From an optimization exercise on the open Yosys and OpenROAD flow, aimed at small area and a short achievable clock period; shortcuts taken in it are not production practice.
Only simulation tests tie the RTL to the original design; equivalence was not proved.
Not every run is shown, and edits may drop behaviour that the tests do not exercise.

File: design/flow/config.mk
export PLATFORM = sky130hd
export DESIGN_NAME = mbox
export DESIGN_NICKNAME = mbox
export VERILOG_FILES = /design/flow/design.v
export SDC_FILE = /design/flow/constraint.sdc
export NUM_CORES = 4
export LEC_CHECK = 0
export CAP_MARGIN = 20
export CORE_MARGIN = 2
export CORE_UTILIZATION = 40
export SLEW_MARGIN = 20
File: design/flow/constraint.sdc
create_clock -name core_clock -period 125.0 [get_ports {clk}]
set_input_delay 25.0000 -clock core_clock [delete_from_list [all_inputs] [get_ports {clk}]]
set_output_delay 25.0000 -clock core_clock [all_outputs]
set_load 0.01 [all_outputs]
File: design/flow/design.v
module mbox(
 			 clk,
  			 rst,
  			 op1,
  			 op2,
  			 mdsel,
			 out  			 
);
  parameter XLEN = 32;
  input logic clk;
  input logic rst;
  input logic [(XLEN/2)-1:0] op1;
  input logic [(XLEN/2)-1:0] op2;
  input logic mdsel;
  output logic [XLEN-1:0] out;
  always @(posedge clk) begin
    if(rst) 
      out <= 0;
    else if(mdsel == 0)
      out <= op1 * op2;
    else if(op2 == 0)
      out <= {XLEN{1'b1}};
    else
      out <= op1 / op2;
  end
endmodule
File: design/flow/run.sh
#!/bin/bash
# synth_recipe.tcl (not shown) runs the flow's synth.tcl, then flattens the netlist and writes it again
# the make line also repeats each setting of config.mk as NAME=value (left out here)
make -C /OpenROAD-flow-scripts/flow DESIGN_CONFIG=/design/flow/config.mk WORK_HOME=/design/flow/orfs CLKGATE_MAP_FILE= SYNTH_SCRIPT=/design/flow/synth_recipe.tcl finish
==> notes.md, run 1 <==
Detailed Place HPWL about 77,000 µm; top_reg_cell synth dfxtp_1; root buf cell clkbuf_16; final hold violation count 0; DRC viols 0; Yosys cell types 128; post-synthesis sequential area ratio 2.06%; Arr. time, crit path roughly 120,000 ps; final setup violation count 0; Longest Clk Path Bufs 2; worst hold-check path type in -> reg; routed len/inst between 15 and 20 µm; Top delay family on crit path compound AO/OA/AOI/OAI gates; H-Tree Depth 2; grt ovf 0; share of cells above drive strength 1 8.63%; Least-Margin Pin Slew 1080 ps; CTS Buf Count 5; syn_area_per_cell 7.41 µm²; Synth area leader ha_1; Tmin final 118,070 ps; Finished Layout Cells 5,246; outcome finished clean; top cell type's share of synthesized area 20.1%; routed vias/inst 5.88; Syn Inst Count 4,199; Inst Count DP between 5,000 and 6,000; Largest regs out x32; CP max stage delay about 600 ps; final instance area 33,400 µm²; Top reg by flops out; slowest stage cell, crit path or4b_2; io pins 67; Sink Count 32; DIE WIDTH 283 µm; ANT nets after route 0; I/O Buffers 66; Post-synth ARST share 0%; CTS tree yes; placed inst area approximately 33,000 µm²; top cells by count, synth ha_1, nand2_1, nor2_1; initial core utilization 40.3%; Levels on crit path 413; crit path launch op2[0]; hold_ws 25,560 ps; synthesis-to-layout area growth 7.31%; Pre-antenna DRT Iters 6; Max Fanout on Critical Path 32; first-pass GRT wire length 158,000 µm; period utilization ~94%
run 1: worst min path at each step:
stage | startpoint | slack [ps] | end | cells past startpoint
floorplan | rst | 25070 | out[0]$_SDFF_PP0_ | 1
global placement | out[16]$_SDFF_PP0_ | 25740 | out[16] | 1
detailed placement | out[21]$_SDFF_PP0_ | 25740 | out[21] | 1
CTS | rst | 25560 | out[6]$_SDFF_PP0_ | 3
global route | rst | 25610 | out[6]$_SDFF_PP0_ | 3
finish | rst | 25560 | out[6]$_SDFF_PP0_ | 3
run 1: logic make-up after synthesis:
group / after synthesis / share of synthesized area (%)
simple gates: 1530 / 23.7
compound gates: 1171 / 26.2
fa+ha+maj: 695 / 32.6
buf+inv: 463 / 6.04
xor+xnor: 199 / 5.60
mux: 108 / 3.82
flops: 32 / 2.06
other cells: 1 / 0.0121
run 1: area by class of cell:
type                    count  area, µm²  area share (%)
well taps                1040       1300            3.90
multi-input cells        3722      28900            86.6
diodes                      1       2.50         0.00750
repair buffers            135       1180            3.53
flip-flops and latches     32        641            1.92
clock inverters             1       30.0          0.0900
clock buffers               7        153           0.457
inverters                 308       1160            3.46
run 1: stage by stage:
stage / util, % / worst slack, ps
final: 43.2 / 6930
after global routing: 43.2 / -12.9
after detailed placement: 42.6 / 1600
after global placement: 42.6 / 3520
after CTS: 42.8 / 1570
after floorplan: - / 10980
run 1: what timing repair did:
action / CTS / global route
resized for setup: 0 / 54
endpoints found under the hold margin: 0 / 0
buffers inserted: 0 / 5
endpoints found under the setup margin: 0 / 2
run 1: layer usage:
metal	up-vias	routed length (µm)	track usage (%)	share of wire [%]
met5	-	0	0	0
met4	0	2570	6.25	2.6
met3	132	5260	1.61	5.3
met2	848	44500	40.8	45
met1	14700	47200	34.4	47
li1	15200	-	-	-
run 1: placed cells by master (no fill, tap or decap), types with 16 or more instances in the layout:
master,count
ha_1,500
nand2_1,445
nor2_1,393
inv_1,301
a21oi_1,275
nor3_1,219
fa_1,194
o21a_1,186
xnor2_1,129
o21ai_0,127
a21o_1,85
and2_1,82
mux2_2,79
or2_2,76
o31ai_1,71
xor2_1,70
buf_4,69
clkdlybuf4s50_1,66
nand3_1,56
a211oi_1,53
o211ai_1,47
or3_1,40
a31oi_1,39
o22ai_1,33
dfxtp_1,32
nand2b_1,30
o21bai_1,30
nor2b_1,28
nor4_1,28
mux2i_1,25
nand4_1,23
and3_1,21
a211o_1,20
conb_1,16
run 1: worst min-delay path: cells and delay by family:
family / cells / cell delay, ps
buffers and inverters: 2 / 680
and+or+nand+nor: 1 / 150
run_1/clock_map.png
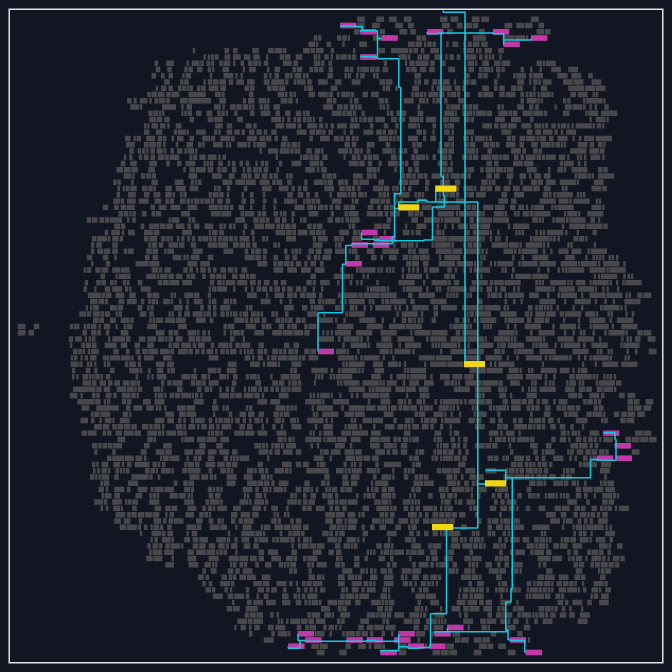
cells driving clock nets: marked yellow, count 5. clock wires: marked cyan, length 1,140 µm. flip-flops: marked magenta, count 32.
There are 6 routed clock nets.

run_1/zoom.png
Scale bar: 5 µm. Window x 131 to 151, y 188 to 208 µm. Cells in gray, sequential cells in the stronger gray; small squares are vias.
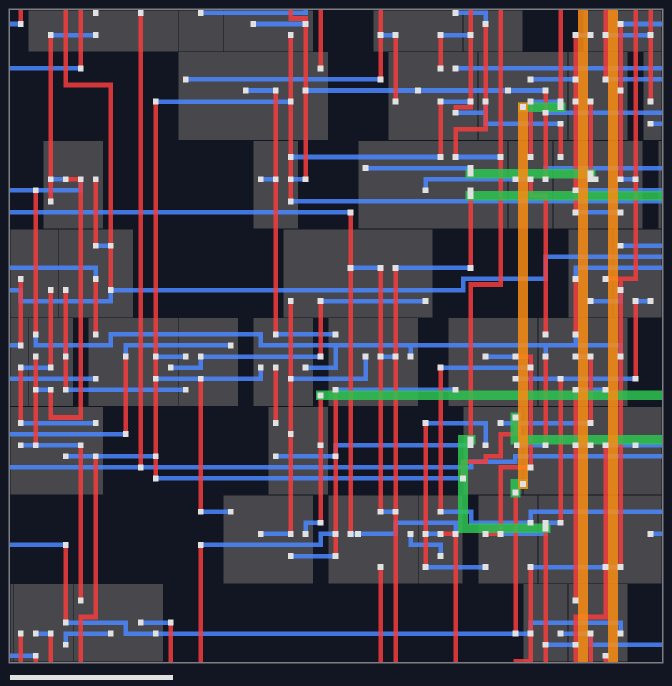
met3: marked green. met4: marked orange. met2: marked red. met1: marked blue.
Sequential cells in the window: 0. Most frequent: o21a_1 (7), ha_1 (6), nor3_1 (5). 34 logic cells have their middle in the window.

run_1/final_routing.png
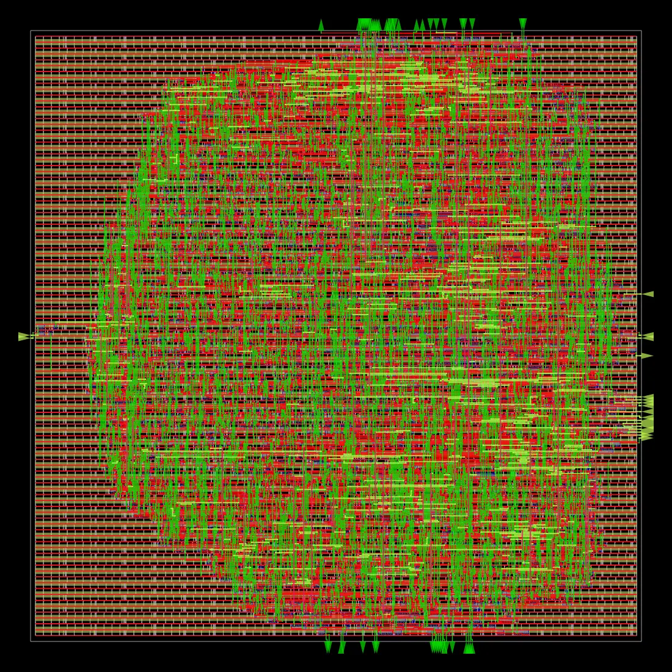
vias post-DR: 30,800
DR WL met2: 44,500 µm

run_1/cell_classes.png
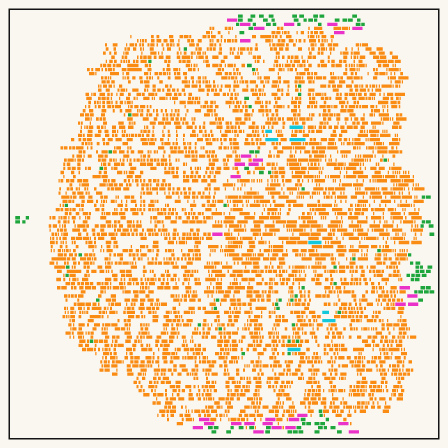
other buffers and delay cells: marked green, cells 135, share of their area 3.7%. clock drivers and dummy loads: marked cyan, cells 8, share of their area 0.57%. all other logic: marked orange, cells 4,030, share of their area 94%. flops: marked magenta, cells 32, share of their area 2.0%.
sequential share of cell area: 1.92%
CORE AREA: 77,200 µm²
cell row count: 102

==> inputs of run 2 (changes only) <==
==> design/flow/design.v (replaced) <==
module mbox(
  clk,
  rst,
  op1,
  op2,
  mdsel,
  out
);
  parameter XLEN = 32;
  localparam N = XLEN/2;
  input logic clk;
  input logic rst;
  input logic [N-1:0] op1;
  input logic [N-1:0] op2;
  input logic mdsel;
  output logic [XLEN-1:0] out;
  logic [N:0]   ms [0:N-1];    
  logic [N-1:0] mc [0:N-1];    
  logic [XLEN-1:0] prod;
  genvar i, j, k;
  generate
    for (j = 0; j < N; j = j + 1) begin : g_r0
      assign ms[0][j] = op1[j] & op2[0];
      assign mc[0][j] = 1'b0;
    end
    assign ms[0][N] = 1'b0;
    for (i = 1; i < N; i = i + 1) begin : g_row
      assign ms[i][N] = 1'b0;
      for (j = 0; j < N; j = j + 1) begin : g_col
        logic a, b, c;
        assign a = op1[j] & op2[i];
        assign b = ms[i-1][j+1];
        assign c = mc[i-1][j];
        assign ms[i][j] = a ^ b ^ c;
        assign mc[i][j] = (a & b) | (c & (a | b));
      end
    end
    for (i = 0; i < N; i = i + 1) begin : g_plo
      assign prod[i] = ms[i][0];
    end
    logic [N:0] fc;
    assign fc[0] = 1'b0;
    for (j = 0; j < N; j = j + 1) begin : g_fin
      logic a, b;
      assign a = ms[N-1][j+1];
      assign b = mc[N-1][j];
      assign prod[N+j] = a ^ b ^ fc[j];
      assign fc[j+1] = (a & b) | (fc[j] & (a | b));
    end
  endgenerate
  logic [N:0] hz;
  assign hz[N] = 1'b1;
  generate
    for (j = N-1; j >= 0; j = j - 1) begin : g_hz
      assign hz[j] = hz[j+1] & ~op2[j];
    end
  endgenerate
  logic [N-1:0] quo;
  logic [N-1:0] rem [0:N];     
  assign rem[0] = '0;
  generate
    for (k = N-1; k >= 0; k = k - 1) begin : g_div
      localparam W = N - k;
      logic [W-1:0] t, d;
      logic [W:0] cy;
      if (W > 1) begin : g_t
        assign t = {rem[W-1][W-2:0], op1[k]};
      end else begin : g_t1
        assign t = op1[k];
      end
      assign cy[0] = 1'b1;
      for (j = 0; j < W; j = j + 1) begin : g_bit
        logic nb;
        assign nb = ~op2[j];
        assign d[j] = t[j] ^ nb ^ cy[j];
        assign cy[j+1] = (t[j] & nb) | (cy[j] & (t[j] | nb));
      end
      assign quo[k] = hz[W] & cy[W];
      if (k > 0) begin : g_rem
        assign rem[W] = {{(N-W){1'b0}}, (quo[k] ? d : t)};
      end else begin : g_last
        assign rem[W] = '0;
      end
    end
  endgenerate
  logic [XLEN-1:0] divres;
  assign divres = {{N{hz[0]}}, quo};
  always @(posedge clk) begin
    if (rst)
      out <= 0;
    else if (mdsel == 0)
      out <= prod;
    else
      out <= divres;
  end
endmodule
run_2/final_routing.png
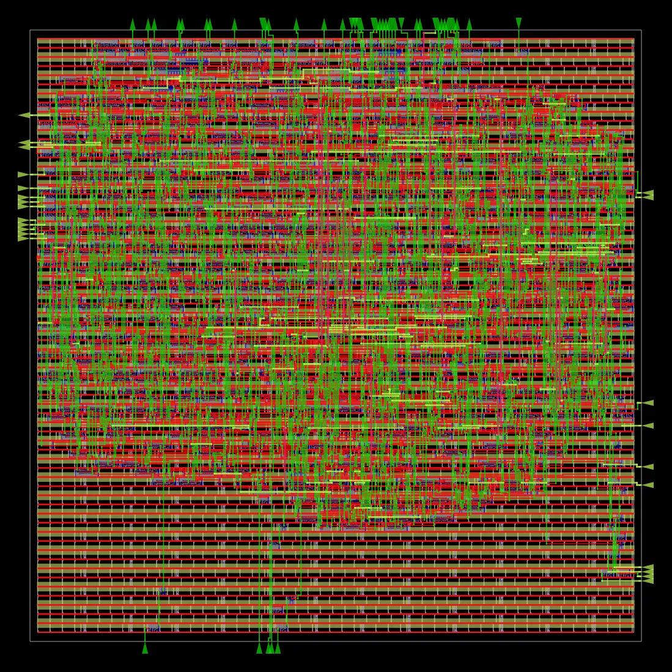
vias post-DR: 9,908
total wire length: 34,200 µm
top layer reached by signal wires: met4
Tot GR Track Use: 22.0%
met1 wire length: 14,400 µm

run_2/clock_map.png
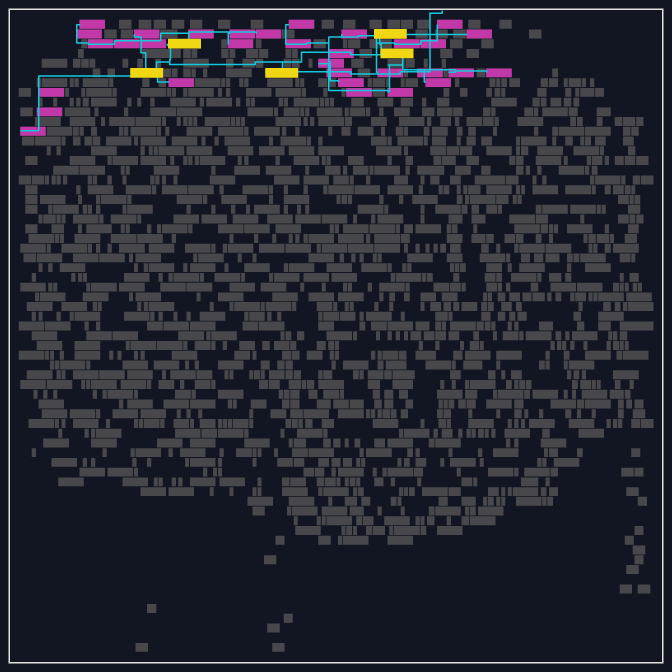
flip-flops: marked magenta, count 32. cells driving clock nets: marked yellow, count 5. clock wires: marked cyan, length 480 µm.
There are 6 routed clock nets.

run_2/metal_stack.png
Scale bar: 50 µm.
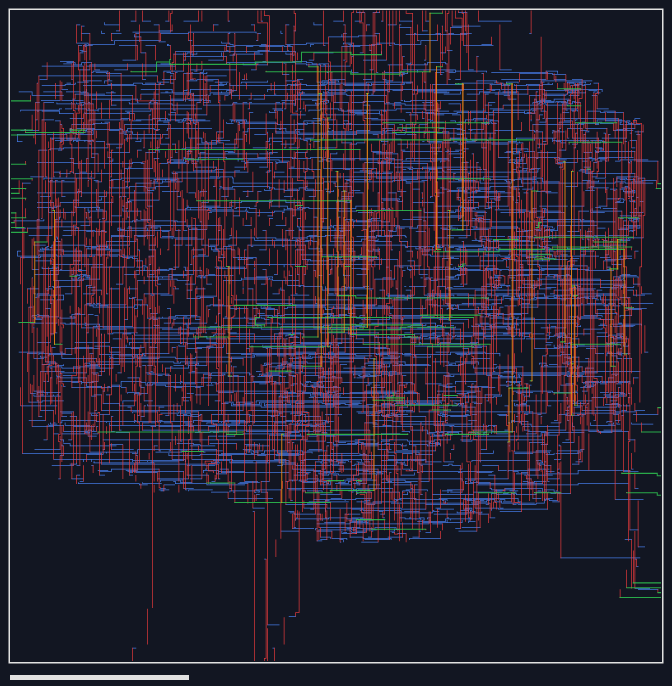
met4: marked orange, wire length 1,060 µm. met3: marked green, wire length 1,400 µm. met1: marked blue, wire length 14,400 µm. met2: marked red, wire length 17,400 µm.
routed len/inst: 18.8 µm

run_2/zoom.png
Scale bar: 5 µm. Window x 81 to 101, y 117 to 137 µm. Cells in gray, sequential cells in the stronger gray; small squares are vias.
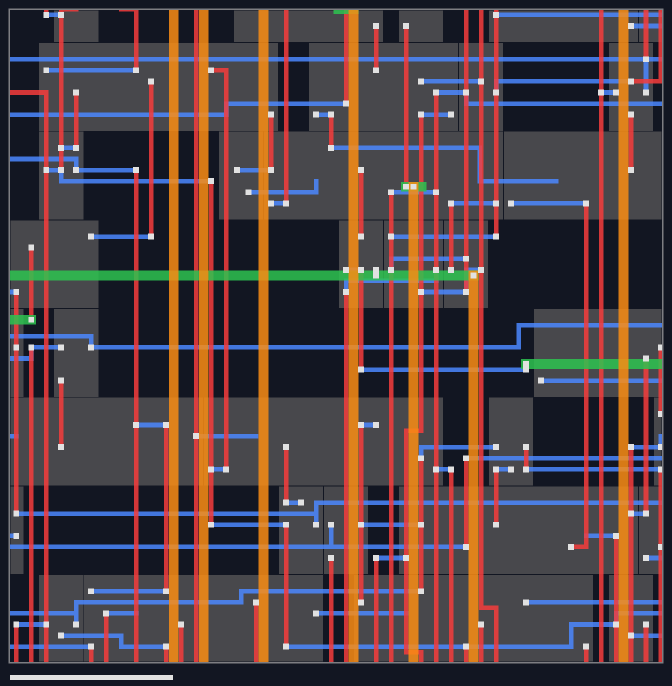

==> run 2 against run 1 <==
Against the previous run: clock-buffer cell count unchanged; hold slack worse by 29 ps; critical path depth shrank 217; cell area fell by 58%; sequential cell count is the same; maximum frequency up 52%; synthesized cell count is 67% lower; die area fell by 59%; core utilization is 1.0 points higher; synthesized area decreased by 59%; cell count is 65% lower; critical path type unchanged; critical endpoint unchanged.
==> notes.md, run 2 <==
cells resized by post-CTS repair 0; CTS Buf Count 5; Largest regs out x32; slowest stage cell, crit path clkdlybuf4s50_1; cell row count 65; share of cells above drive strength 1 5.21%; routed vias/inst 5.44; Top reg by flops out; Finished Layout Cells 1,821; Longest Clk Path Bufs 2; Syn Inst Count 1,402; I/O Buffers 66; outcome finished clean; worst hold-check path type in -> reg; ANT nets after route 0; Synth area leader fa_1; CTS tree yes; Post-CTS Setup Repair Bufs 0; first-pass GRT wire length 57,400 µm; Post-synth ARST share 0%; CORE AREA 31,400 µm²; Sink Count 32; grt ovf 0; Pre-antenna DRT Iters 5; most common library cell in the layout ignoring fill and taps fa_1; Yosys cell types 85; Tmin final 77,560 ps; top cell type's share of synthesized area 50.8%; DRC viols 0; top_reg_cell synth dfxtp_1; io pins 67; H-Tree Depth 2; post-synthesis sequential area ratio about 5%; final setup violation count 0; Arr. time, crit path between 70,000 and 80,000 ps; Least-Margin Pin Slew 876 ps; hold_ws 25,530 ps
-- run 2: path summary, 6_finish.rpt --
check	to	startpoint	depth (start not counted)
worst max-delay path	out[0]$_SDFF_PP0_	op2[14]	196
worst min-delay path	out[3]$_SDFF_PP0_	rst	3
-- run 2: kinds of logic after synthesis --
family | synth area share, %
AND/OR/NAND/NOR | 18.4
adder cells (fa/ha/maj) | 56.4
buffers and inverters | 7.61
AO/OA/AOI/OAI | 9.90
flip-flops | 5.05
multiplexers | 2.09
XOR/XNOR | 0.483
-- run 2: routing by layer --
layer | vias up | GRT usage, % | routed length, µm
met5 | - | 0 | 0
li1 | 4460 | - | -
met1 | 5164 | 28.8 | 14400
met2 | 232 | 39.0 | 17400
met4 | 0 | 6.32 | 1060
met3 | 52 | 2.22 | 1400
-- run 2: layout make-up --
cell class | count | area, µm² | share of cell area (%)
multi-input combinational | 1126 | 11100 | 79.9
timing repair buffer | 92 | 856 | 6.17
sequential | 32 | 641 | 4.62
inverter | 161 | 604 | 4.35
tap | 402 | 503 | 3.62
clock buffer | 7 | 153 | 1.10
clock inverter | 1 | 30.0 | 0.216
-- run 2: stage by stage --
step	worst slack, ps	utilization, %	area (µm²)
final	47440	44.2	13900
after global routing	44510	44.2	13900
after CTS	47590	44.2	13900
after detailed placement	47510	43.6	13700
after global placement	48010	43.6	13700
after floorplan	52420	-	12700
-- run 2: worst max-delay path: cells and delay by family --
family | cells | cell delay, ps
adder cells (fa/ha/maj) | 103 | 34830
buffers and inverters | 35 | 3580
AND/OR/NAND/NOR | 32 | 9070
multiplexers | 4 | 1530
AO/OA/AOI/OAI | 22 | 3650
==> inputs of run 3 (changes only) <==
--- a/design/flow/design.v
+++ b/design/flow/design.v
@@ -16,5 +16,5 @@
   output logic [XLEN-1:0] out;
-  logic [N:0]   ms [0:N-1];    
-  logic [N-1:0] mc [0:N-1];    
-  logic [XLEN-1:0] prod;
+  logic [N:0]   msn [0:N-1];   
+  logic [N-1:0] mcn [0:N-1];   
+  logic [XLEN-1:0] prodn;
   genvar i, j, k;
@@ -22,15 +22,15 @@
     for (j = 0; j < N; j = j + 1) begin : g_r0
-      assign ms[0][j] = op1[j] & op2[0];
-      assign mc[0][j] = 1'b0;
+      assign msn[0][j] = ~(op1[j] & op2[0]);
+      assign mcn[0][j] = 1'b1;
     end
-    assign ms[0][N] = 1'b0;
+    assign msn[0][N] = 1'b1;
     for (i = 1; i < N; i = i + 1) begin : g_row
-      assign ms[i][N] = 1'b0;
+      assign msn[i][N] = 1'b1;
       for (j = 0; j < N; j = j + 1) begin : g_col
         logic a, b, c;
-        assign a = op1[j] & op2[i];
-        assign b = ms[i-1][j+1];
-        assign c = mc[i-1][j];
-        assign ms[i][j] = a ^ b ^ c;
-        assign mc[i][j] = (a & b) | (c & (a | b));
+        assign a = ~(op1[j] & op2[i]);
+        assign b = msn[i-1][j+1];
+        assign c = mcn[i-1][j];
+        assign msn[i][j] = a ^ b ^ c;
+        assign mcn[i][j] = (a & b) | (c & (a | b));
       end
@@ -38,12 +38,12 @@
     for (i = 0; i < N; i = i + 1) begin : g_plo
-      assign prod[i] = ms[i][0];
+      assign prodn[i] = msn[i][0];
     end
-    logic [N:0] fc;
-    assign fc[0] = 1'b0;
+    logic [N:0] fcn;
+    assign fcn[0] = 1'b1;
     for (j = 0; j < N; j = j + 1) begin : g_fin
       logic a, b;
-      assign a = ms[N-1][j+1];
-      assign b = mc[N-1][j];
-      assign prod[N+j] = a ^ b ^ fc[j];
-      assign fc[j+1] = (a & b) | (fc[j] & (a | b));
+      assign a = msn[N-1][j+1];
+      assign b = mcn[N-1][j];
+      assign prodn[N+j] = a ^ b ^ fcn[j];
+      assign fcn[j+1] = (a & b) | (fcn[j] & (a | b));
     end
@@ -63,3 +63,3 @@
       localparam W = N - k;
-      logic [W-1:0] t, d;
+      logic [W-1:0] t, dx;
       logic [W:0] cy;
@@ -74,3 +74,3 @@
         assign nb = ~op2[j];
-        assign d[j] = t[j] ^ nb ^ cy[j];
+        assign dx[j] = nb ^ cy[j];
         assign cy[j+1] = (t[j] & nb) | (cy[j] & (t[j] | nb));
@@ -79,3 +79,3 @@
       if (k > 0) begin : g_rem
-        assign rem[W] = {{(N-W){1'b0}}, (quo[k] ? d : t)};
+        assign rem[W] = {{(N-W){1'b0}}, (t ^ ({W{quo[k]}} & dx))};
       end else begin : g_last
@@ -91,3 +91,3 @@
     else if (mdsel == 0)
-      out <= prod;
+      out <= ~prodn;
     else
--- a/design/flow/config.mk
+++ b/design/flow/config.mk
@@ -7,2 +7,3 @@
 export LEC_CHECK = 0
+export ABC_AREA = 1
 export CAP_MARGIN = 20
run_3/final_routing.png
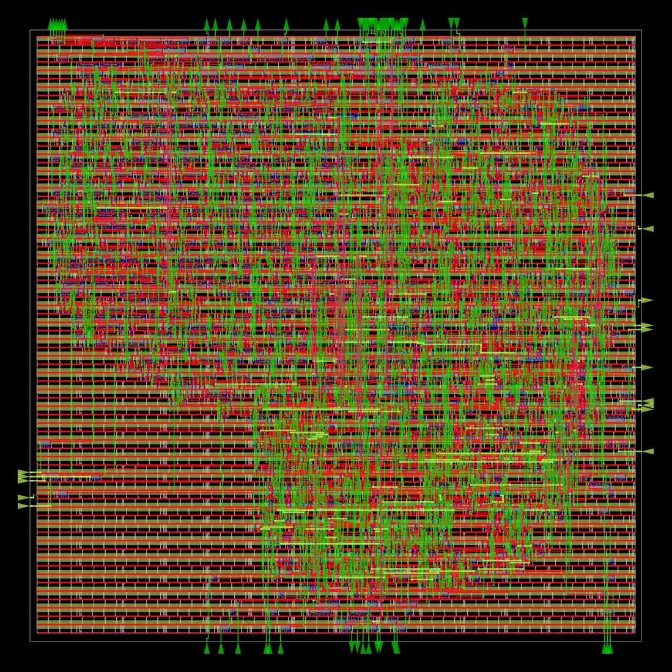
vias post-DR: 13,000
Tot GR Track Use: 20.4%
total wire length: 37,700 µm
met1 wire length: 16,000 µm
DR WL met3: 969 µm

run_3/cell_classes.png
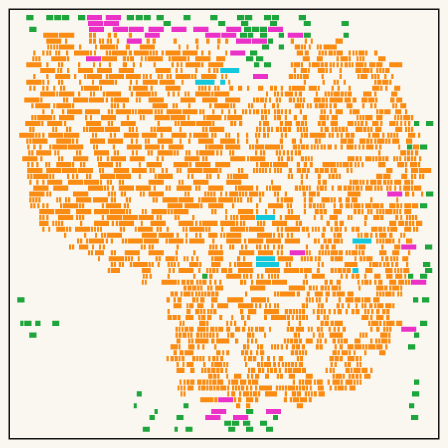
all other logic: marked orange, cells 2,068, share of their area 90%. other buffers and delay cells: marked green, cells 85, share of their area 5.2%. clock drivers and dummy loads: marked cyan, cells 8, share of their area 1.1%. flops: marked magenta, cells 32, share of their area 4.2%.
final instance area: 15,800 µm²
sequential share of cell area: 4.04%

run_3/zoom.png
Scale bar: 5 µm. Window x 89 to 109, y 129 to 149 µm. Cells in gray, sequential cells in the stronger gray; small squares are vias.
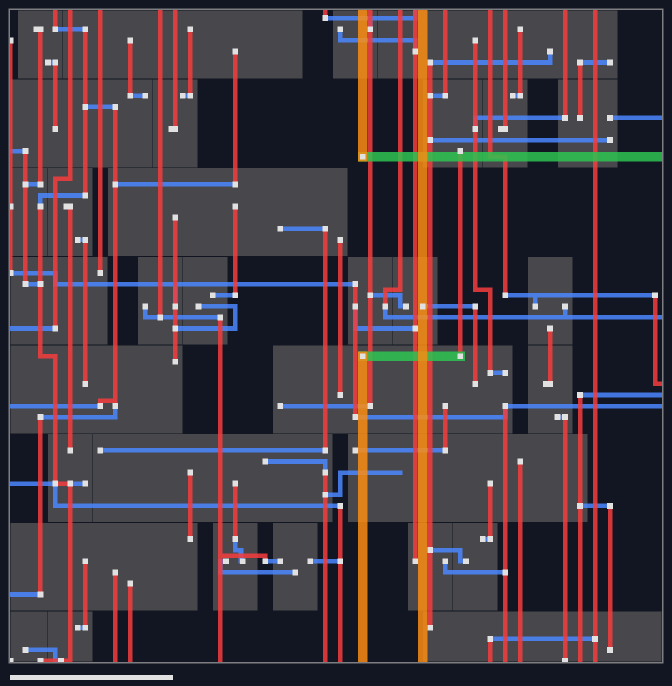
met2: marked red. met1: marked blue. met4: marked orange. met3: marked green.
Most frequent: inv_1 (10), fa_1 (10), nand2_1 (9). Sequential cells in the window: 0. 31 logic cells have their middle in the window.

run_3/metal_stack.png
Scale bar: 50 µm.
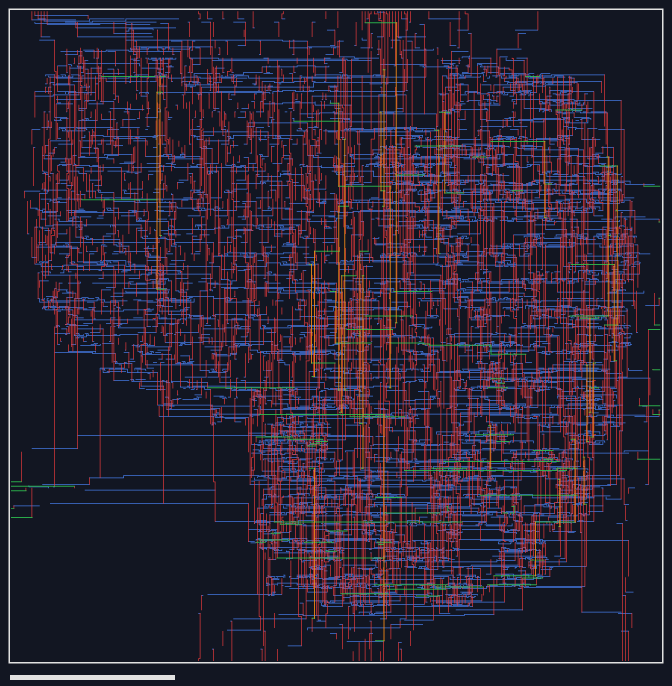
routed len/inst: 13.9 µm

==> run 3 against run 2 <==
Against the previous run: synthesized cell count up 58%; routed wire length up 10%; critical path depth down 17; highest routed layer unchanged; maximum frequency up 80%; critical endpoint unchanged; clock-buffer cell count down 2; die area up 18%; worst setup slack better by 35000 ps; global-route usage down 1.6 points; hold slack worse by 120 ps; cell area up 14%.
==> notes.md, run 3 <==
outcome finished clean; worst hold-check path type in -> reg; post-synthesis sequential area ratio roughly 4.3%; top_reg_cell synth dfxtp_1; period utilization 34.4%; grt ovf 0; Tmin final 43,020 ps; root buf cell clkbuf_16; initial core utilization 40.3%; syn_area_per_cell 6.82 µm²; final setup violation count 0; hold_ws about 25,000 ps; slowest stage cell, crit path clkdlybuf4s50_1; top cells by count, synth nand2_1, inv_1, fa_1; placed inst area 15,700 µm²; Cell Area, Synth 15,100 µm²; Synth area leader fa_1; crit path launch op2[14]; Longest Clk Path Bufs 2; DIE WIDTH around 200 µm; Post-synth ARST share 0%; CORE AREA 37,400 µm²; Syn Inst Count 2,209; H-Tree Depth 2; DRC viols 0; synthesis-to-layout area growth 5.19%; die area 39,200 µm²; Arr. time, crit path around 43,000 ps; Detailed Place HPWL between 20,000 and 30,000 µm; Worst-path clk slew 80 ps; first-pass GRT wire length 64,700 µm; CTS Buf Count 5; routed vias/inst 4.79; Max Fanout on Critical Path 20; Yosys cell types 52; Ant. Diodes 0; most frequent cells in the layout nand2_1, inv_1, fa_1; vias in the first global route 13,300; Pre-antenna DRT Iters 5; most common library cell in the layout ignoring fill and taps nand2_1; I/O Buffers 66; cell row count 71; CTS tree yes; io pins 67; ANT nets after route 0; Post-CTS Setup Repair Bufs 0; Sink Count 32; final hold violation count 0; Top reg by flops out; CP max stage delay between 800 and 900 ps; share of cells above drive strength 1 11.7%; hold path start op2[0]
## run 3: cell types whose count changed in the layout (fill, tap and decap cells not counted), sizes merged, moves of 31 or more
cell	previous run	this run
ha	53	16
fa	322	224
xor2	4	82
nand3	11	237
nand4	5	36
nor2	288	86
nand2	129	748
inv	161	512
## run 3: layer usage
| metal | part of all wire (%) | GRT usage, % |
|---|---|---|
| met3 | 2.6 | 1.19 |
| met5 | 0 | 0 |
| met1 | 43 | 24.5 |
| met2 | 52 | 38.4 |
| met4 | 3.2 | 7.02 |
## run 3: logic make-up (layout without fill, tap and decap cells)
| logic type | count (synthesis) | count (layout) | share of synthesized area [%] |
|---|---|---|---|
| buffers and inverters | 628 | 612 | 19.0 |
| flip-flops | 32 | 32 | 4.25 |
| AO/OA/AOI/OAI | 92 | 92 | 3.38 |
| XOR/XNOR | 98 | 98 | 5.80 |
| adder cells (fa/ha/maj) | 240 | 240 | 31.1 |
| AND/OR/NAND/NOR | 1119 | 1119 | 36.4 |
## run 3: final cells by class
cell class | count | area (µm²)
Clock buffer | 5 | 125
Clock inverter | 3 | 46.3
Fill cell | 3896 | 21600
Inverter | 519 | 2050
Multi-Input combinational cell | 1549 | 11600
Sequential cell | 32 | 641
Tap cell | 511 | 639
Timing Repair Buffer | 85 | 783
## run 3: stage by stage
step | worst slack (ps) | util [%] | cells
after CTS | 82090 | 42.4 | 2704
after detailed placement | 81810 | 41.9 | 2696
after global placement | 82550 | 41.9 | 2696
final | 81980 | 42.4 | 2704
after global routing | 79670 | 42.4 | 2704
after floorplan | 85510 | - | 2209
## run 3: final timing paths
kind / end / slack [ps] / cells past startpoint
min: out[0]$_SDFF_PP0_ / 25410 / 6
max: out[0]$_SDFF_PP0_ / 81980 / 179
## run 3: critical path: cells and delay by family
kind	cells	cell delay [ps]
and+or+nand+nor	147	13700
buffers and inverters	22	2540
xor gates and xnor gates	7	1380
AOI/OAI and AO/OA	3	610
==> run 4: too many edits to list; what changed since run 3 <==
design/flow/design.v: 96 -> 663 lines; modules unchanged: 0
  c_inv: new, 1 lines
  c_nand2: new, 1 lines
  c_nor2: new, 1 lines
  c_aoi21: new, 3 lines
  c_oai21: new, 3 lines
  c_xor2: new, 1 lines
  c_xnor2: new, 1 lines
  c_fa: new, 4 lines
  c_ha: new, 4 lines
  mb_div: new, 40 lines
  mbox: edited, 96 -> 604 lines
==> module c_ha as of run 4 <==
module c_ha (input logic a, input logic b, output logic s, output logic co);
  assign s  = a ^ b;
  assign co = a & b;
endmodule
==> module c_nor2 as of run 4 <==
module c_nor2 (input logic a, input logic b, output logic y); assign y = ~(a | b); endmodule
==> module c_xnor2 as of run 4 <==
module c_xnor2(input logic a, input logic b, output logic y); assign y = ~(a ^ b); endmodule
==> module mb_div as of run 4 <==
module mb_div (input logic [15:0] n, input logic [15:0] d,
               output logic [15:0] q, output logic dz);
  localparam N = 16;
  logic [N:0] hz;      
  assign hz[N] = 1'b1;
  genvar j, k;
  generate
    for (j = N-1; j >= 0; j = j - 1) begin : g_hz
      assign hz[j] = hz[j+1] & ~d[j];
    end
  endgenerate
  assign dz = hz[0];
  logic [N-1:0] rem [0:N];     
  assign rem[0] = '0;
  generate
    for (k = N-1; k >= 0; k = k - 1) begin : g_row
      localparam W = N - k;
      logic [W-1:0] t, dx;
      logic [W:0] cy;
      if (W > 1) begin : g_t
        assign t = {rem[W-1][W-2:0], n[k]};
      end else begin : g_t1
        assign t = n[k];
      end
      assign cy[0] = 1'b1;
      for (j = 0; j < W; j = j + 1) begin : g_bit
        logic nb;
        assign nb = ~d[j];
        assign dx[j] = nb ^ cy[j];
        assign cy[j+1] = (t[j] & nb) | (cy[j] & (t[j] | nb));
      end
      assign q[k] = hz[W] & cy[W];
      if (k > 0) begin : g_rem
        assign rem[W] = {{(N-W){1'b0}}, (t ^ ({W{q[k]}} & dx))};
      end else begin : g_last
        assign rem[W] = '0;
      end
    end
  endgenerate
endmodule
==> module c_fa as of run 4 <==
module c_fa (input logic a, input logic b, input logic c, output logic s, output logic co);
  assign s  = a ^ b ^ c;
  assign co = (a & b) | (c & (a | b));
endmodule
==> module c_nand2 as of run 4 <==
module c_nand2(input logic a, input logic b, output logic y); assign y = ~(a & b); endmodule
==> module c_inv as of run 4 <==
module c_inv  (input logic a, output logic y); assign y = ~a; endmodule
==> module c_aoi21 as of run 4 <==
module c_aoi21(input logic a1, input logic a2, input logic b1, output logic y);
  assign y = ~((a1 & a2) | b1);
endmodule
==> module c_oai21 as of run 4 <==
module c_oai21(input logic a1, input logic a2, input logic b1, output logic y);
  assign y = ~((a1 | a2) & b1);
endmodule
==> module c_xor2 as of run 4 <==
module c_xor2 (input logic a, input logic b, output logic y); assign y = a ^ b; endmodule
--- a/design/flow/config.mk
+++ b/design/flow/config.mk
@@ -9,4 +9,6 @@
 export CAP_MARGIN = 20
 export CORE_MARGIN = 2
-export CORE_UTILIZATION = 40
+export CORE_UTILIZATION = 65
 export SLEW_MARGIN = 20
+export SYNTH_HIERARCHICAL = 1
+export SYNTH_MINIMUM_KEEP_SIZE = 0
run_4/final_routing.png
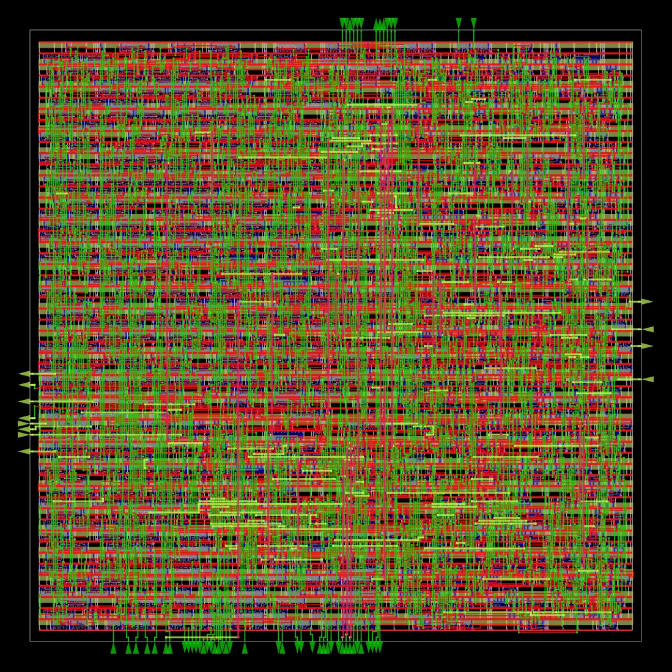
DR WL met3: 1260 µm
vias post-DR: 12,200
met1 wire length: 14,000 µm
DR WL met2: 18,500 µm

run_4/metal_stack.png
Scale bar: 50 µm.
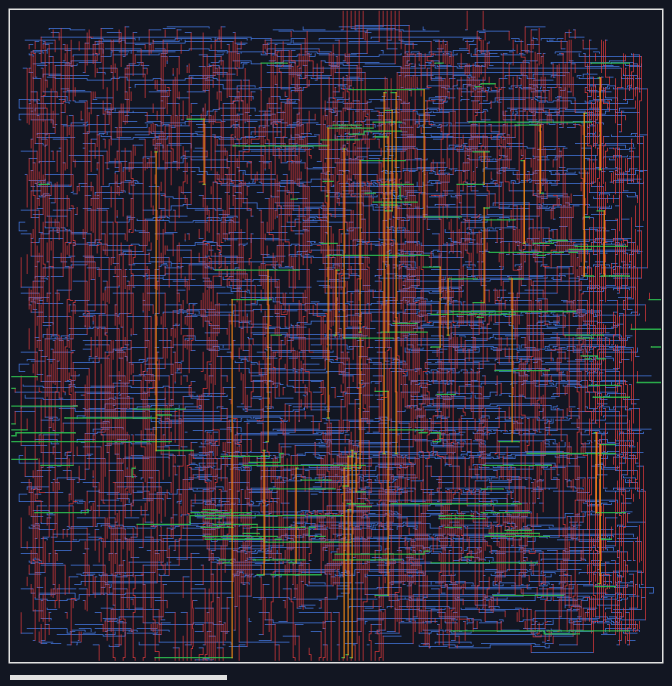
met3: marked green, wire length 1,260 µm. met1: marked blue, wire length 14,000 µm. met4: marked orange, wire length 1,160 µm. met2: marked red, wire length 18,500 µm.

run_4/clock_map.png
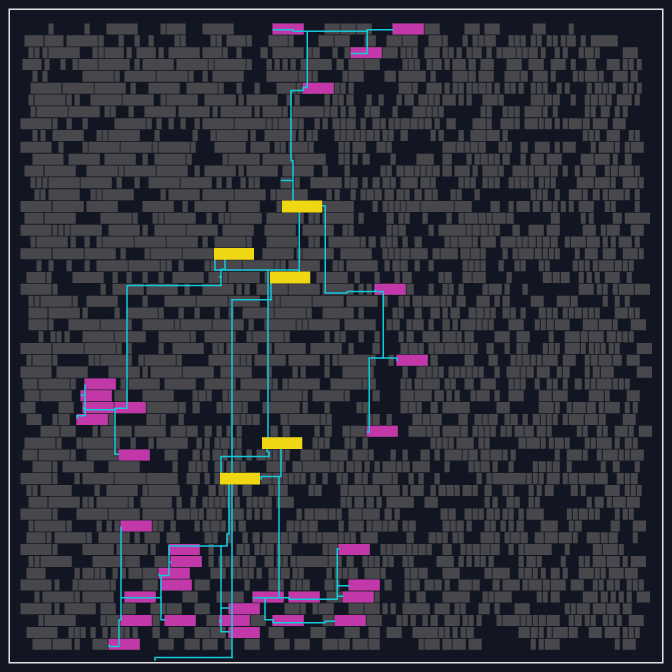
flip-flops: marked magenta, count 32. cells driving clock nets: marked yellow, count 5. clock wires: marked cyan, length 697 µm.
There are 6 routed clock nets.

run_4/cell_classes.png
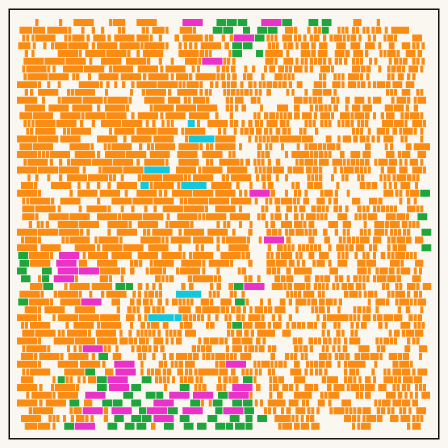
flops: marked magenta, cells 32, share of their area 4.5%. other buffers and delay cells: marked green, cells 78, share of their area 5.3%. all other logic: marked orange, cells 1,808, share of their area 89%. clock drivers and dummy loads: marked cyan, cells 8, share of their area 1.0%.

==> run 4 against run 3 <==
Against the previous run: via count fell by 6.0%; hold slack improved by 61 ps; global-route usage rose by 12 points; critical path depth rose by 5; critical path type unchanged; sequential cell count did not move; still clean.
==> notes.md, run 4 <==
Levels on crit path 184; slowest stage cell, crit path clkdlybuf4s50_1; Pre-antenna DRT Iters 6; Ant. Diodes 0; CP max stage delay 830 ps; final setup violation count 0; mux cell area share after synthesis 0%; Worst Path Buf+Inv 27; Yosys cell types 55; syn_area_per_cell 7.32 µm²; Sink Count 32; DRC viols 0; CTS Buf Count 5; Detailed Place HPWL 28,000 µm; crit path launch op2[8]; io pins 67; Post-synth ARST share 0%; Cell Area, Synth ~14,000 µm²; period utilization 34.7%; Least-Margin Pin Slew 1060 ps; outcome finished clean; grt ovf 0; die area 22,500 µm²; CTS tree yes; Top reg by flops out; Post-CTS Setup Repair Bufs 0
## run 4: changes by cell type after synthesis, moves of 10 or more
| cell | previous run | this run |
|---|---|---|
| a21oi_1 | 39 | 11 |
| a21oi_2 | 0 | 12 |
| buf_1 | 14 | 2 |
| buf_6 | 21 | 7 |
| clkbuf_1 | 46 | 5 |
| ha_1 | 16 | 29 |
| inv_1 | 478 | 171 |
| inv_2 | 22 | 36 |
| nand2_1 | 672 | 443 |
| nand3_1 | 152 | 139 |
| nand4_1 | 31 | 21 |
| nor2_1 | 79 | 360 |
## run 4: per-layer routing
layer  up-vias  wire length [µm]  track usage [%]
met4         0              1160             11.7
li1       5904                 -                -
met5         -                 0                0
met1      5897             14000             37.9
met2       296             18500             60.9
met3        71              1260             2.04
## run 4: how the worst min path moves through the flow
stage / startpoint / end / depth (start not counted)
after global routing: rst / out[29]$_SDFF_PP0_ / 3
after detailed placement: out[29]$_SDFF_PP0_ / out[29] / 1
after floorplan: mdsel / out[1]$_SDFF_PP0_ / 2
after global placement: out[29]$_SDFF_PP0_ / out[29] / 1
final: rst / out[27]$_SDFF_PP0_ / 3
after CTS: rst / out[27]$_SDFF_PP0_ / 3
## run 4: modules after synthesis (local to each module, per instance)
module	flip-flops and latches	area, µm²
c_inv	0	3.75
c_xor2	0	18.8
c_nor2	0	3.75
mbox	32	1080
c_fa	0	20.0
c_ha	0	12.5
mb_div	0	6810
## run 4: area by class of cell
class	instances	area (µm²)	share of cell area, %
well taps	275	344	2.36
inverters	221	880	6.03
multi-input cells	1587	11800	81.1
clock buffers	5	125	0.858
flip-flops and latches	32	641	4.39
clock inverters	3	23.8	0.163
repair buffers	78	751	5.15
## run 4: cell families (layout without fill, tap and decap cells)
family | after synthesis | in the layout
compound gates | 82 | 82
xor+xnor | 96 | 96
fa+ha+maj | 253 | 253
buf+inv | 270 | 307
flops | 32 | 32
other cells | 1 | 1
simple gates | 1155 | 1155
## run 4: metrics by stage
stage	utilization [%]	setup slack, ps
global placement	68.9	82070
CTS	69.6	81780
global route	69.6	79520
detailed placement	68.9	81540
finish	69.6	81620
floorplan	-	85400
==> inputs of run 5 (changes only) <==
==> design/flow/flow/run.sh (new file) <==
#!/bin/bash
# The standard layout, with plain buffers (buf_2) on the ports instead of the
# delay cell that buffer_ports picks by default. Every port still gets a buffer.
set -euo pipefail
export BUFFER_PORTS_ARGS="-buffer_cell sky130_fd_sc_hd__buf_2"
bash standard.sh > standard.log 2>&1
==> design/flow/standard.sh (new file) <==
#!/bin/bash
# synth_recipe.tcl (not shown) runs the flow's synth.tcl, then flattens the netlist and writes it again
# the make line also repeats each setting of config.mk as NAME=value (left out here)
make -C /OpenROAD-flow-scripts/flow DESIGN_CONFIG=/design/flow/config.mk WORK_HOME=/design/flow/orfs CLKGATE_MAP_FILE= SYNTH_SCRIPT=/design/flow/synth_recipe.tcl "${@:-finish}"
removed: design/flow/run.sh
run_5/cell_classes.png
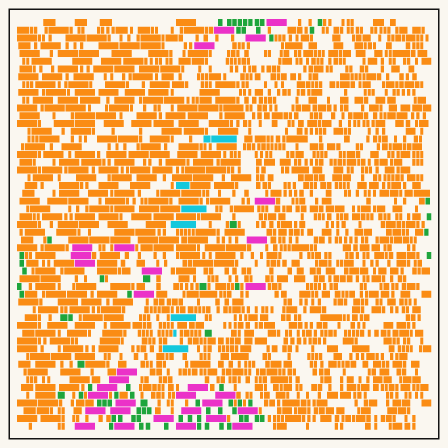
all other logic: marked orange, cells 1,808, share of their area 91%. flops: marked magenta, cells 32, share of their area 4.6%. other buffers and delay cells: marked green, cells 74, share of their area 2.8%. clock drivers and dummy loads: marked cyan, cells 8, share of their area 1.1%.

run_5/clock_map.png
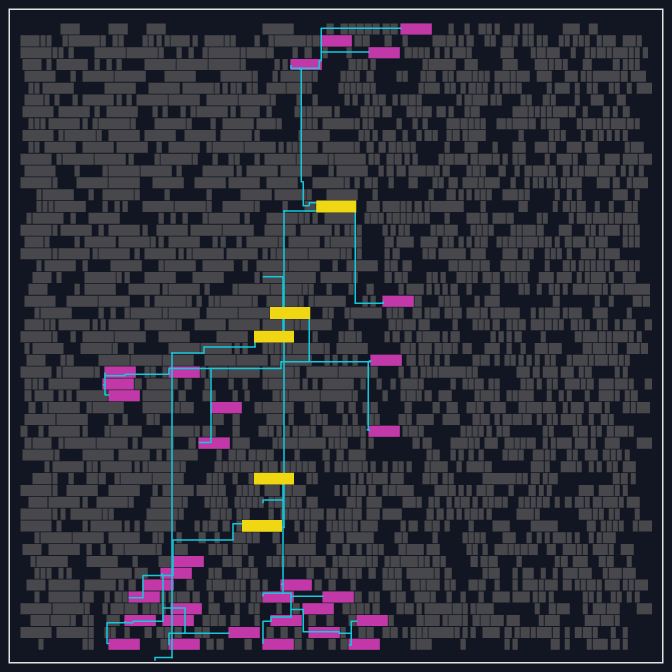

run_5/zoom.png
Scale bar: 5 µm. Window x 65 to 85, y 95 to 115 µm. Cells in gray, sequential cells in the stronger gray; small squares are vias.
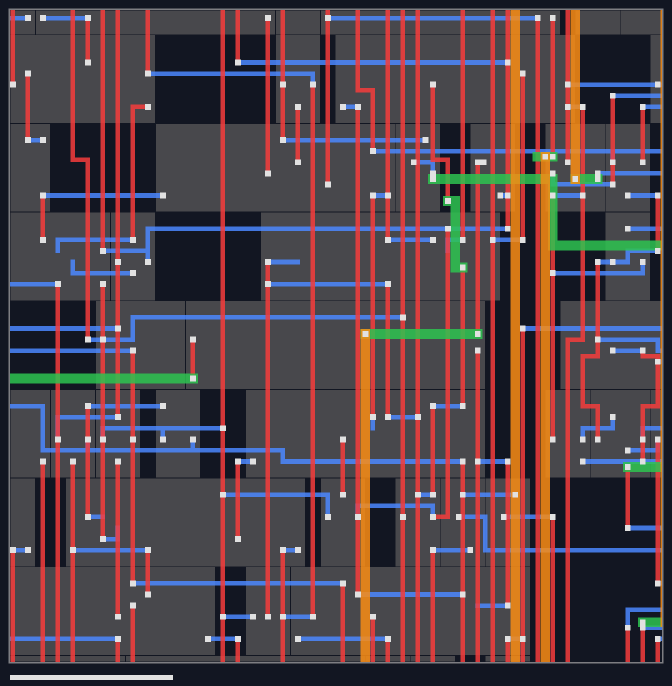
met2: marked red. met3: marked green. met4: marked orange. met1: marked blue.
28 logic cells have their middle in the window. Sequential cells in the window: 0. Most frequent: nor2_1 (8), fa_1 (8), inv_1 (4).

run_5/final_routing.png
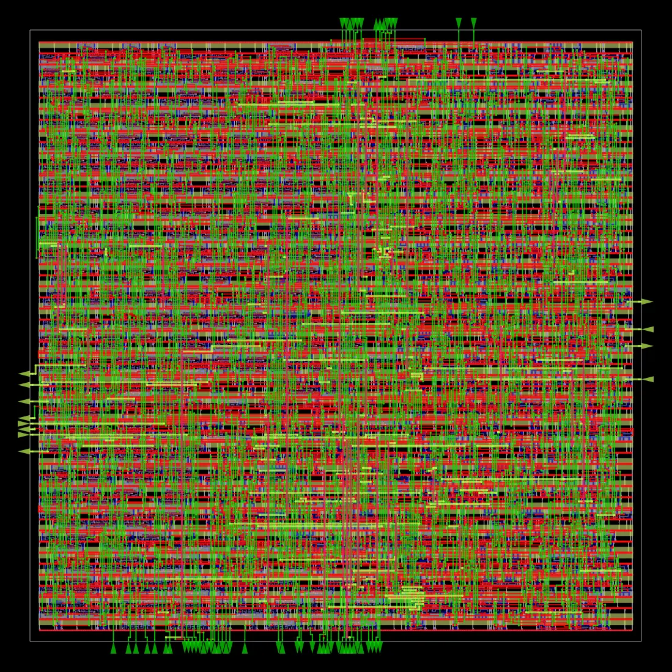
met1 wire length: 14,100 µm
Tot GR Track Use: 32.7%

==> run 5 against run 4 <==
Against the previous run: highest routed layer unchanged; cell count is essentially flat; hold slack lost 350 ps; global-route usage grew 0.64 points.
==> notes.md, run 5 <==
outcome finished clean; Least-Margin Pin Slew 827 ps; routed len/inst about 16 µm; hold_ws 25,120 ps; Worst Path Buf+Inv 28; Inst Count DP 2,189; final instance area 14,200 µm²; ANT nets after route 0; period utilization 34.1%; Place WS just over 80,000 ps; DRC viols 0; Top delay family on crit path simple AND/OR/NAND/NOR gates; vias in the first global route 12,400; final setup violation count 0; top_reg_cell synth dfxtp_1; Pre-antenna DRT Iters 7; XOR/XNOR share of the synthesized area about 6.2%; most frequent cells in the layout nand2_1, nor2_1, fa_1; Detailed Place HPWL 28,200 µm; placed inst area 14,100 µm²; top cells by count, synth nand2_1, nor2_1, fa_1; I/O Buffers 66; setup slack after layout 82,400 ps; initial core utilization between 60% and 70%; Synth Area in Simple Gates 40.7%; Yosys cell types 55; Tmin final between 40,000 and 50,000 ps; synthesis-to-layout area growth 2.88%; DIE WIDTH 150 µm; final hold violation count 0; Longest Clk Path Bufs 2; post-synthesis sequential area ratio 4.63%; Post-synth ARST share 0%; vias post-DR 12,200
[run 5: cell families after synthesis]
| logic type | count (synthesis) |
|---|---|
| adders and majority gates | 253 |
| DFF | 32 |
| buffers and inverters | 270 |
| other | 1 |
| and+or+nand+nor | 1155 |
| AOI/OAI and AO/OA | 82 |
| xor gates and xnor gates | 96 |
[run 5: layer usage]
metal | global-route usage [%] | wire length, µm | up-vias
met5 | 0 | 0 | -
met4 | 12.0 | 1010 | 0
met3 | 2.59 | 1270 | 77
met2 | 60.2 | 18300 | 270
met1 | 40.0 | 14100 | 5921
li1 | - | - | 5901
[run 5: modules after synthesis, one instance, submodules excluded]
module  cell area (µm²)  flip-flops and latches  cells  copies in the design
mb_div             6810                       0   1219                     1
mbox               1080                      32    124                     1
c_fa               20.0                       0      1                   224
c_xor2             18.8                       0      5                     1
c_ha               12.5                       0      1                    29
c_inv              3.75                       0      1                    32
c_nor2             3.75                       0      1                   256
[run 5: final cells by class]
class | instances | area [µm²] | area share, %
multi-input combinational | 1587 | 11800 | 83.1
antenna | 2 | 5.00 | 0.0352
timing repair buffer | 74 | 390 | 2.74
sequential | 32 | 641 | 4.50
inverter | 221 | 880 | 6.18
clock inverter | 1 | 7.51 | 0.0527
tap | 275 | 344 | 2.42
clock buffer | 7 | 143 | 1.00
[run 5: final timing paths]
check	startpoint	endpoint	slack, ps	cells after the start
setup / recovery	op2[5]	out[0]$_SDFF_PP0_	82400	185
hold / removal	rst	out[22]$_SDFF_PP0_	25120	2
==> inputs of run 6 (changes only) <==
==> design/flow/flow/run.sh (replaced) <==
#!/bin/bash
# The standard layout with two changes:
#  - synthesis maps the logic with ABC using flow/abc.script (a yosys tcl
#    wrapper swaps the script; the rest of the standard synthesis is unchanged);
#  - plain buffers (buf_2) on the ports instead of the delay cell that
#    buffer_ports picks by default. Every port still gets a buffer.
set -euo pipefail
W=$(pwd)
cat > "$W/my_synth.tcl" <<EOT
proc abc {args} {
  set i [lsearch -exact \$args -script]
  if { \$i >= 0 } { lset args [expr {\$i+1}] $W/flow/abc.script }
  yosys abc {*}\$args
}
source $W/synth_recipe.tcl
EOT
sed "s#$W/synth_recipe.tcl#$W/my_synth.tcl#g" standard.sh > my_standard.sh
grep -q my_synth.tcl my_standard.sh
export BUFFER_PORTS_ARGS="-buffer_cell sky130_fd_sc_hd__buf_2"
bash my_standard.sh > standard.log 2>&1
==> design/flow/flow/abc.script (new file) <==
strash
dc2
dch
map -B 0.9
topo
stime -c
run_6/zoom.png
Scale bar: 5 µm. Window x 58 to 78, y 85 to 105 µm. Cells in gray, sequential cells in the stronger gray; small squares are vias.
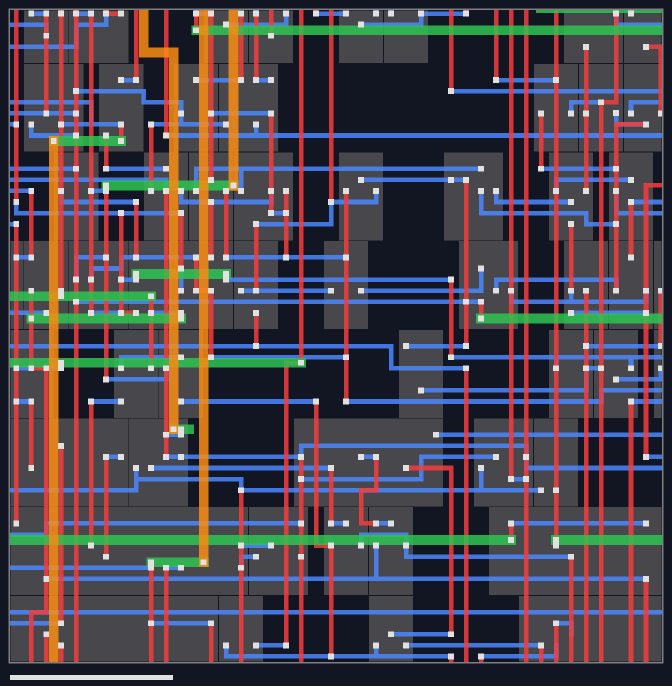
met1: marked blue. met4: marked orange. met3: marked green. met2: marked red.
Sequential cells in the window: 0. 51 logic cells have their middle in the window. Most frequent: nand2_1 (15), nor2_1 (10).

run_6/cell_classes.png
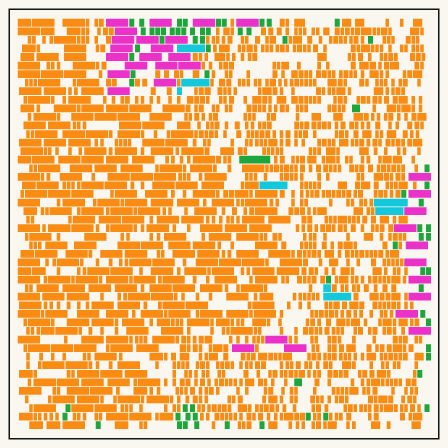
other buffers and delay cells: marked green, cells 69, share of their area 3.1%. all other logic: marked orange, cells 1,585, share of their area 90%. clock drivers and dummy loads: marked cyan, cells 8, share of their area 1.4%. flops: marked magenta, cells 32, share of their area 5.4%.

run_6/final_routing.png
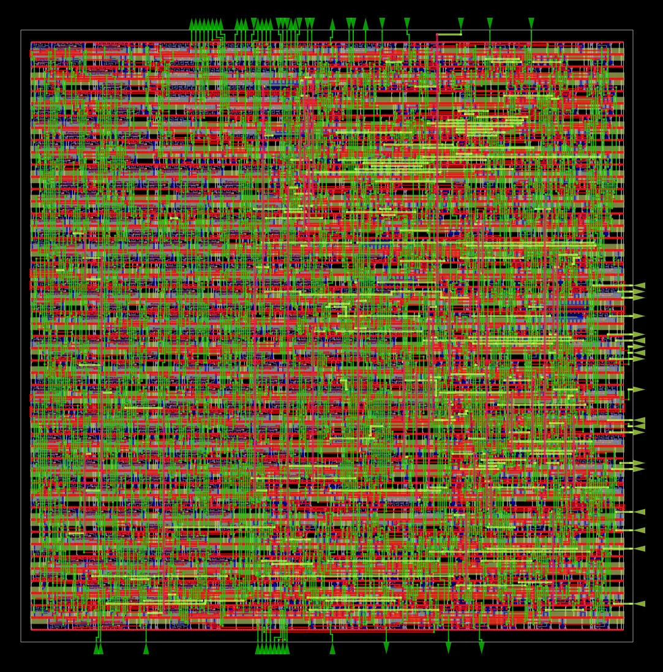
vias post-DR: 10,700
routed len/inst: 15.0 µm
Tot GR Track Use: 33.3%
total wire length: 28,800 µm

run_6/clock_map.png
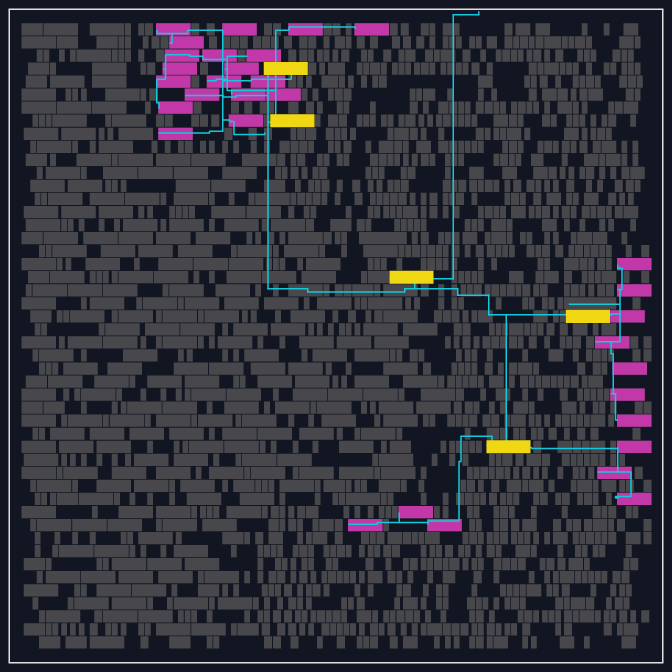
flip-flops: marked magenta, count 32. cells driving clock nets: marked yellow, count 5. clock wires: marked cyan, length 581 µm.
There are 6 routed clock nets.

==> run 6 against run 5 <==
Against the previous run: cell count down 13%; sequential share of layout area increased by 0.78 points; maximum frequency decreased by 17%; highest routed layer unchanged; synthesized area shrank 18%; still clean; sequential cell count stayed put; first-iteration DRC count down 4.9%; global-route usage grew 0.59 points.
==> notes.md, run 6 <==
CP max stage delay 610 ps; cell row count 48; most frequent cells in the layout nand2_1, nor2_1, fa_1; post-synthesis sequential area ratio 5.66%; Longest Clk Path Bufs 2; io pins 67; Worst-path clk slew 60 ps; vias in the first global route 10,700; grt ovf 0; DRC viols 0; hold_ws 25,080 ps; most common library cell in the layout ignoring fill and taps nand2_1; ANT nets after route 0; Least-Margin Pin Slew between 700 and 800 ps; final setup violation count 0; Core Util, Final 70.7%; CTS tree yes; synthesis-to-layout area growth 7.26%; outcome finished clean; top cells by count, synth nand2_1, nor2_1, fa_1; most crowded layer after global routing met2; Arr. time, crit path 51,770 ps; Tmin final between 50,000 and 60,000 ps; root buf cell clkbuf_16; CORE AREA about 17,000 µm²; Detailed Place HPWL between 20,000 and 25,000 µm; DIE WIDTH 136 µm; Sink Count 32; share of cells above drive strength 1 4.90%; first-pass GRT wire length just under 50,000 µm; Post-CTS Setup Repair Bufs 0; met3 Use GR 3.28%; die area approximately 18,000 µm²; period utilization 41.3%; Syn Inst Count 1,617; H-Tree Depth 2; Max Fanout on Critical Path 13
[run 6: changes by cell type after synthesis, moves of 12 or more]
cell and delta:
a21oi_1 +15, a21oi_2 -12, clkbuf_8 -18, clkinv_1 +202, inv_1 -171, inv_2 -36
nand2_1 -36, nand2_2 -61, nand2_4 -16, nand3_1 +82, nand3_2 -78, nor2_1 -17
o21ai_1 -16, xnor2_1 -16
[run 6: logic make-up (layout without fill, tap and decap cells)]
group,after synthesis,in the layout,synth area share [%]
flops,32,32,5.66
xor+xnor,83,83,6.42
buf+inv,203,280,6.73
other cells,1,1,0.0331
fa+ha+maj,253,253,42.8
compound gates,60,60,2.92
simple gates,985,985,35.4
[run 6: area by class of cell]
type / count / area share, %
Multi-Input combinational cell: 1382 / 81.7
Inverter: 203 / 6.28
Sequential cell: 32 / 5.28
Timing Repair Buffer: 69 / 3.07
Tap cell: 225 / 2.32
Clock buffer: 5 / 1.03
Clock inverter: 3 / 0.350
[run 6: final timing paths]
| kind | startpoint | to | slack, ps | cells past startpoint |
|---|---|---|---|---|
| max | op2[15] | out[0]$_SDFF_PP0_ | 73400 | 247 |
| min | rst | out[24]$_SDFF_PP0_ | 25080 | 2 |
[run 6: metal layers]
| layer | vias to the layer above | share of wire [%] |
|---|---|---|
| met4 | 0 | 3.3 |
| li1 | 5186 | - |
| met1 | 5148 | 40 |
| met2 | 316 | 52 |
| met3 | 84 | 5.4 |
| met5 | - | 0 |
[run 6: modules after synthesis (local to each module, per instance)]
module / cells inside / cell area [µm²] / copies in the design
c_fa: 1 / 20.0 / 224
c_ha: 1 / 12.5 / 29
c_inv: 1 / 3.75 / 32
c_nor2: 1 / 3.75 / 256
c_xor2: 5 / 18.8 / 1
mb_div: 955 / 4380 / 1
mbox: 116 / 996 / 1
[run 6: metrics by stage]
stage	worst slack, ps	cell area, µm²	instances
2_1_floorplan	77970	11300	1617
3_3_place_gp	74270	11900	1910
3_5_place_dp	73540	11900	1910
6_report	73400	12100	1919
4_1_cts	73770	12100	1918
5_1_grt	69190	12100	1919
[run 6: worst max-delay path, delay by kind of cell]
family	cells	cell delay, ps
compound gates	4	1050
buf+inv	18	2300
simple gates	214	21450
xor+xnor	11	1970
==> inputs of run 7 (changes only) <==
--- a/design/flow/flow/run.sh
+++ b/design/flow/flow/run.sh
@@ -18,2 +18,3 @@
 grep -q my_synth.tcl my_standard.sh
+export SETUP_SLACK_MARGIN=87
 export BUFFER_PORTS_ARGS="-buffer_cell sky130_fd_sc_hd__buf_2"
==> design/flow/flow/abc.script (replaced) <==
strash
dch
map
topo
stime -c
buffer -c
upsize -c
dnsize -c
run_7/cell_classes.png
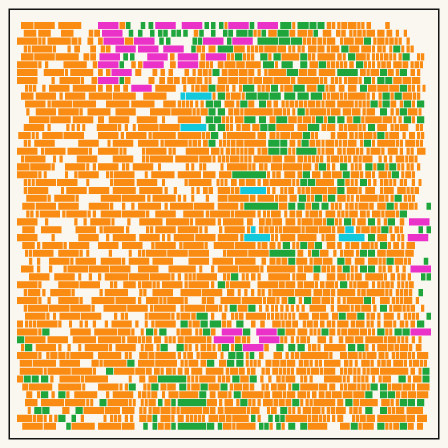
clock drivers and dummy loads: marked cyan, cells 8, share of their area 0.87%. all other logic: marked orange, cells 1,736, share of their area 82%. other buffers and delay cells: marked green, cells 283, share of their area 14%. flops: marked magenta, cells 32, share of their area 3.9%.
CORE AREA: 20,300 µm²
Core Util, Final: 83.5%

run_7/metal_stack.png
Scale bar: 50 µm.
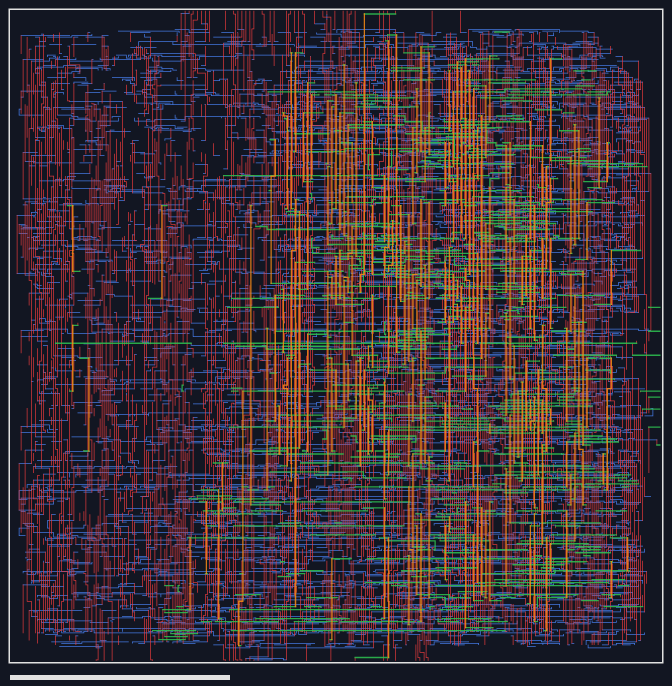
met4: marked orange, wire length 3,990 µm. met1: marked blue, wire length 15,900 µm. met2: marked red, wire length 23.0 mm. met3: marked green, wire length 4,170 µm.

run_7/zoom.png
Scale bar: 5 µm. Window x 64 to 84, y 94 to 114 µm. Cells in gray, sequential cells in the stronger gray; small squares are vias.
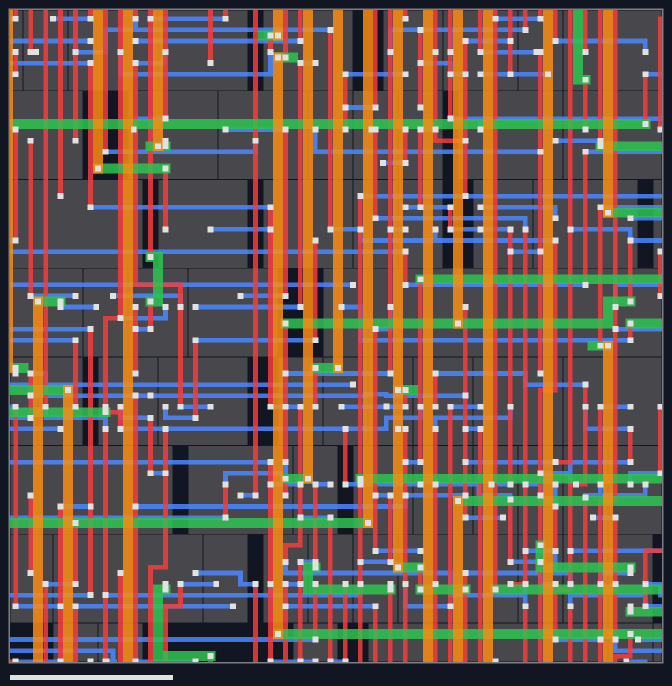
met1: marked blue. met2: marked red. met3: marked green. met4: marked orange.
Sequential cells in the window: 0. Most frequent: inv_1 (10), nor2_1 (10), buf_4 (8). 51 logic cells have their middle in the window.

run_7/clock_map.png
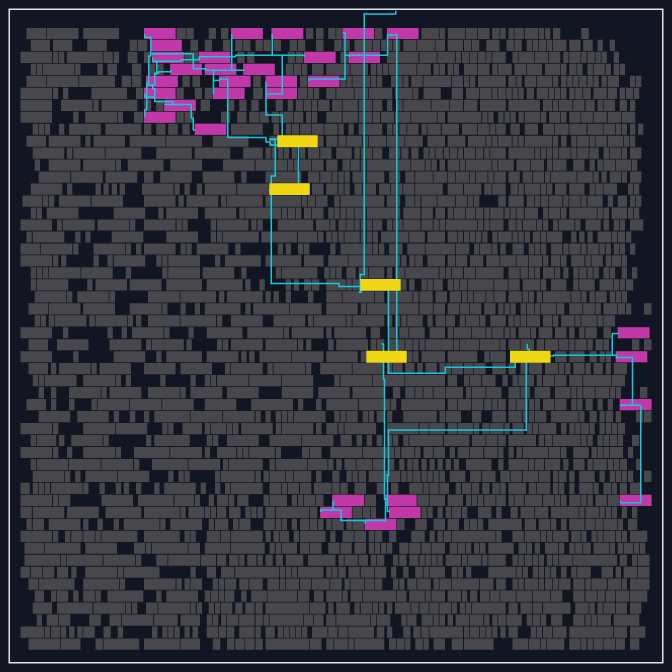
flip-flops: marked magenta, count 32. cells driving clock nets: marked yellow, count 5. clock wires: marked cyan, length 733 µm.
There are 6 routed clock nets. Position of the flops: all over the die.

==> run 7 against run 6 <==
Against the previous run: first-iteration DRC count rose to 3.1 times the previous value; non-clock buffer count up 214; cell area up 40%; hold slack worse by 6.2 ps; critical path depth down 110; clock-buffer cell count unchanged; maximum frequency up 18%; critical endpoint unchanged.
==> notes.md, run 7 <==
outcome finished clean; Cell Area, Synth about 14,000 µm²; grt ovf 0; setup slack after layout 81,220 ps; Least-Margin Pin Slew between 1000 and 1500 ps; CTS Buf Count 5; cell row count 52; worst hold-check path type in -> reg; final setup violation count 0; first-pass GRT wire length around 67,000 µm; Post-synth ARST share 0%; DRC viols 0; Longest Clk Path Bufs 2; post-synthesis sequential area ratio 4.74%; Pre-antenna DRT Iters 6; initial core utilization 66.5%; die area 21,900 µm²; ANT nets after route 0; total wire length between 40,000 and 50,000 µm; CTS tree yes; I/O Buffers between 60 and 70; period utilization 35.0%; io pins 67; most common library cell in the layout ignoring fill and taps nand2_1; CP endpoint out[0]$_SDFF_PP0_; Tmin final 43,780 ps; DIE WIDTH 148 µm; Finished Layout Cells between 2,000 and 2,500; root buf cell clkbuf_16; share of cells above drive strength 1 just over 30%; vias post-DR 14,700; top cell type's share of synthesized area between 30% and 40%; Sink Count 32; syn_area_per_cell 7.44 µm²; crit path launch op2[15]; top_reg_cell synth dfxtp_1; top cells by count, synth nand2_1, nor2_1, fa_1; Tot GR Track Use around 38%; Worst-path clk slew 70 ps; most frequent cells in the layout nand2_1, nor2_1, buf_4; vias in the first global route 14,300; Synth area leader fa_1; routed vias/inst 6.32; Ant. Diodes 0; Largest regs out x32; Top reg by flops out; max reg flops 32; Max Fanout on Critical Path 10
## run 7: cell count changes in the layout (fill, tap and decap cells not counted), moves of 24 or more
cell and delta:
fa_1 -54, clkinv_1 -202, buf_4 +189, a21oi_1 +38
nand2_1 -61, fa_2 +54, nand3_2 +78, inv_1 +157
nand2_2 +45, nand3_1 -156, nand4_1 +25, buf_6 +24
## run 7: cells by family after synthesis
group / Yosys count / synth area share [%]
adders and majority gates: 254 / 36.0
AOI/OAI and AO/OA: 178 / 9.13
and+or+nand+nor: 999 / 34.8
xor gates and xnor gates: 110 / 7.13
DFF: 32 / 4.74
other: 1 / 0.0278
buffers and inverters: 241 / 8.23
## run 7: layout make-up
type	instances	area, µm²
repair buffers	283	2240
multi-input cells	1543	12800
inverters	193	802
well taps	270	338
clock buffers	5	125
clock inverters	3	18.8
fillers	1232	3340
flip-flops and latches	32	641
## run 7: stage by stage
step / area, µm²
final: 17000
after global routing: 17000
after CTS: 16100
after detailed placement: 13900
after global placement: 13900
after floorplan: 13600
## run 7: how the worst min path moves through the flow
stage,startpoint,to,depth (start not counted)
after floorplan,mdsel,out[16]$_SDFF_PP0_,2
after global placement,rst,out[24]$_SDFF_PP0_,2
after detailed placement,rst,out[30]$_SDFF_PP0_,2
after CTS,rst,out[30]$_SDFF_PP0_,2
after global routing,rst,out[30]$_SDFF_PP0_,2
final,rst,out[30]$_SDFF_PP0_,2
## run 7: worst max-delay path: cells and delay by family
| family | cells | cell delay, ps |
|---|---|---|
| XOR/XNOR | 1 | 190 |
| buffers and inverters | 4 | 380 |
| AO/OA/AOI/OAI | 36 | 6490 |
| AND/OR/NAND/NOR | 96 | 11860 |
## run 7: repair_timing
action	4_1_cts	5_1_grt
gates resized for setup	175	106
pin swaps	84	91
setup buffers	160	53
cloned	3	1
endpoints found under the setup margin	8	7
## run 7: modules after synthesis, one instance, submodules excluded
module	flops+latches	copies in the design	cell area, µm²	cells inside
c_fa	0	224	20.0	1
c_ha	0	29	12.5	1
c_inv	0	32	3.75	1
c_nor2	0	256	3.75	1
c_xor2	0	1	16.3	3
mb_div	0	1	6440	1147
mbox	32	1	1110	124
## run 7: routing by layer
layer | up-vias | GRT usage (%) | part of all wire, %
li1 | 6234 | - | -
met1 | 7045 | 44.1 | 34
met2 | 1047 | 68.6 | 49
met3 | 403 | 4.23 | 8.9
met4 | 0 | 18.9 | 8.5
met5 | - | 0 | 0
==> inputs of run 8 (changes only) <==
--- a/design/flow/flow/run.sh
+++ b/design/flow/flow/run.sh
@@ -18,3 +18,3 @@
 grep -q my_synth.tcl my_standard.sh
-export SETUP_SLACK_MARGIN=87
+export SETUP_SLACK_MARGIN=82
 export BUFFER_PORTS_ARGS="-buffer_cell sky130_fd_sc_hd__buf_2"
run_8/cell_classes.png
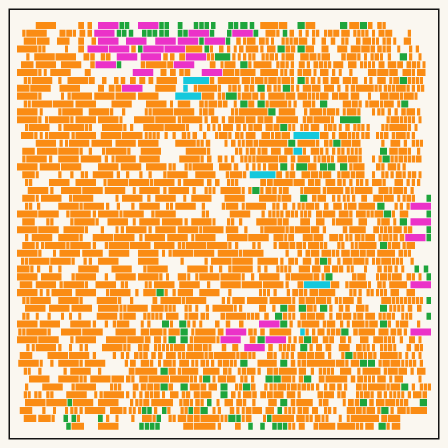
clock drivers and dummy loads: marked cyan, cells 8, share of their area 0.96%. all other logic: marked orange, cells 1,737, share of their area 89%. other buffers and delay cells: marked green, cells 141, share of their area 6.2%. flops: marked magenta, cells 32, share of their area 4.3%.
cell row count: 52
Core Util, Final: 75.1%
sequential share of cell area: 4.20%
final instance area: 15,300 µm²

run_8/zoom.png
Scale bar: 5 µm. Window x 64 to 84, y 94 to 114 µm. Cells in gray, sequential cells in the stronger gray; small squares are vias.
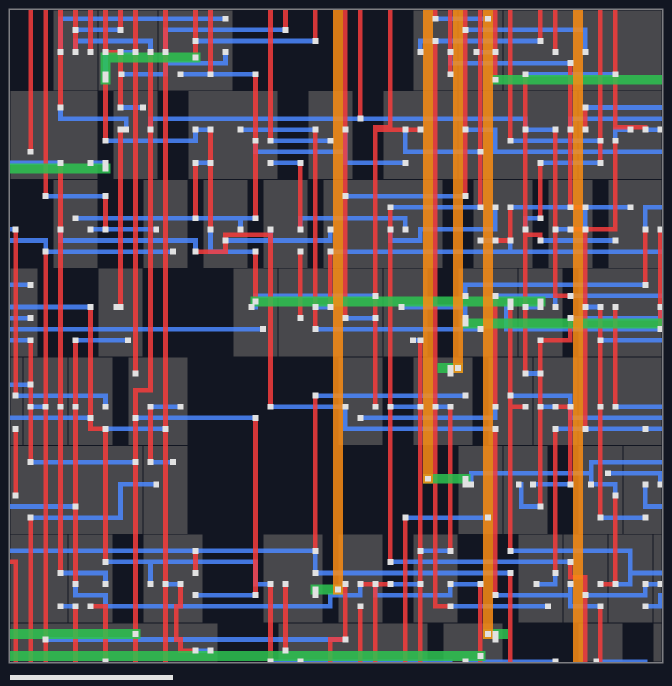
met3: marked green. met4: marked orange. met2: marked red. met1: marked blue.
Sequential cells in the window: 0. 48 logic cells have their middle in the window. Most frequent: inv_1 (11), nor2_1 (10), nand2_1 (8).

run_8/final_routing.png
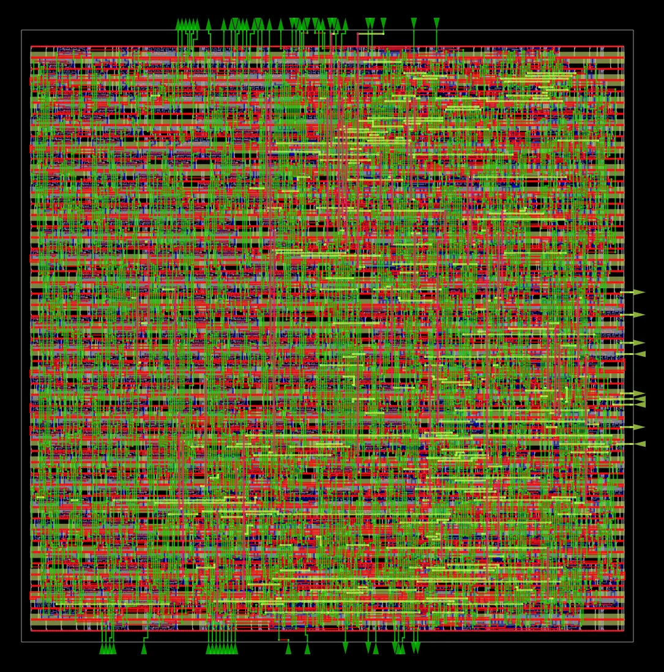
DR WL met3: 1880 µm
routed len/inst: 16.5 µm

run_8/metal_stack.png
Scale bar: 50 µm.
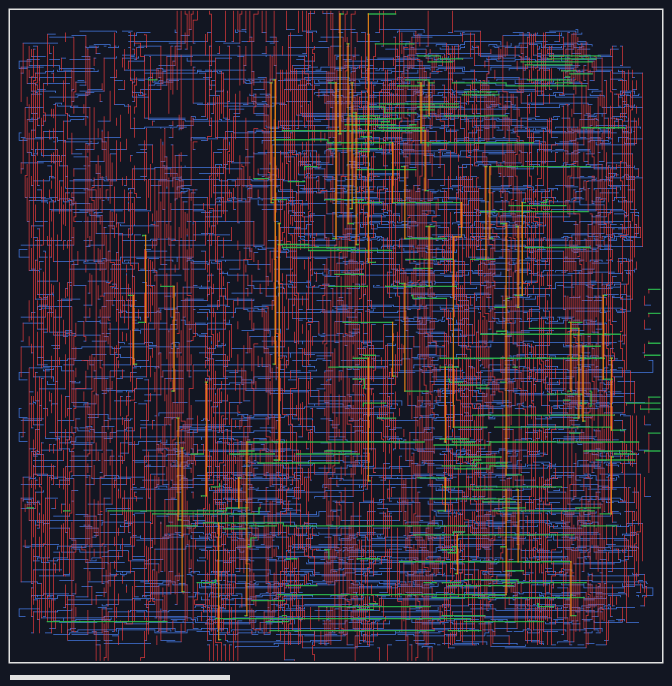
vias post-DR: 12,700
Tot GR Track Use: 32.4%

==> run 8 against run 7 <==
Against the previous run: cell area is 10% lower; via count fell by 14%; sequential share of layout area grew 0.42 points; still clean on timing, DRC and antenna.
==> notes.md, run 8 <==
Detailed Place HPWL 27,100 µm; root buf cell clkbuf_16; post-synthesis sequential area ratio 4.74%; top cell type's share of synthesized area 33.2%; Cell Area, Synth between 10,000 and 15,000 µm²; Worst-path clk slew 70 ps; Hold Path Sink out[16]$_SDFF_PP0_; total wire length 36,100 µm; Synth area leader fa_1; Max Fanout on Critical Path 8; top cells by count, synth nand2_1, nor2_1, fa_1; Yosys cell types 71; I/O Buffers 66; initial core utilization 66.5%; ANT nets after route 0; Sink Count 32; Syn Inst Count 1,815; Least-Margin Pin Slew 862 ps; Arr. time, crit path 42,330 ps; CTS tree yes; Worst Path Buf+Inv 6; grt ovf 0; first-pass GRT wire length 58,300 µm; worst hold-check path type in -> reg; outcome finished clean; mux cell area share after synthesis 0%; DRC viols 0; Longest Clk Path Bufs 2; Layout fillers 1,632; largest family of logic cells by synthesized area adder cells; post-synthesis compound-gate area fraction 9.13%; synthesis-to-layout area growth 13.0%; Synth Area in Simple Gates 34.8%; most common library cell in the layout ignoring fill and taps nand2_1; CP max stage delay 330 ps; syn_area_per_cell ~7.4 µm²; CORE AREA 20,300 µm²; io pins 67; XOR/XNOR share of the synthesized area under 10%; die area 21,900 µm²; Final Max Tran Viols 0; Top reg by flops out; top_reg_cell synth dfxtp_1; max reg flops 32; share of cells above drive strength 1 20.6%; placed inst area 13,800 µm²; Post-synth ARST share 0%; hold path start rst; slowest stage cell, crit path nor4_4; final setup violation count 0; most frequent cells in the layout nand2_1, nor2_1, fa_1; period utilization about 34%; Multi-input gate area 12,400 µm²
==> run 8: cell type report <==
| class | instances | area share [%] |
|---|---|---|
| inverters | 193 | 5.00 |
| well taps | 270 | 2.21 |
| clock buffers | 5 | 0.820 |
| clock inverters | 3 | 0.123 |
| multi-input cells | 1544 | 81.6 |
| flip-flops and latches | 32 | 4.20 |
| repair buffers | 141 | 6.09 |
==> run 8: modules after synthesis, one instance, submodules excluded <==
module	flops+latches	cells inside	area (µm²)
c_fa	0	1	20.0
c_ha	0	1	12.5
c_inv	0	1	3.75
c_nor2	0	1	3.75
c_xor2	0	3	16.3
mb_div	0	1147	6440
mbox	32	124	1110
==> run 8: timing repair <==
action,CTS,global route
endpoints found under the setup margin,0,2
buffers inserted,0,73
resized for setup,0,142
==> run 8: per-stage QoR <==
stage | std cells | hold WS (ps) | setup slack (ps) | utilization, %
2_1_floorplan | 1815 | 25210 | 85630 | -
3_3_place_gp | 2105 | 25370 | 82980 | 68.0
3_5_place_dp | 2105 | 25370 | 82280 | 68.0
4_1_cts | 2113 | 25070 | 82520 | 68.8
5_1_grt | 2188 | 25110 | 81390 | 75.1
6_report | 2188 | 25080 | 82830 | 75.1
==> run 8: cell families (layout without fill, tap and decap cells) <==
group,count (synthesis),count (layout)
compound gates,178,179
xor+xnor,110,110
fa+ha+maj,254,254
buf+inv,241,342
flops,32,32
other cells,1,1
simple gates,999,1000
==> run 8: worst max-delay path by stage <==
stage	start	end	slack [ps]	cells after the start
5_1_grt	op2[14]	out[0]$_SDFF_PP0_	81390	143
6_report	op2[14]	out[0]$_SDFF_PP0_	82830	141
3_3_place_gp	op2[0]	out[0]$_SDFF_PP0_	82980	134
2_1_floorplan	op2[12]	out[0]$_SDFF_PP0_	85630	131
3_5_place_dp	op2[0]	out[0]$_SDFF_PP0_	82280	139
4_1_cts	op2[0]	out[0]$_SDFF_PP0_	82520	139
==> run 8: routing by layer <==
| layer | vias to the layer above | global-route usage (%) | wire, µm |
|---|---|---|---|
| met4 | 0 | 9.86 | 1090 |
| met5 | - | 0 | 0 |
| met2 | 396 | 60.8 | 19400 |
| li1 | 5942 | - | - |
| met1 | 6273 | 40.0 | 13700 |
| met3 | 96 | 2.06 | 1880 |
==> inputs of run 9 (changes only) <==
--- a/design/flow/flow/run.sh
+++ b/design/flow/flow/run.sh
@@ -18,3 +18,2 @@
 grep -q my_synth.tcl my_standard.sh
-export SETUP_SLACK_MARGIN=82
 export BUFFER_PORTS_ARGS="-buffer_cell sky130_fd_sc_hd__buf_2"
--- a/design/flow/config.mk
+++ b/design/flow/config.mk
@@ -11,2 +11,3 @@
 export CORE_UTILIZATION = 65
+export GPL_TIMING_DRIVEN = 0
 export SLEW_MARGIN = 20
run_9/clock_map.png
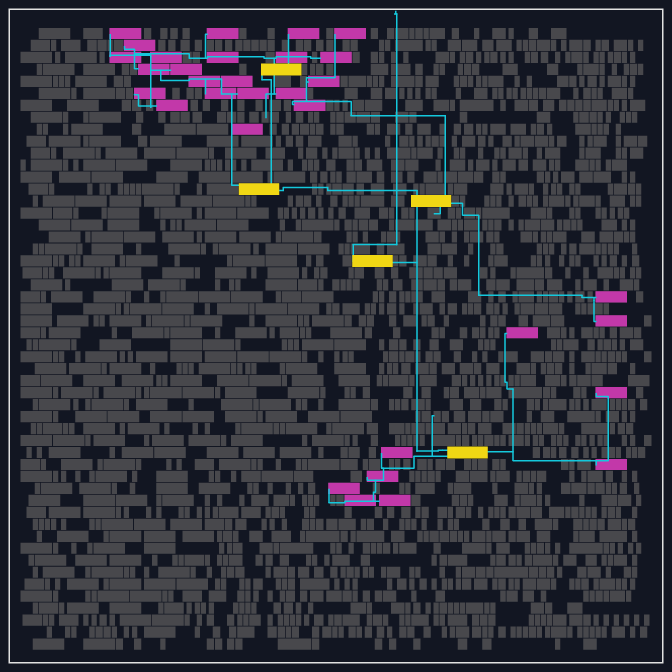
cells driving clock nets: marked yellow, count 5. clock wires: marked cyan, length 690 µm. flip-flops: marked magenta, count 32.
Position of the flops: all over the die. There are 6 routed clock nets.

run_9/zoom.png
Scale bar: 5 µm. Window x 64 to 84, y 94 to 114 µm. Cells in gray, sequential cells in the stronger gray; small squares are vias.
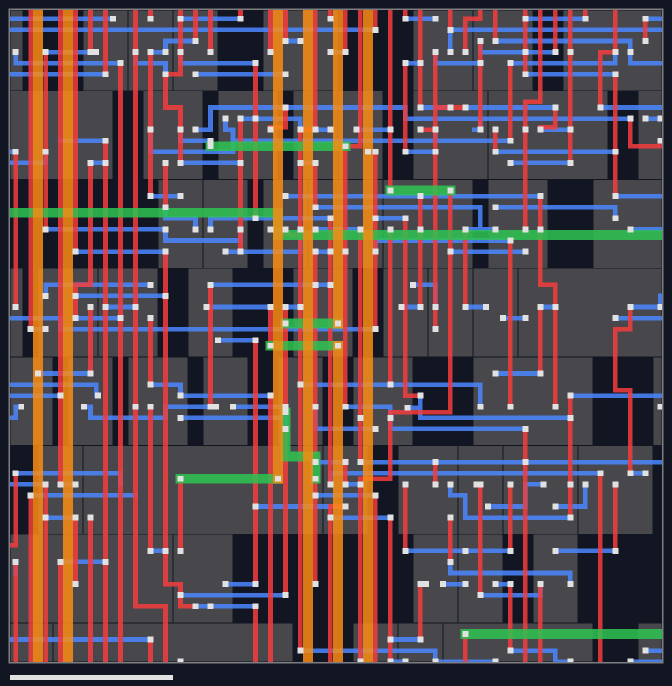
met4: marked orange. met1: marked blue. met2: marked red. met3: marked green.
47 logic cells have their middle in the window. Sequential cells in the window: 0. Most frequent: inv_1 (10), nor2_1 (7), nand3_1 (6).

run_9/final_routing.png
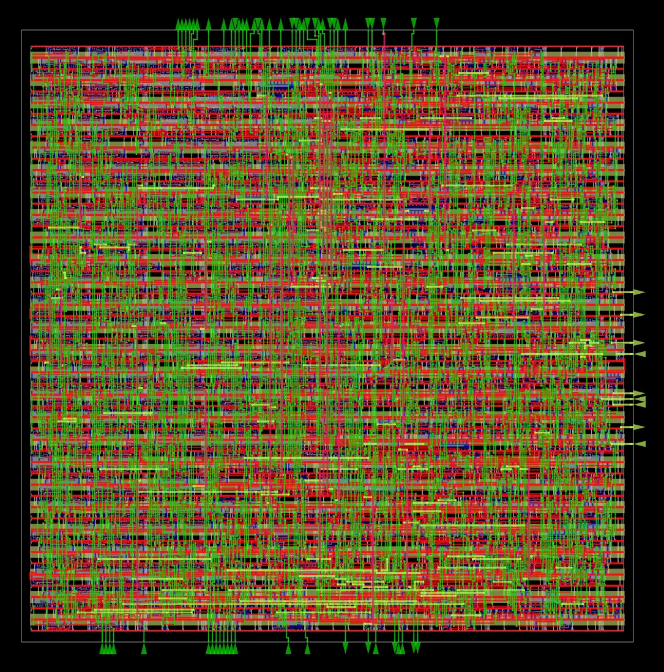
vias post-DR: 12,200
Tot GR Track Use: 32.2%
DR WL met2: 17,500 µm

run_9/metal_stack.png
Scale bar: 50 µm.
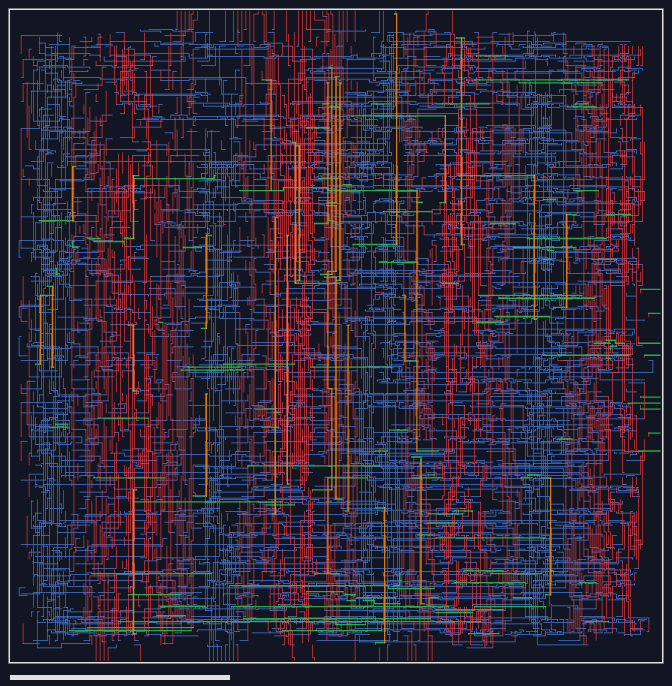
met3: marked green, wire length 1,290 µm. met2: marked red, wire length 17,500 µm. met4: marked orange, wire length 1,030 µm. met1: marked blue, wire length 14,000 µm.
routed len/inst: 15.7 µm
total wire length: 33,800 µm

==> run 9 against run 8 <==
Against the previous run: core utilization decreased by 4.6 points; via count is 4.3% lower; maximum frequency about the same; still clean.
==> notes.md, run 9 <==
CTS tree yes; slowest stage cell, crit path nor4_4; Largest regs out x32; cell row count 52; most frequent cells in the layout nand2_1, nor2_1, fa_1; initial core utilization 66.5%; post-synthesis compound-gate area fraction 9.13%; Core Util, Final between 70% and 80%; most crowded layer after global routing met2; vias in the first global route 12,400; Post-synth ARST share 0%; Reg area 641 µm²; CTS Buf Count 5; H-Tree Depth 2; outcome finished clean; Cell Area, Synth 13,500 µm²; mux cell area share after synthesis 0%; CORE AREA 20,300 µm²; final hold violation count 0; DIE WIDTH 148 µm; io pins 67; Worst Path Buf+Inv 6; cells resized by post-CTS repair 0; Multi-input gate area around 12,000 µm²; root buf cell clkbuf_16; Least-Margin Pin Slew between 600 and 700 ps; DRC viols 0; Top delay family on crit path simple AND/OR/NAND/NOR gates; grt met1 use 39.4%; Layout fillers 1,766; Arr. time, crit path between 40,000 and 50,000 ps; Synth area leader fa_1; most common library cell in the layout ignoring fill and taps nand2_1; Tmin final 42,150 ps; Max Fanout on Critical Path 10; post-synthesis sequential area ratio 4.74%; top cells by count, synth nand2_1, nor2_1, fa_1; I/O Buffers 65; top_reg_cell synth dfxtp_1; Longest Clk Path Bufs 2; worst hold-check path type in -> reg; Sink Count 32; met2 global-route usage 59.5%; grt ovf 0; met3 Use GR under 10%; share of cells above drive strength 1 14.3%
-- run 9: Yosys stat by module (local to each module, per instance) --
module,cells inside,cell area [µm²]
mbox,124,1110
c_fa,1,20.0
mb_div,1147,6440
c_xor2,3,16.3
c_nor2,1,3.75
c_ha,1,12.5
c_inv,1,3.75
-- run 9: cells by family after synthesis --
kind of cell    Yosys count
buf+inv                 241
fa+ha+maj               254
flops                    32
xor+xnor                110
other cells               1
compound gates          178
simple gates            999
-- run 9: path summary, 6_finish.rpt --
kind	cells past startpoint	start	endpoint
setup / recovery	135	op2[12]	out[0]$_SDFF_PP0_
hold / removal	2	rst	out[18]$_SDFF_PP0_
-- run 9: routing by layer --
metal	share of wire, %	vias up
met3	3.8	68
li1	-	5892
met2	52	283
met1	41	5922
met5	0	-
met4	3.1	0
-- run 9: area by class of cell --
class	count	share of cell area (%)
Clock buffer	5	0.874
Buffer	48	2.62
Timing Repair Buffer	65	2.27
Clock inverter	3	0.131
Tap cell	270	2.36
Multi-Input combinational cell	1542	82.1
Sequential cell	32	4.48
Inverter	193	5.14
Antenna cell	1	0.0175
-- run 9: through the flow --
stage | area (µm²) | instances | hold WS [ps] | setup slack (ps)
2_1_floorplan | 13500 | 1815 | 25210 | 85630
3_3_place_gp | 14200 | 2150 | 25280 | 83210
3_5_place_dp | 14200 | 2150 | 25280 | 82720
4_1_cts | 14300 | 2158 | 24970 | 83030
5_1_grt | 14300 | 2158 | 25000 | 80990
6_report | 14300 | 2159 | 24980 | 82850
==> inputs of run 10 (changes only) <==
--- a/design/flow/config.mk
+++ b/design/flow/config.mk
@@ -11,3 +11,2 @@
 export CORE_UTILIZATION = 65
-export GPL_TIMING_DRIVEN = 0
 export SLEW_MARGIN = 20
run_10/zoom.png
Scale bar: 5 µm. Window x 64 to 84, y 94 to 114 µm. Cells in gray, sequential cells in the stronger gray; small squares are vias.
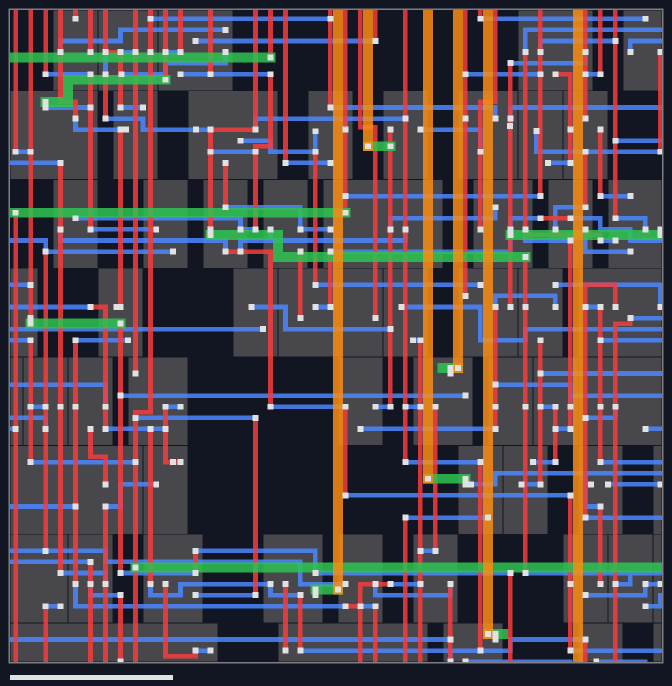
met4: marked orange. met2: marked red. met1: marked blue. met3: marked green.
Most frequent: inv_1 (10), nor2_1 (10), nand2_1 (9). 46 logic cells have their middle in the window. Sequential cells in the window: 0.

run_10/final_routing.png
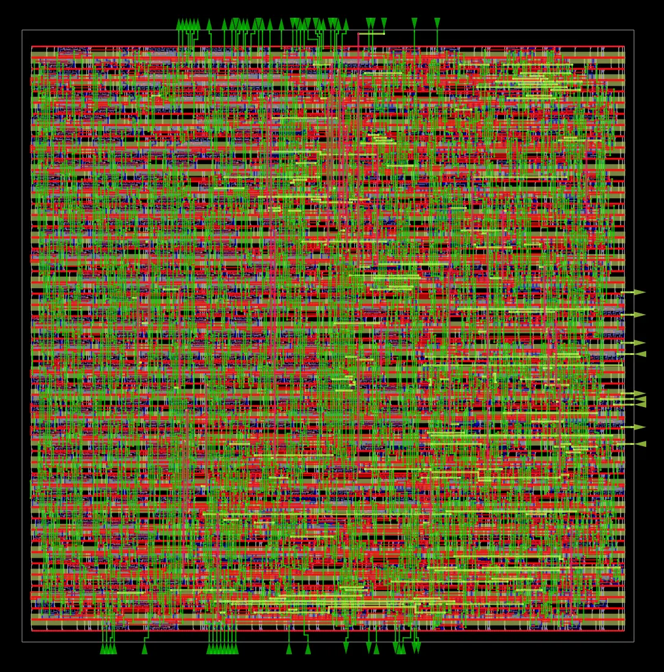
routed len/inst: 15.9 µm
total wire length: 33,600 µm
Tot GR Track Use: 32.4%

run_10/clock_map.png
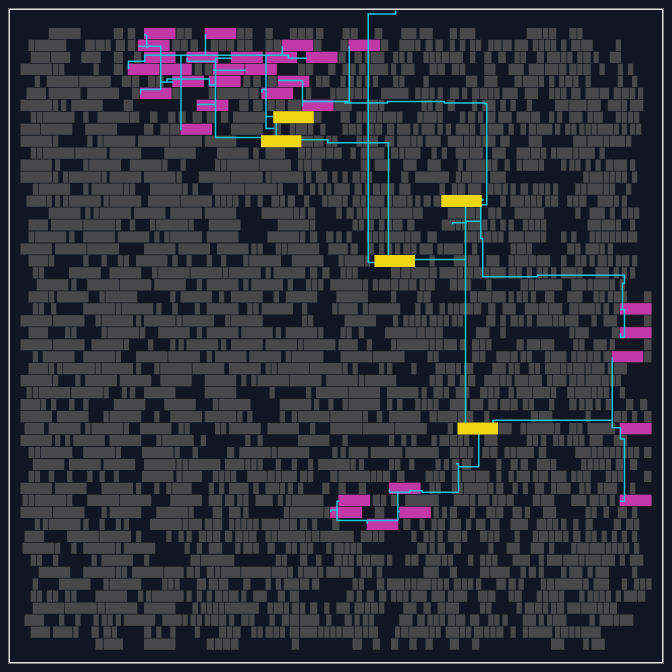

run_10/metal_stack.png
Scale bar: 50 µm.
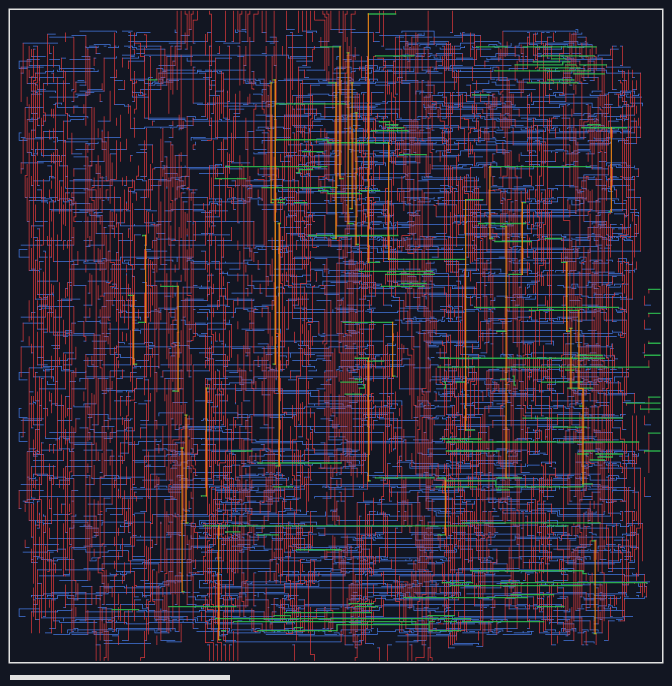
met2: marked red, wire length 17,800 µm. met1: marked blue, wire length 13,500 µm. met3: marked green, wire length 1,380 µm. met4: marked orange, wire length 863 µm.

==> run 10 against run 9 <==
Against the previous run: still clean; via count decreased by 0.38%; core utilization fell by 1.8 points; cell area is 2.5% lower; global-route usage is 0.19 points higher; sequential share of layout area increased by 0.11 points; first-iteration DRC count is 41% higher; worst setup slack worse by 570 ps; critical path depth is 3 higher; critical endpoint unchanged.
==> notes.md, run 10 <==
outcome finished clean; H-Tree Depth 2; I/O Buffers 66; Pre-antenna DRT Iters 5; Syn Inst Count 1,815; synthesis-to-layout area growth 3.34%; Least-Margin Pin Slew around 820 ps; Cell Area, Synth around 14,000 µm²; most common library cell in the layout ignoring fill and taps nand2_1; top cell type's share of synthesized area 33.2%; CTS tree yes; Arr. time, crit path ~43,000 ps; Worst Path Buf+Inv 4; Longest Clk Path Bufs 2; setup slack after layout 82,280 ps; slowest stage cell, crit path clkinv_1; Top delay family on crit path simple AND/OR/NAND/NOR gates; Reg area 641 µm²; crit path launch op2[0]; Largest regs out x32; mux cell area share after synthesis 0%; Synth area leader fa_1; Place WS 82,280 ps; routed vias/inst 5.74; Sink Count 32; Post-CTS Setup Repair Bufs 0; Ant. Diodes 0; Multi-input gate area 11,800 µm²; Tmin final 42,720 ps; post-synthesis compound-gate area fraction under 10%; first-pass GRT wire length 58,300 µm; DRC viols 0; final hold violation count 0; Top reg by flops out; Final Max Tran Viols 0; CORE AREA between 20,000 and 25,000 µm²; Yosys cell types 71; vias in the first global route 12,400; io pins 67; syn_area_per_cell 7.44 µm²; share of cells above drive strength 1 about an eighth; ANT nets after route 0
run 10: per-stage QoR:
step / cells / instance area, µm² / hold slack, ps
global placement: 2105 / 13800 / 25370
floorplan: 1815 / 13500 / 25210
detailed placement: 2105 / 13800 / 25370
global route: 2113 / 14000 / 25100
CTS: 2113 / 14000 / 25070
finish: 2113 / 14000 / 25080
run 10: logic make-up after synthesis:
group / after synthesis
simple gates: 999
flops: 32
fa+ha+maj: 254
other cells: 1
buf+inv: 241
compound gates: 178
xor+xnor: 110
run 10: layout make-up:
class,count,share of cell area [%]
clock buffer,5,0.897
clock inverter,3,0.134
inverter,193,5.27
multi-input combinational,1542,84.2
sequential,32,4.59
tap,270,2.42
timing repair buffer,68,2.47
run 10: modules after synthesis (local to each module, per instance):
module | copies in the design | area (µm²) | flip-flops and latches | cells
c_fa | 224 | 20.0 | 0 | 1
c_ha | 29 | 12.5 | 0 | 1
c_inv | 32 | 3.75 | 0 | 1
c_nor2 | 256 | 3.75 | 0 | 1
c_xor2 | 1 | 16.3 | 0 | 3
mb_div | 1 | 6440 | 0 | 1147
mbox | 1 | 1110 | 32 | 124
run 10: final timing paths:
path	end	slack [ps]	cells past startpoint
min	out[16]$_SDFF_PP0_	25080	2
max	out[0]$_SDFF_PP0_	82280	138
run 10: layer usage:
metal / vias up / GRT usage (%) / routed length [µm]
li1: 5793 / - / -
met1: 5976 / 40.0 / 13500
met2: 288 / 60.8 / 17800
met3: 62 / 2.06 / 1380
met4: 0 / 9.86 / 863
met5: - / 0 / 0
==> inputs of run 11 (changes only) <==
--- a/design/flow/config.mk
+++ b/design/flow/config.mk
@@ -10,3 +10,4 @@
 export CORE_MARGIN = 2
-export CORE_UTILIZATION = 65
+export CORE_UTILIZATION = 80
+export PLACE_DENSITY = 0.85
 export SLEW_MARGIN = 20
run_11/zoom.png
Scale bar: 5 µm. Window x 57 to 77, y 84 to 104 µm. Cells in gray, sequential cells in the stronger gray; small squares are vias.
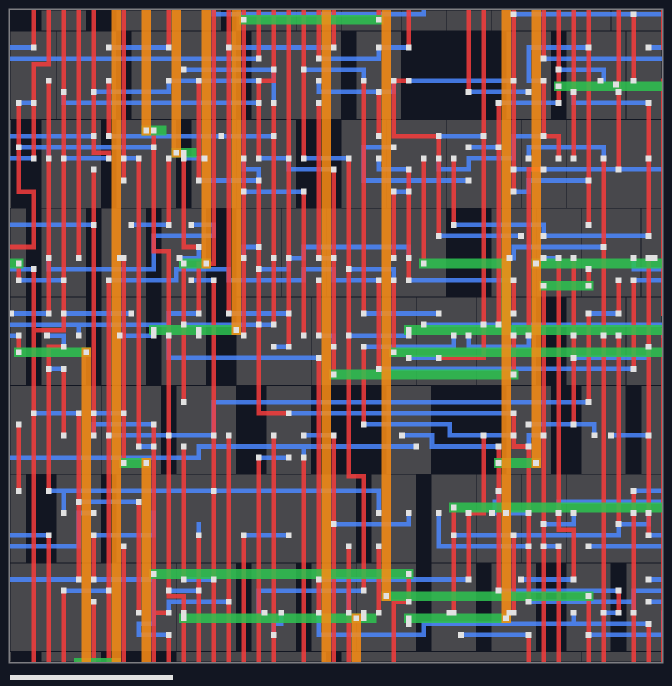
met3: marked green. met4: marked orange. met1: marked blue. met2: marked red.
56 logic cells have their middle in the window. Most frequent: inv_1 (11), nor2_1 (10), nand2_1 (10). Sequential cells in the window: 0.

run_11/clock_map.png
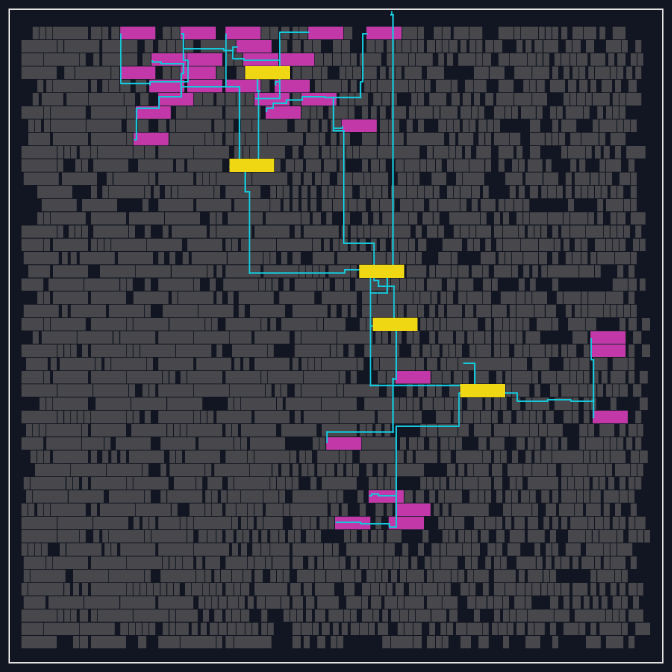

run_11/cell_classes.png
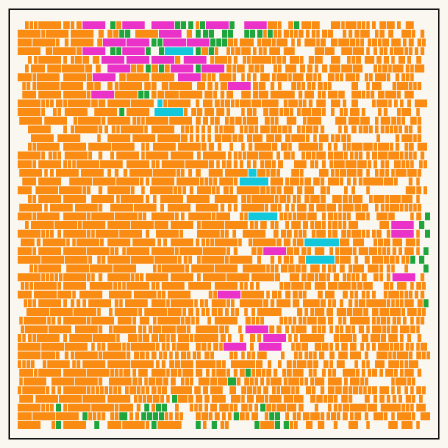
CORE AREA: 16,500 µm²
final instance area: 13,900 µm²

run_11/metal_stack.png
Scale bar: 50 µm.
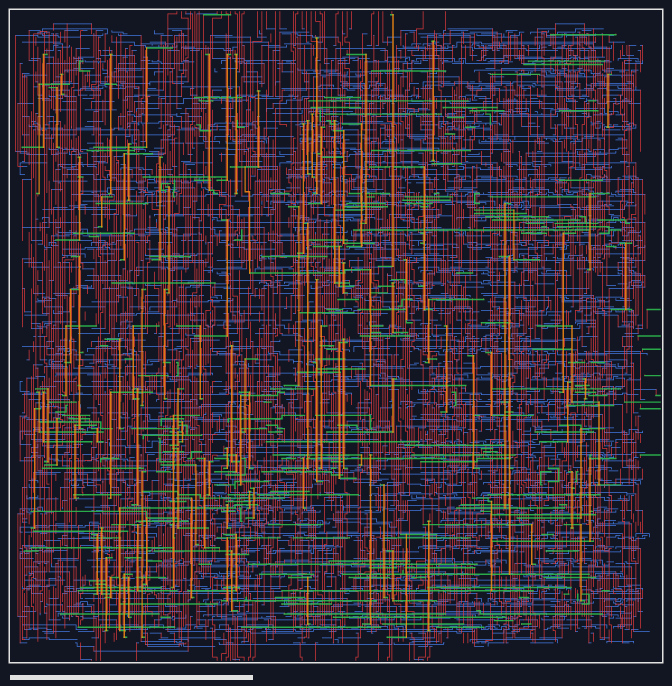
met1: marked blue, wire length 12,800 µm. met4: marked orange, wire length 2,200 µm. met3: marked green, wire length 2,750 µm. met2: marked red, wire length 19,100 µm.

==> run 11 against run 10 <==
Against the previous run: still clean on timing, DRC and antenna; routed wire length up 9.8%; global-route usage grew 9.6 points; synthesized area is the same; core utilization grew 15 points.
==> notes.md, run 11 <==
period utilization 34.5%; cells resized by post-CTS repair 0; met1 wire length 12,800 µm; worst hold-check path type in -> reg; CTS tree yes; Worst-path clk slew roughly 60 ps; Multi-input gate area about 12,000 µm²; DRC viols 0; DR WL met3 2750 µm; CTS Buf Count 5; placed inst area 13,700 µm²; Layout fillers about 1,100; top cells by count, synth nand2_1, nor2_1, fa_1; Cell Area, Synth 13,500 µm²; routed len/inst 17.9 µm; Longest Clk Path Bufs 2; Final Max Tran Viols 0; outcome finished clean; Post-synth ARST share 0%; routed vias/inst between 6 and 7; initial core utilization 81.7%; CP endpoint out[0]$_SDFF_PP0_; I/O Buffers between 60 and 70; top_reg_cell synth dfxtp_1; Pre-antenna DRT Iters 7
==> run 11: cell types whose count changed in the layout (fill, tap and decap cells not counted) <==
cell and change:
clkinvlp_4 +1, clkinv_2 -1, bufinv_16 +1, clkinv_4 -1
==> run 11: metal layers <==
layer | vias up | track usage [%]
met5 | - | 0
met3 | 258 | 5.33
met1 | 6137 | 47.4
met2 | 729 | 76.0
li1 | 5804 | -
met4 | 0 | 25.2
==> run 11: area by class of cell <==
cell class | instances | area share (%)
multi-input combinational | 1542 | 84.4
clock inverter | 3 | 0.306
timing repair buffer | 68 | 2.48
inverter | 193 | 5.29
sequential | 32 | 4.60
clock buffer | 5 | 0.899
tap | 220 | 1.98
==> run 11: modules after synthesis, one instance, submodules excluded <==
module	area (µm²)	cells inside	times used	flip-flops and latches
c_xor2	16.3	3	1	0
c_inv	3.75	1	32	0
c_nor2	3.75	1	256	0
mbox	1110	124	1	32
c_fa	20.0	1	224	0
mb_div	6440	1147	1	0
c_ha	12.5	1	29	0
==> run 11: worst min-delay path by stage <==
stage               start                 end  cells after the start
floorplan           mdsel  out[16]$_SDFF_PP0_                      2
global placement      rst  out[24]$_SDFF_PP0_                      2
detailed placement    rst  out[21]$_SDFF_PP0_                      2
CTS                   rst  out[28]$_SDFF_PP0_                      2
global route          rst  out[28]$_SDFF_PP0_                      2
finish                rst  out[29]$_SDFF_PP0_                      2
==> run 11: cells by family after synthesis <==
logic type / Yosys count / synth area share (%)
compound gates: 178 / 9.13
xor+xnor: 110 / 7.13
fa+ha+maj: 254 / 36.0
buf+inv: 241 / 8.23
flops: 32 / 4.74
other cells: 1 / 0.0278
simple gates: 999 / 34.8
==> run 11: worst max-delay path: cells and delay by family <==
kind	cells	cell delay, ps
buffers and inverters	6	1550
and+or+nand+nor	100	11040
xor gates and xnor gates	4	950
AOI/OAI and AO/OA	26	4620
==> run 11: metrics by stage <==
step	setup WS, ps	util, %
after detailed placement	82010	83.2
final	81900	84.2
after floorplan	85630	-
after global routing	80110	84.2
after global placement	83100	83.2
after CTS	82310	84.2
==> inputs of run 12 (changes only) <==
==> design/flow/flow/abc.script (replaced) <==
strash
dch
map -D 16000
topo
stime -c
buffer -c
upsize -c -D 16000
dnsize -c -D 16000
--- a/design/flow/config.mk
+++ b/design/flow/config.mk
@@ -10,4 +10,3 @@
 export CORE_MARGIN = 2
-export CORE_UTILIZATION = 80
-export PLACE_DENSITY = 0.85
+export CORE_UTILIZATION = 65
 export SLEW_MARGIN = 20
run_12/metal_stack.png
Scale bar: 50 µm.
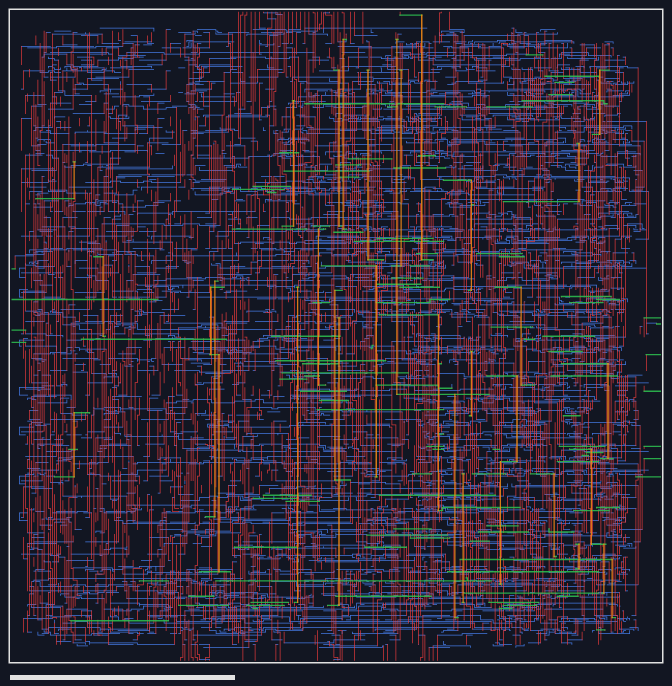
met1: marked blue, wire length 13,400 µm. met3: marked green, wire length 1,290 µm. met2: marked red, wire length 17,300 µm. met4: marked orange, wire length 1,080 µm.

run_12/zoom.png
Scale bar: 5 µm. Window x 62 to 82, y 91 to 111 µm. Cells in gray, sequential cells in the stronger gray; small squares are vias.
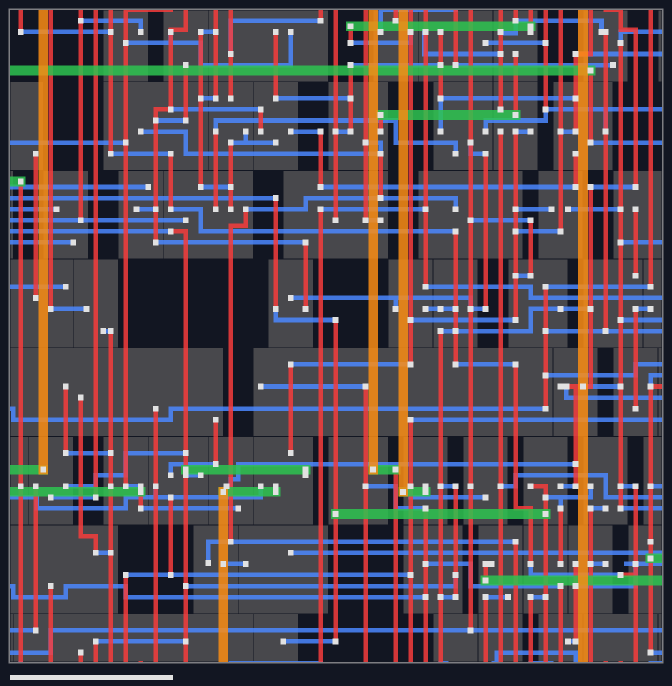

run_12/cell_classes.png
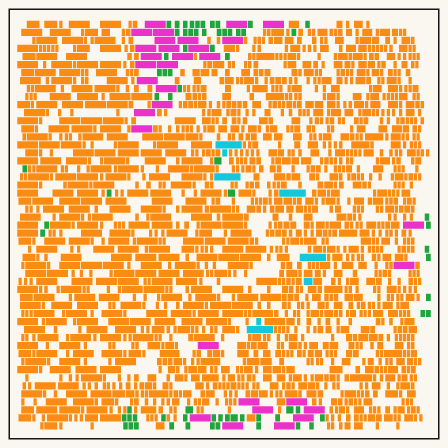
sequential share of cell area: 4.75%
final instance area: 13,500 µm²
Core Util, Final: 69.4%
cell row count: 51
CORE AREA: 19,500 µm²

run_12/final_routing.png
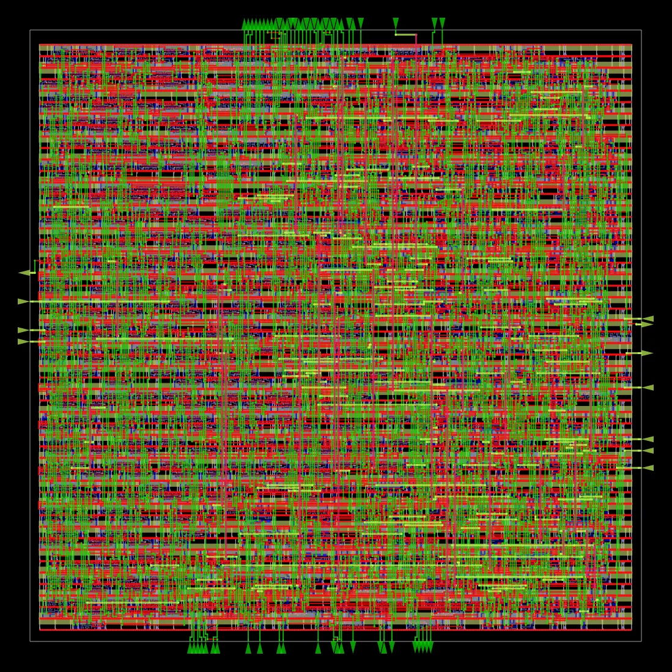
Tot GR Track Use: 33.2%
DR WL met3: 1290 µm
total wire length: 33,100 µm

==> run 12 against run 11 <==
Against the previous run: sequential cell count unchanged; die area up 17%; non-clock buffer count up 3; cell area down 3.0%; critical path depth up 29; routed wire length down 10%; core utilization down 15 points; first-iteration DRC count down 47%; clock-buffer cell count unchanged.
==> notes.md, run 12 <==
Largest regs out x32; Top delay family on crit path simple AND/OR/NAND/NOR gates; Pre-antenna DRT Iters 5; Arr. time, crit path 44,800 ps; slowest stage cell, crit path nor2_2; crit path launch op2[15]; Worst-path clk slew 80 ps; DIE WIDTH 145 µm; outcome finished clean; Max Fanout on Critical Path 17; I/O Buffers 66; max reg flops 32; cells resized by post-CTS repair 0; Yosys cell types 66; hold_ws 25,080 ps; first-pass GRT wire length 58,000 µm; Detailed Place HPWL about 27,000 µm; Layout fillers 1,736; final setup violation count 0; vias post-DR roughly 12,000; Top reg by flops out; CTS Buf Count 5; period utilization between 30% and 40%; Syn Inst Count 1,751
run 12: worst max path at each step:
stage	end	slack, ps	cells past startpoint
finish	out[0]$_SDFF_PP0_	80390	165
global route	out[0]$_SDFF_PP0_	78110	165
CTS	out[0]$_SDFF_PP0_	80660	164
detailed placement	out[0]$_SDFF_PP0_	80330	164
global placement	out[0]$_SDFF_PP0_	81160	166
floorplan	out[0]$_SDFF_PP0_	83790	162
run 12: routing by layer:
layer | track usage, % | wire (µm)
met2 | 61.3 | 17300
met1 | 41.2 | 13400
met4 | 11.3 | 1080
met3 | 2.20 | 1290
met5 | 0 | 0
run 12: cell type report:
cell class              instances  area, µm²  area share [%]
clock inverters                 3       18.8           0.139
well taps                     265        332            2.46
multi-input cells            1511      11400            84.5
inverters                     161        604            4.48
flip-flops and latches         32        641            4.75
repair buffers                 71        368            2.73
clock buffers                   5        125           0.927
run 12: cells by family (layout without fill, tap and decap cells):
family | count (synthesis) | after routing | synth area share, %
and+or+nand+nor | 981 | 981 | 34.3
AOI/OAI and AO/OA | 162 | 162 | 8.75
xor gates and xnor gates | 114 | 114 | 7.73
DFF | 32 | 32 | 4.96
other | 1 | 1 | 0.0290
buffers and inverters | 208 | 240 | 6.68
adders and majority gates | 253 | 253 | 37.5
run 12: per-module statistics from Yosys (local to each module, per instance):
module | flip-flops and latches | cell area, µm² | times used
c_fa | 0 | 20.0 | 224
c_xor2 | 0 | 8.76 | 1
mbox | 32 | 1030 | 1
mb_div | 0 | 5950 | 1
c_nor2 | 0 | 3.75 | 256
c_ha | 0 | 12.5 | 29
c_inv | 0 | 3.75 | 32

==> layout pictures side by side <==
Routed metal, one color a layer.
panel A
Scale bar: 100 µm.
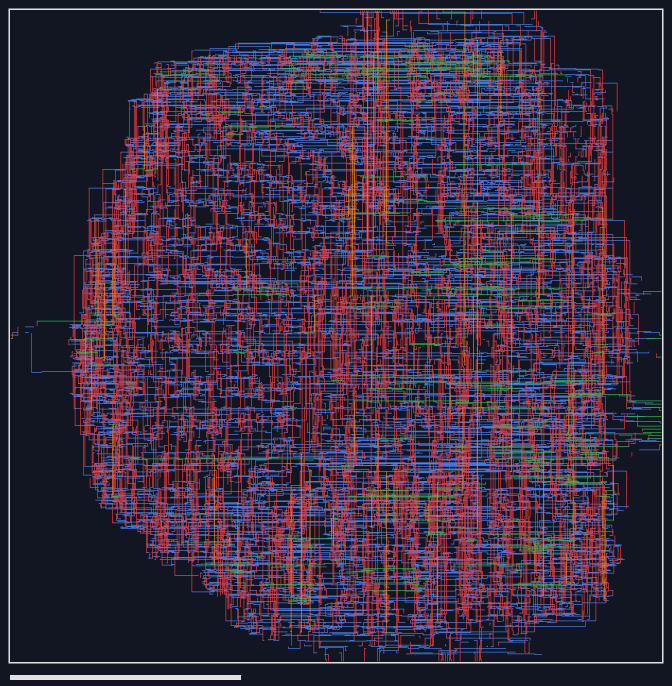
panel B
Scale bar: 50 µm.
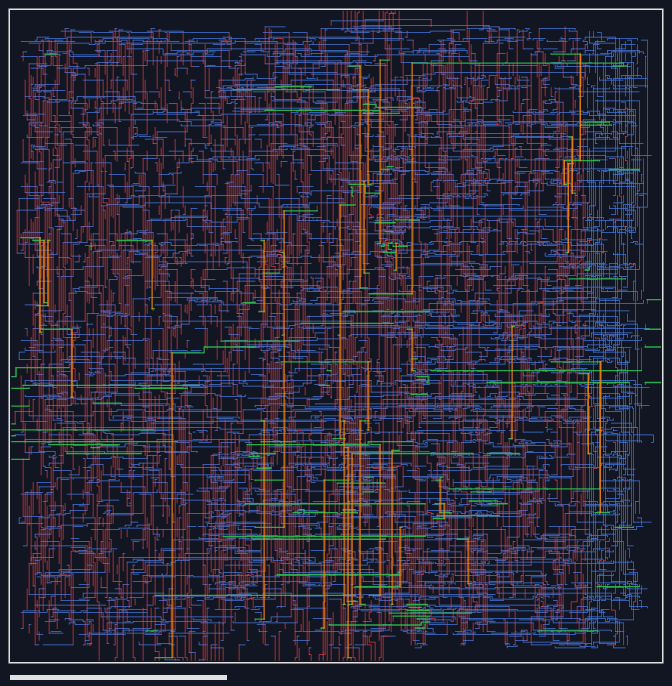
panel C
Scale bar: 50 µm.
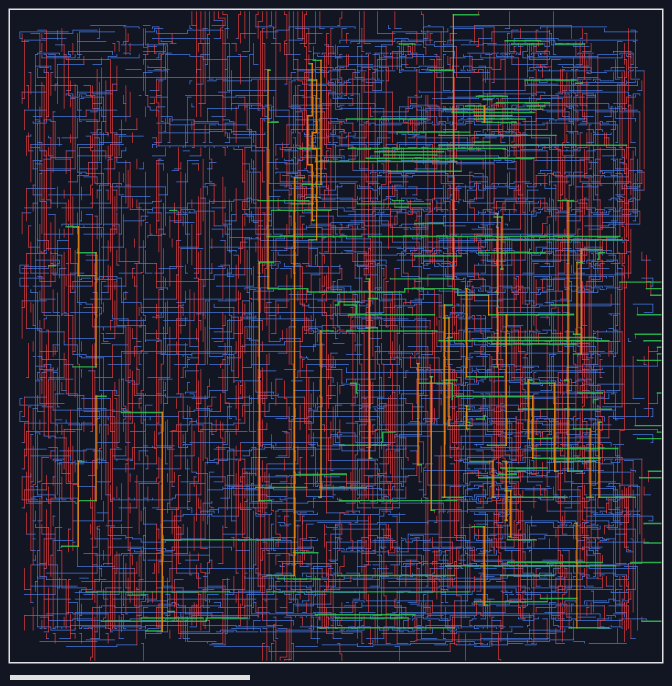
- most wire: panel A
- smallest die: panel C
Run 1 is panel A.
Run 5 is panel B.
Run 6 is panel C.

Key to panel B:
met4: marked orange, wire length 1,010 µm. met2: marked red, wire length 18,300 µm. met3: marked green, wire length 1,270 µm. met1: marked blue, wire length 14,100 µm.


## Gallery

Cell classes on the final placement.
(a)
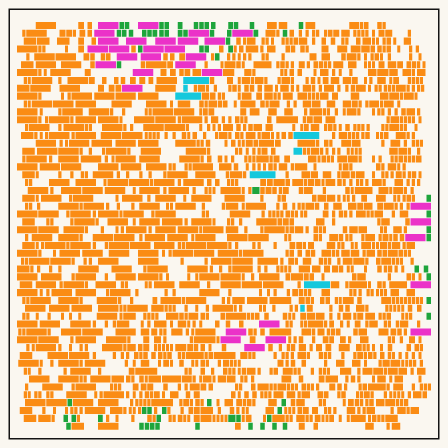
(b)
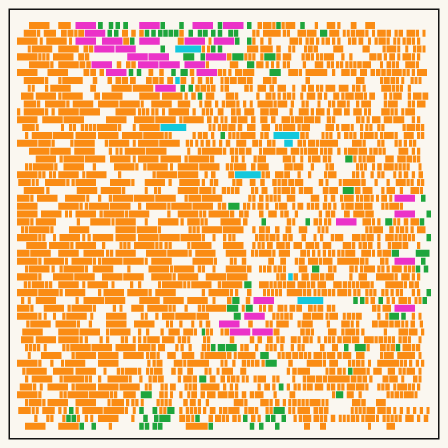
(c)
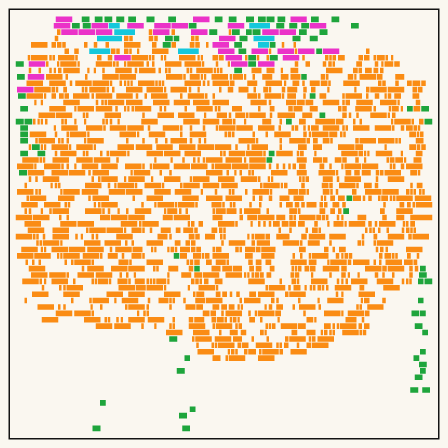
(a) -> run 10
(c) -> run 2
(b) -> run 9

separate check: timing with driven ports:
How much do the figures lean on ideal ports? The routed layouts below were timed once more, with nothing changed but the port constraints.
Step 1 assumes that a clkbuf_16 drives the clock port and a buf_2 every other input.
Step 2, shift: input delay + t, output delay - t, t = (earliest + latest rising clock arrival at the registers) / 2. This alone moves slack from input paths to output paths.
Three values: ideal ports, drivers, drivers and shift; two values: the first two.
run	shift t [ns]	setup slack, ns	worst setup path at the end	slew at the worst register clock pin (ns)	worst slew at a driven data input, ns
run 1	0.363	6.934 / 6.965 / 6.602	input to register	0.07 / 0.07	0.12
run 2	0.307	47.439 / 47.449 / 47.142	input to register	0.05 / 0.05	0.04
run 3	0.346	81.983 / 82.001 / 81.655	input to register	0.08 / 0.08	0.04
run 4	0.332	81.615 / 81.610 / 81.278	input to register	0.07 / 0.07	0.07
run 5	0.327	82.403 / 82.423 / 82.096	input to register	0.06 / 0.06	0.08
run 6	0.325	73.401 / 73.413 / 73.088	input to register	0.06 / 0.06	0.05
run 7	0.332	81.225 / 81.225 / 80.894	input to register	0.07 / 0.07	0.20
run 8	0.331	82.831 / 82.817 / 82.486	input to register	0.07 / 0.07	0.06
run 9	0.330	82.848 / 82.863 / 82.533	input to register	0.07 / 0.07	0.07
run 10	0.330	82.277 / 82.287 / 81.957	input to register	0.07 / 0.07	0.03
run 11	0.326	81.900 / 81.906 / 81.580	input to register	0.06 / 0.06	0.04
run 12	0.330	80.388 / 80.400 / 80.070	input to register	0.08 / 0.08	0.04
After both steps setup and hold are still met in every run listed. For run 8, which loses most, drivers alone change the setup slack by -0.014 ns; drivers and shift together by -0.345 ns.
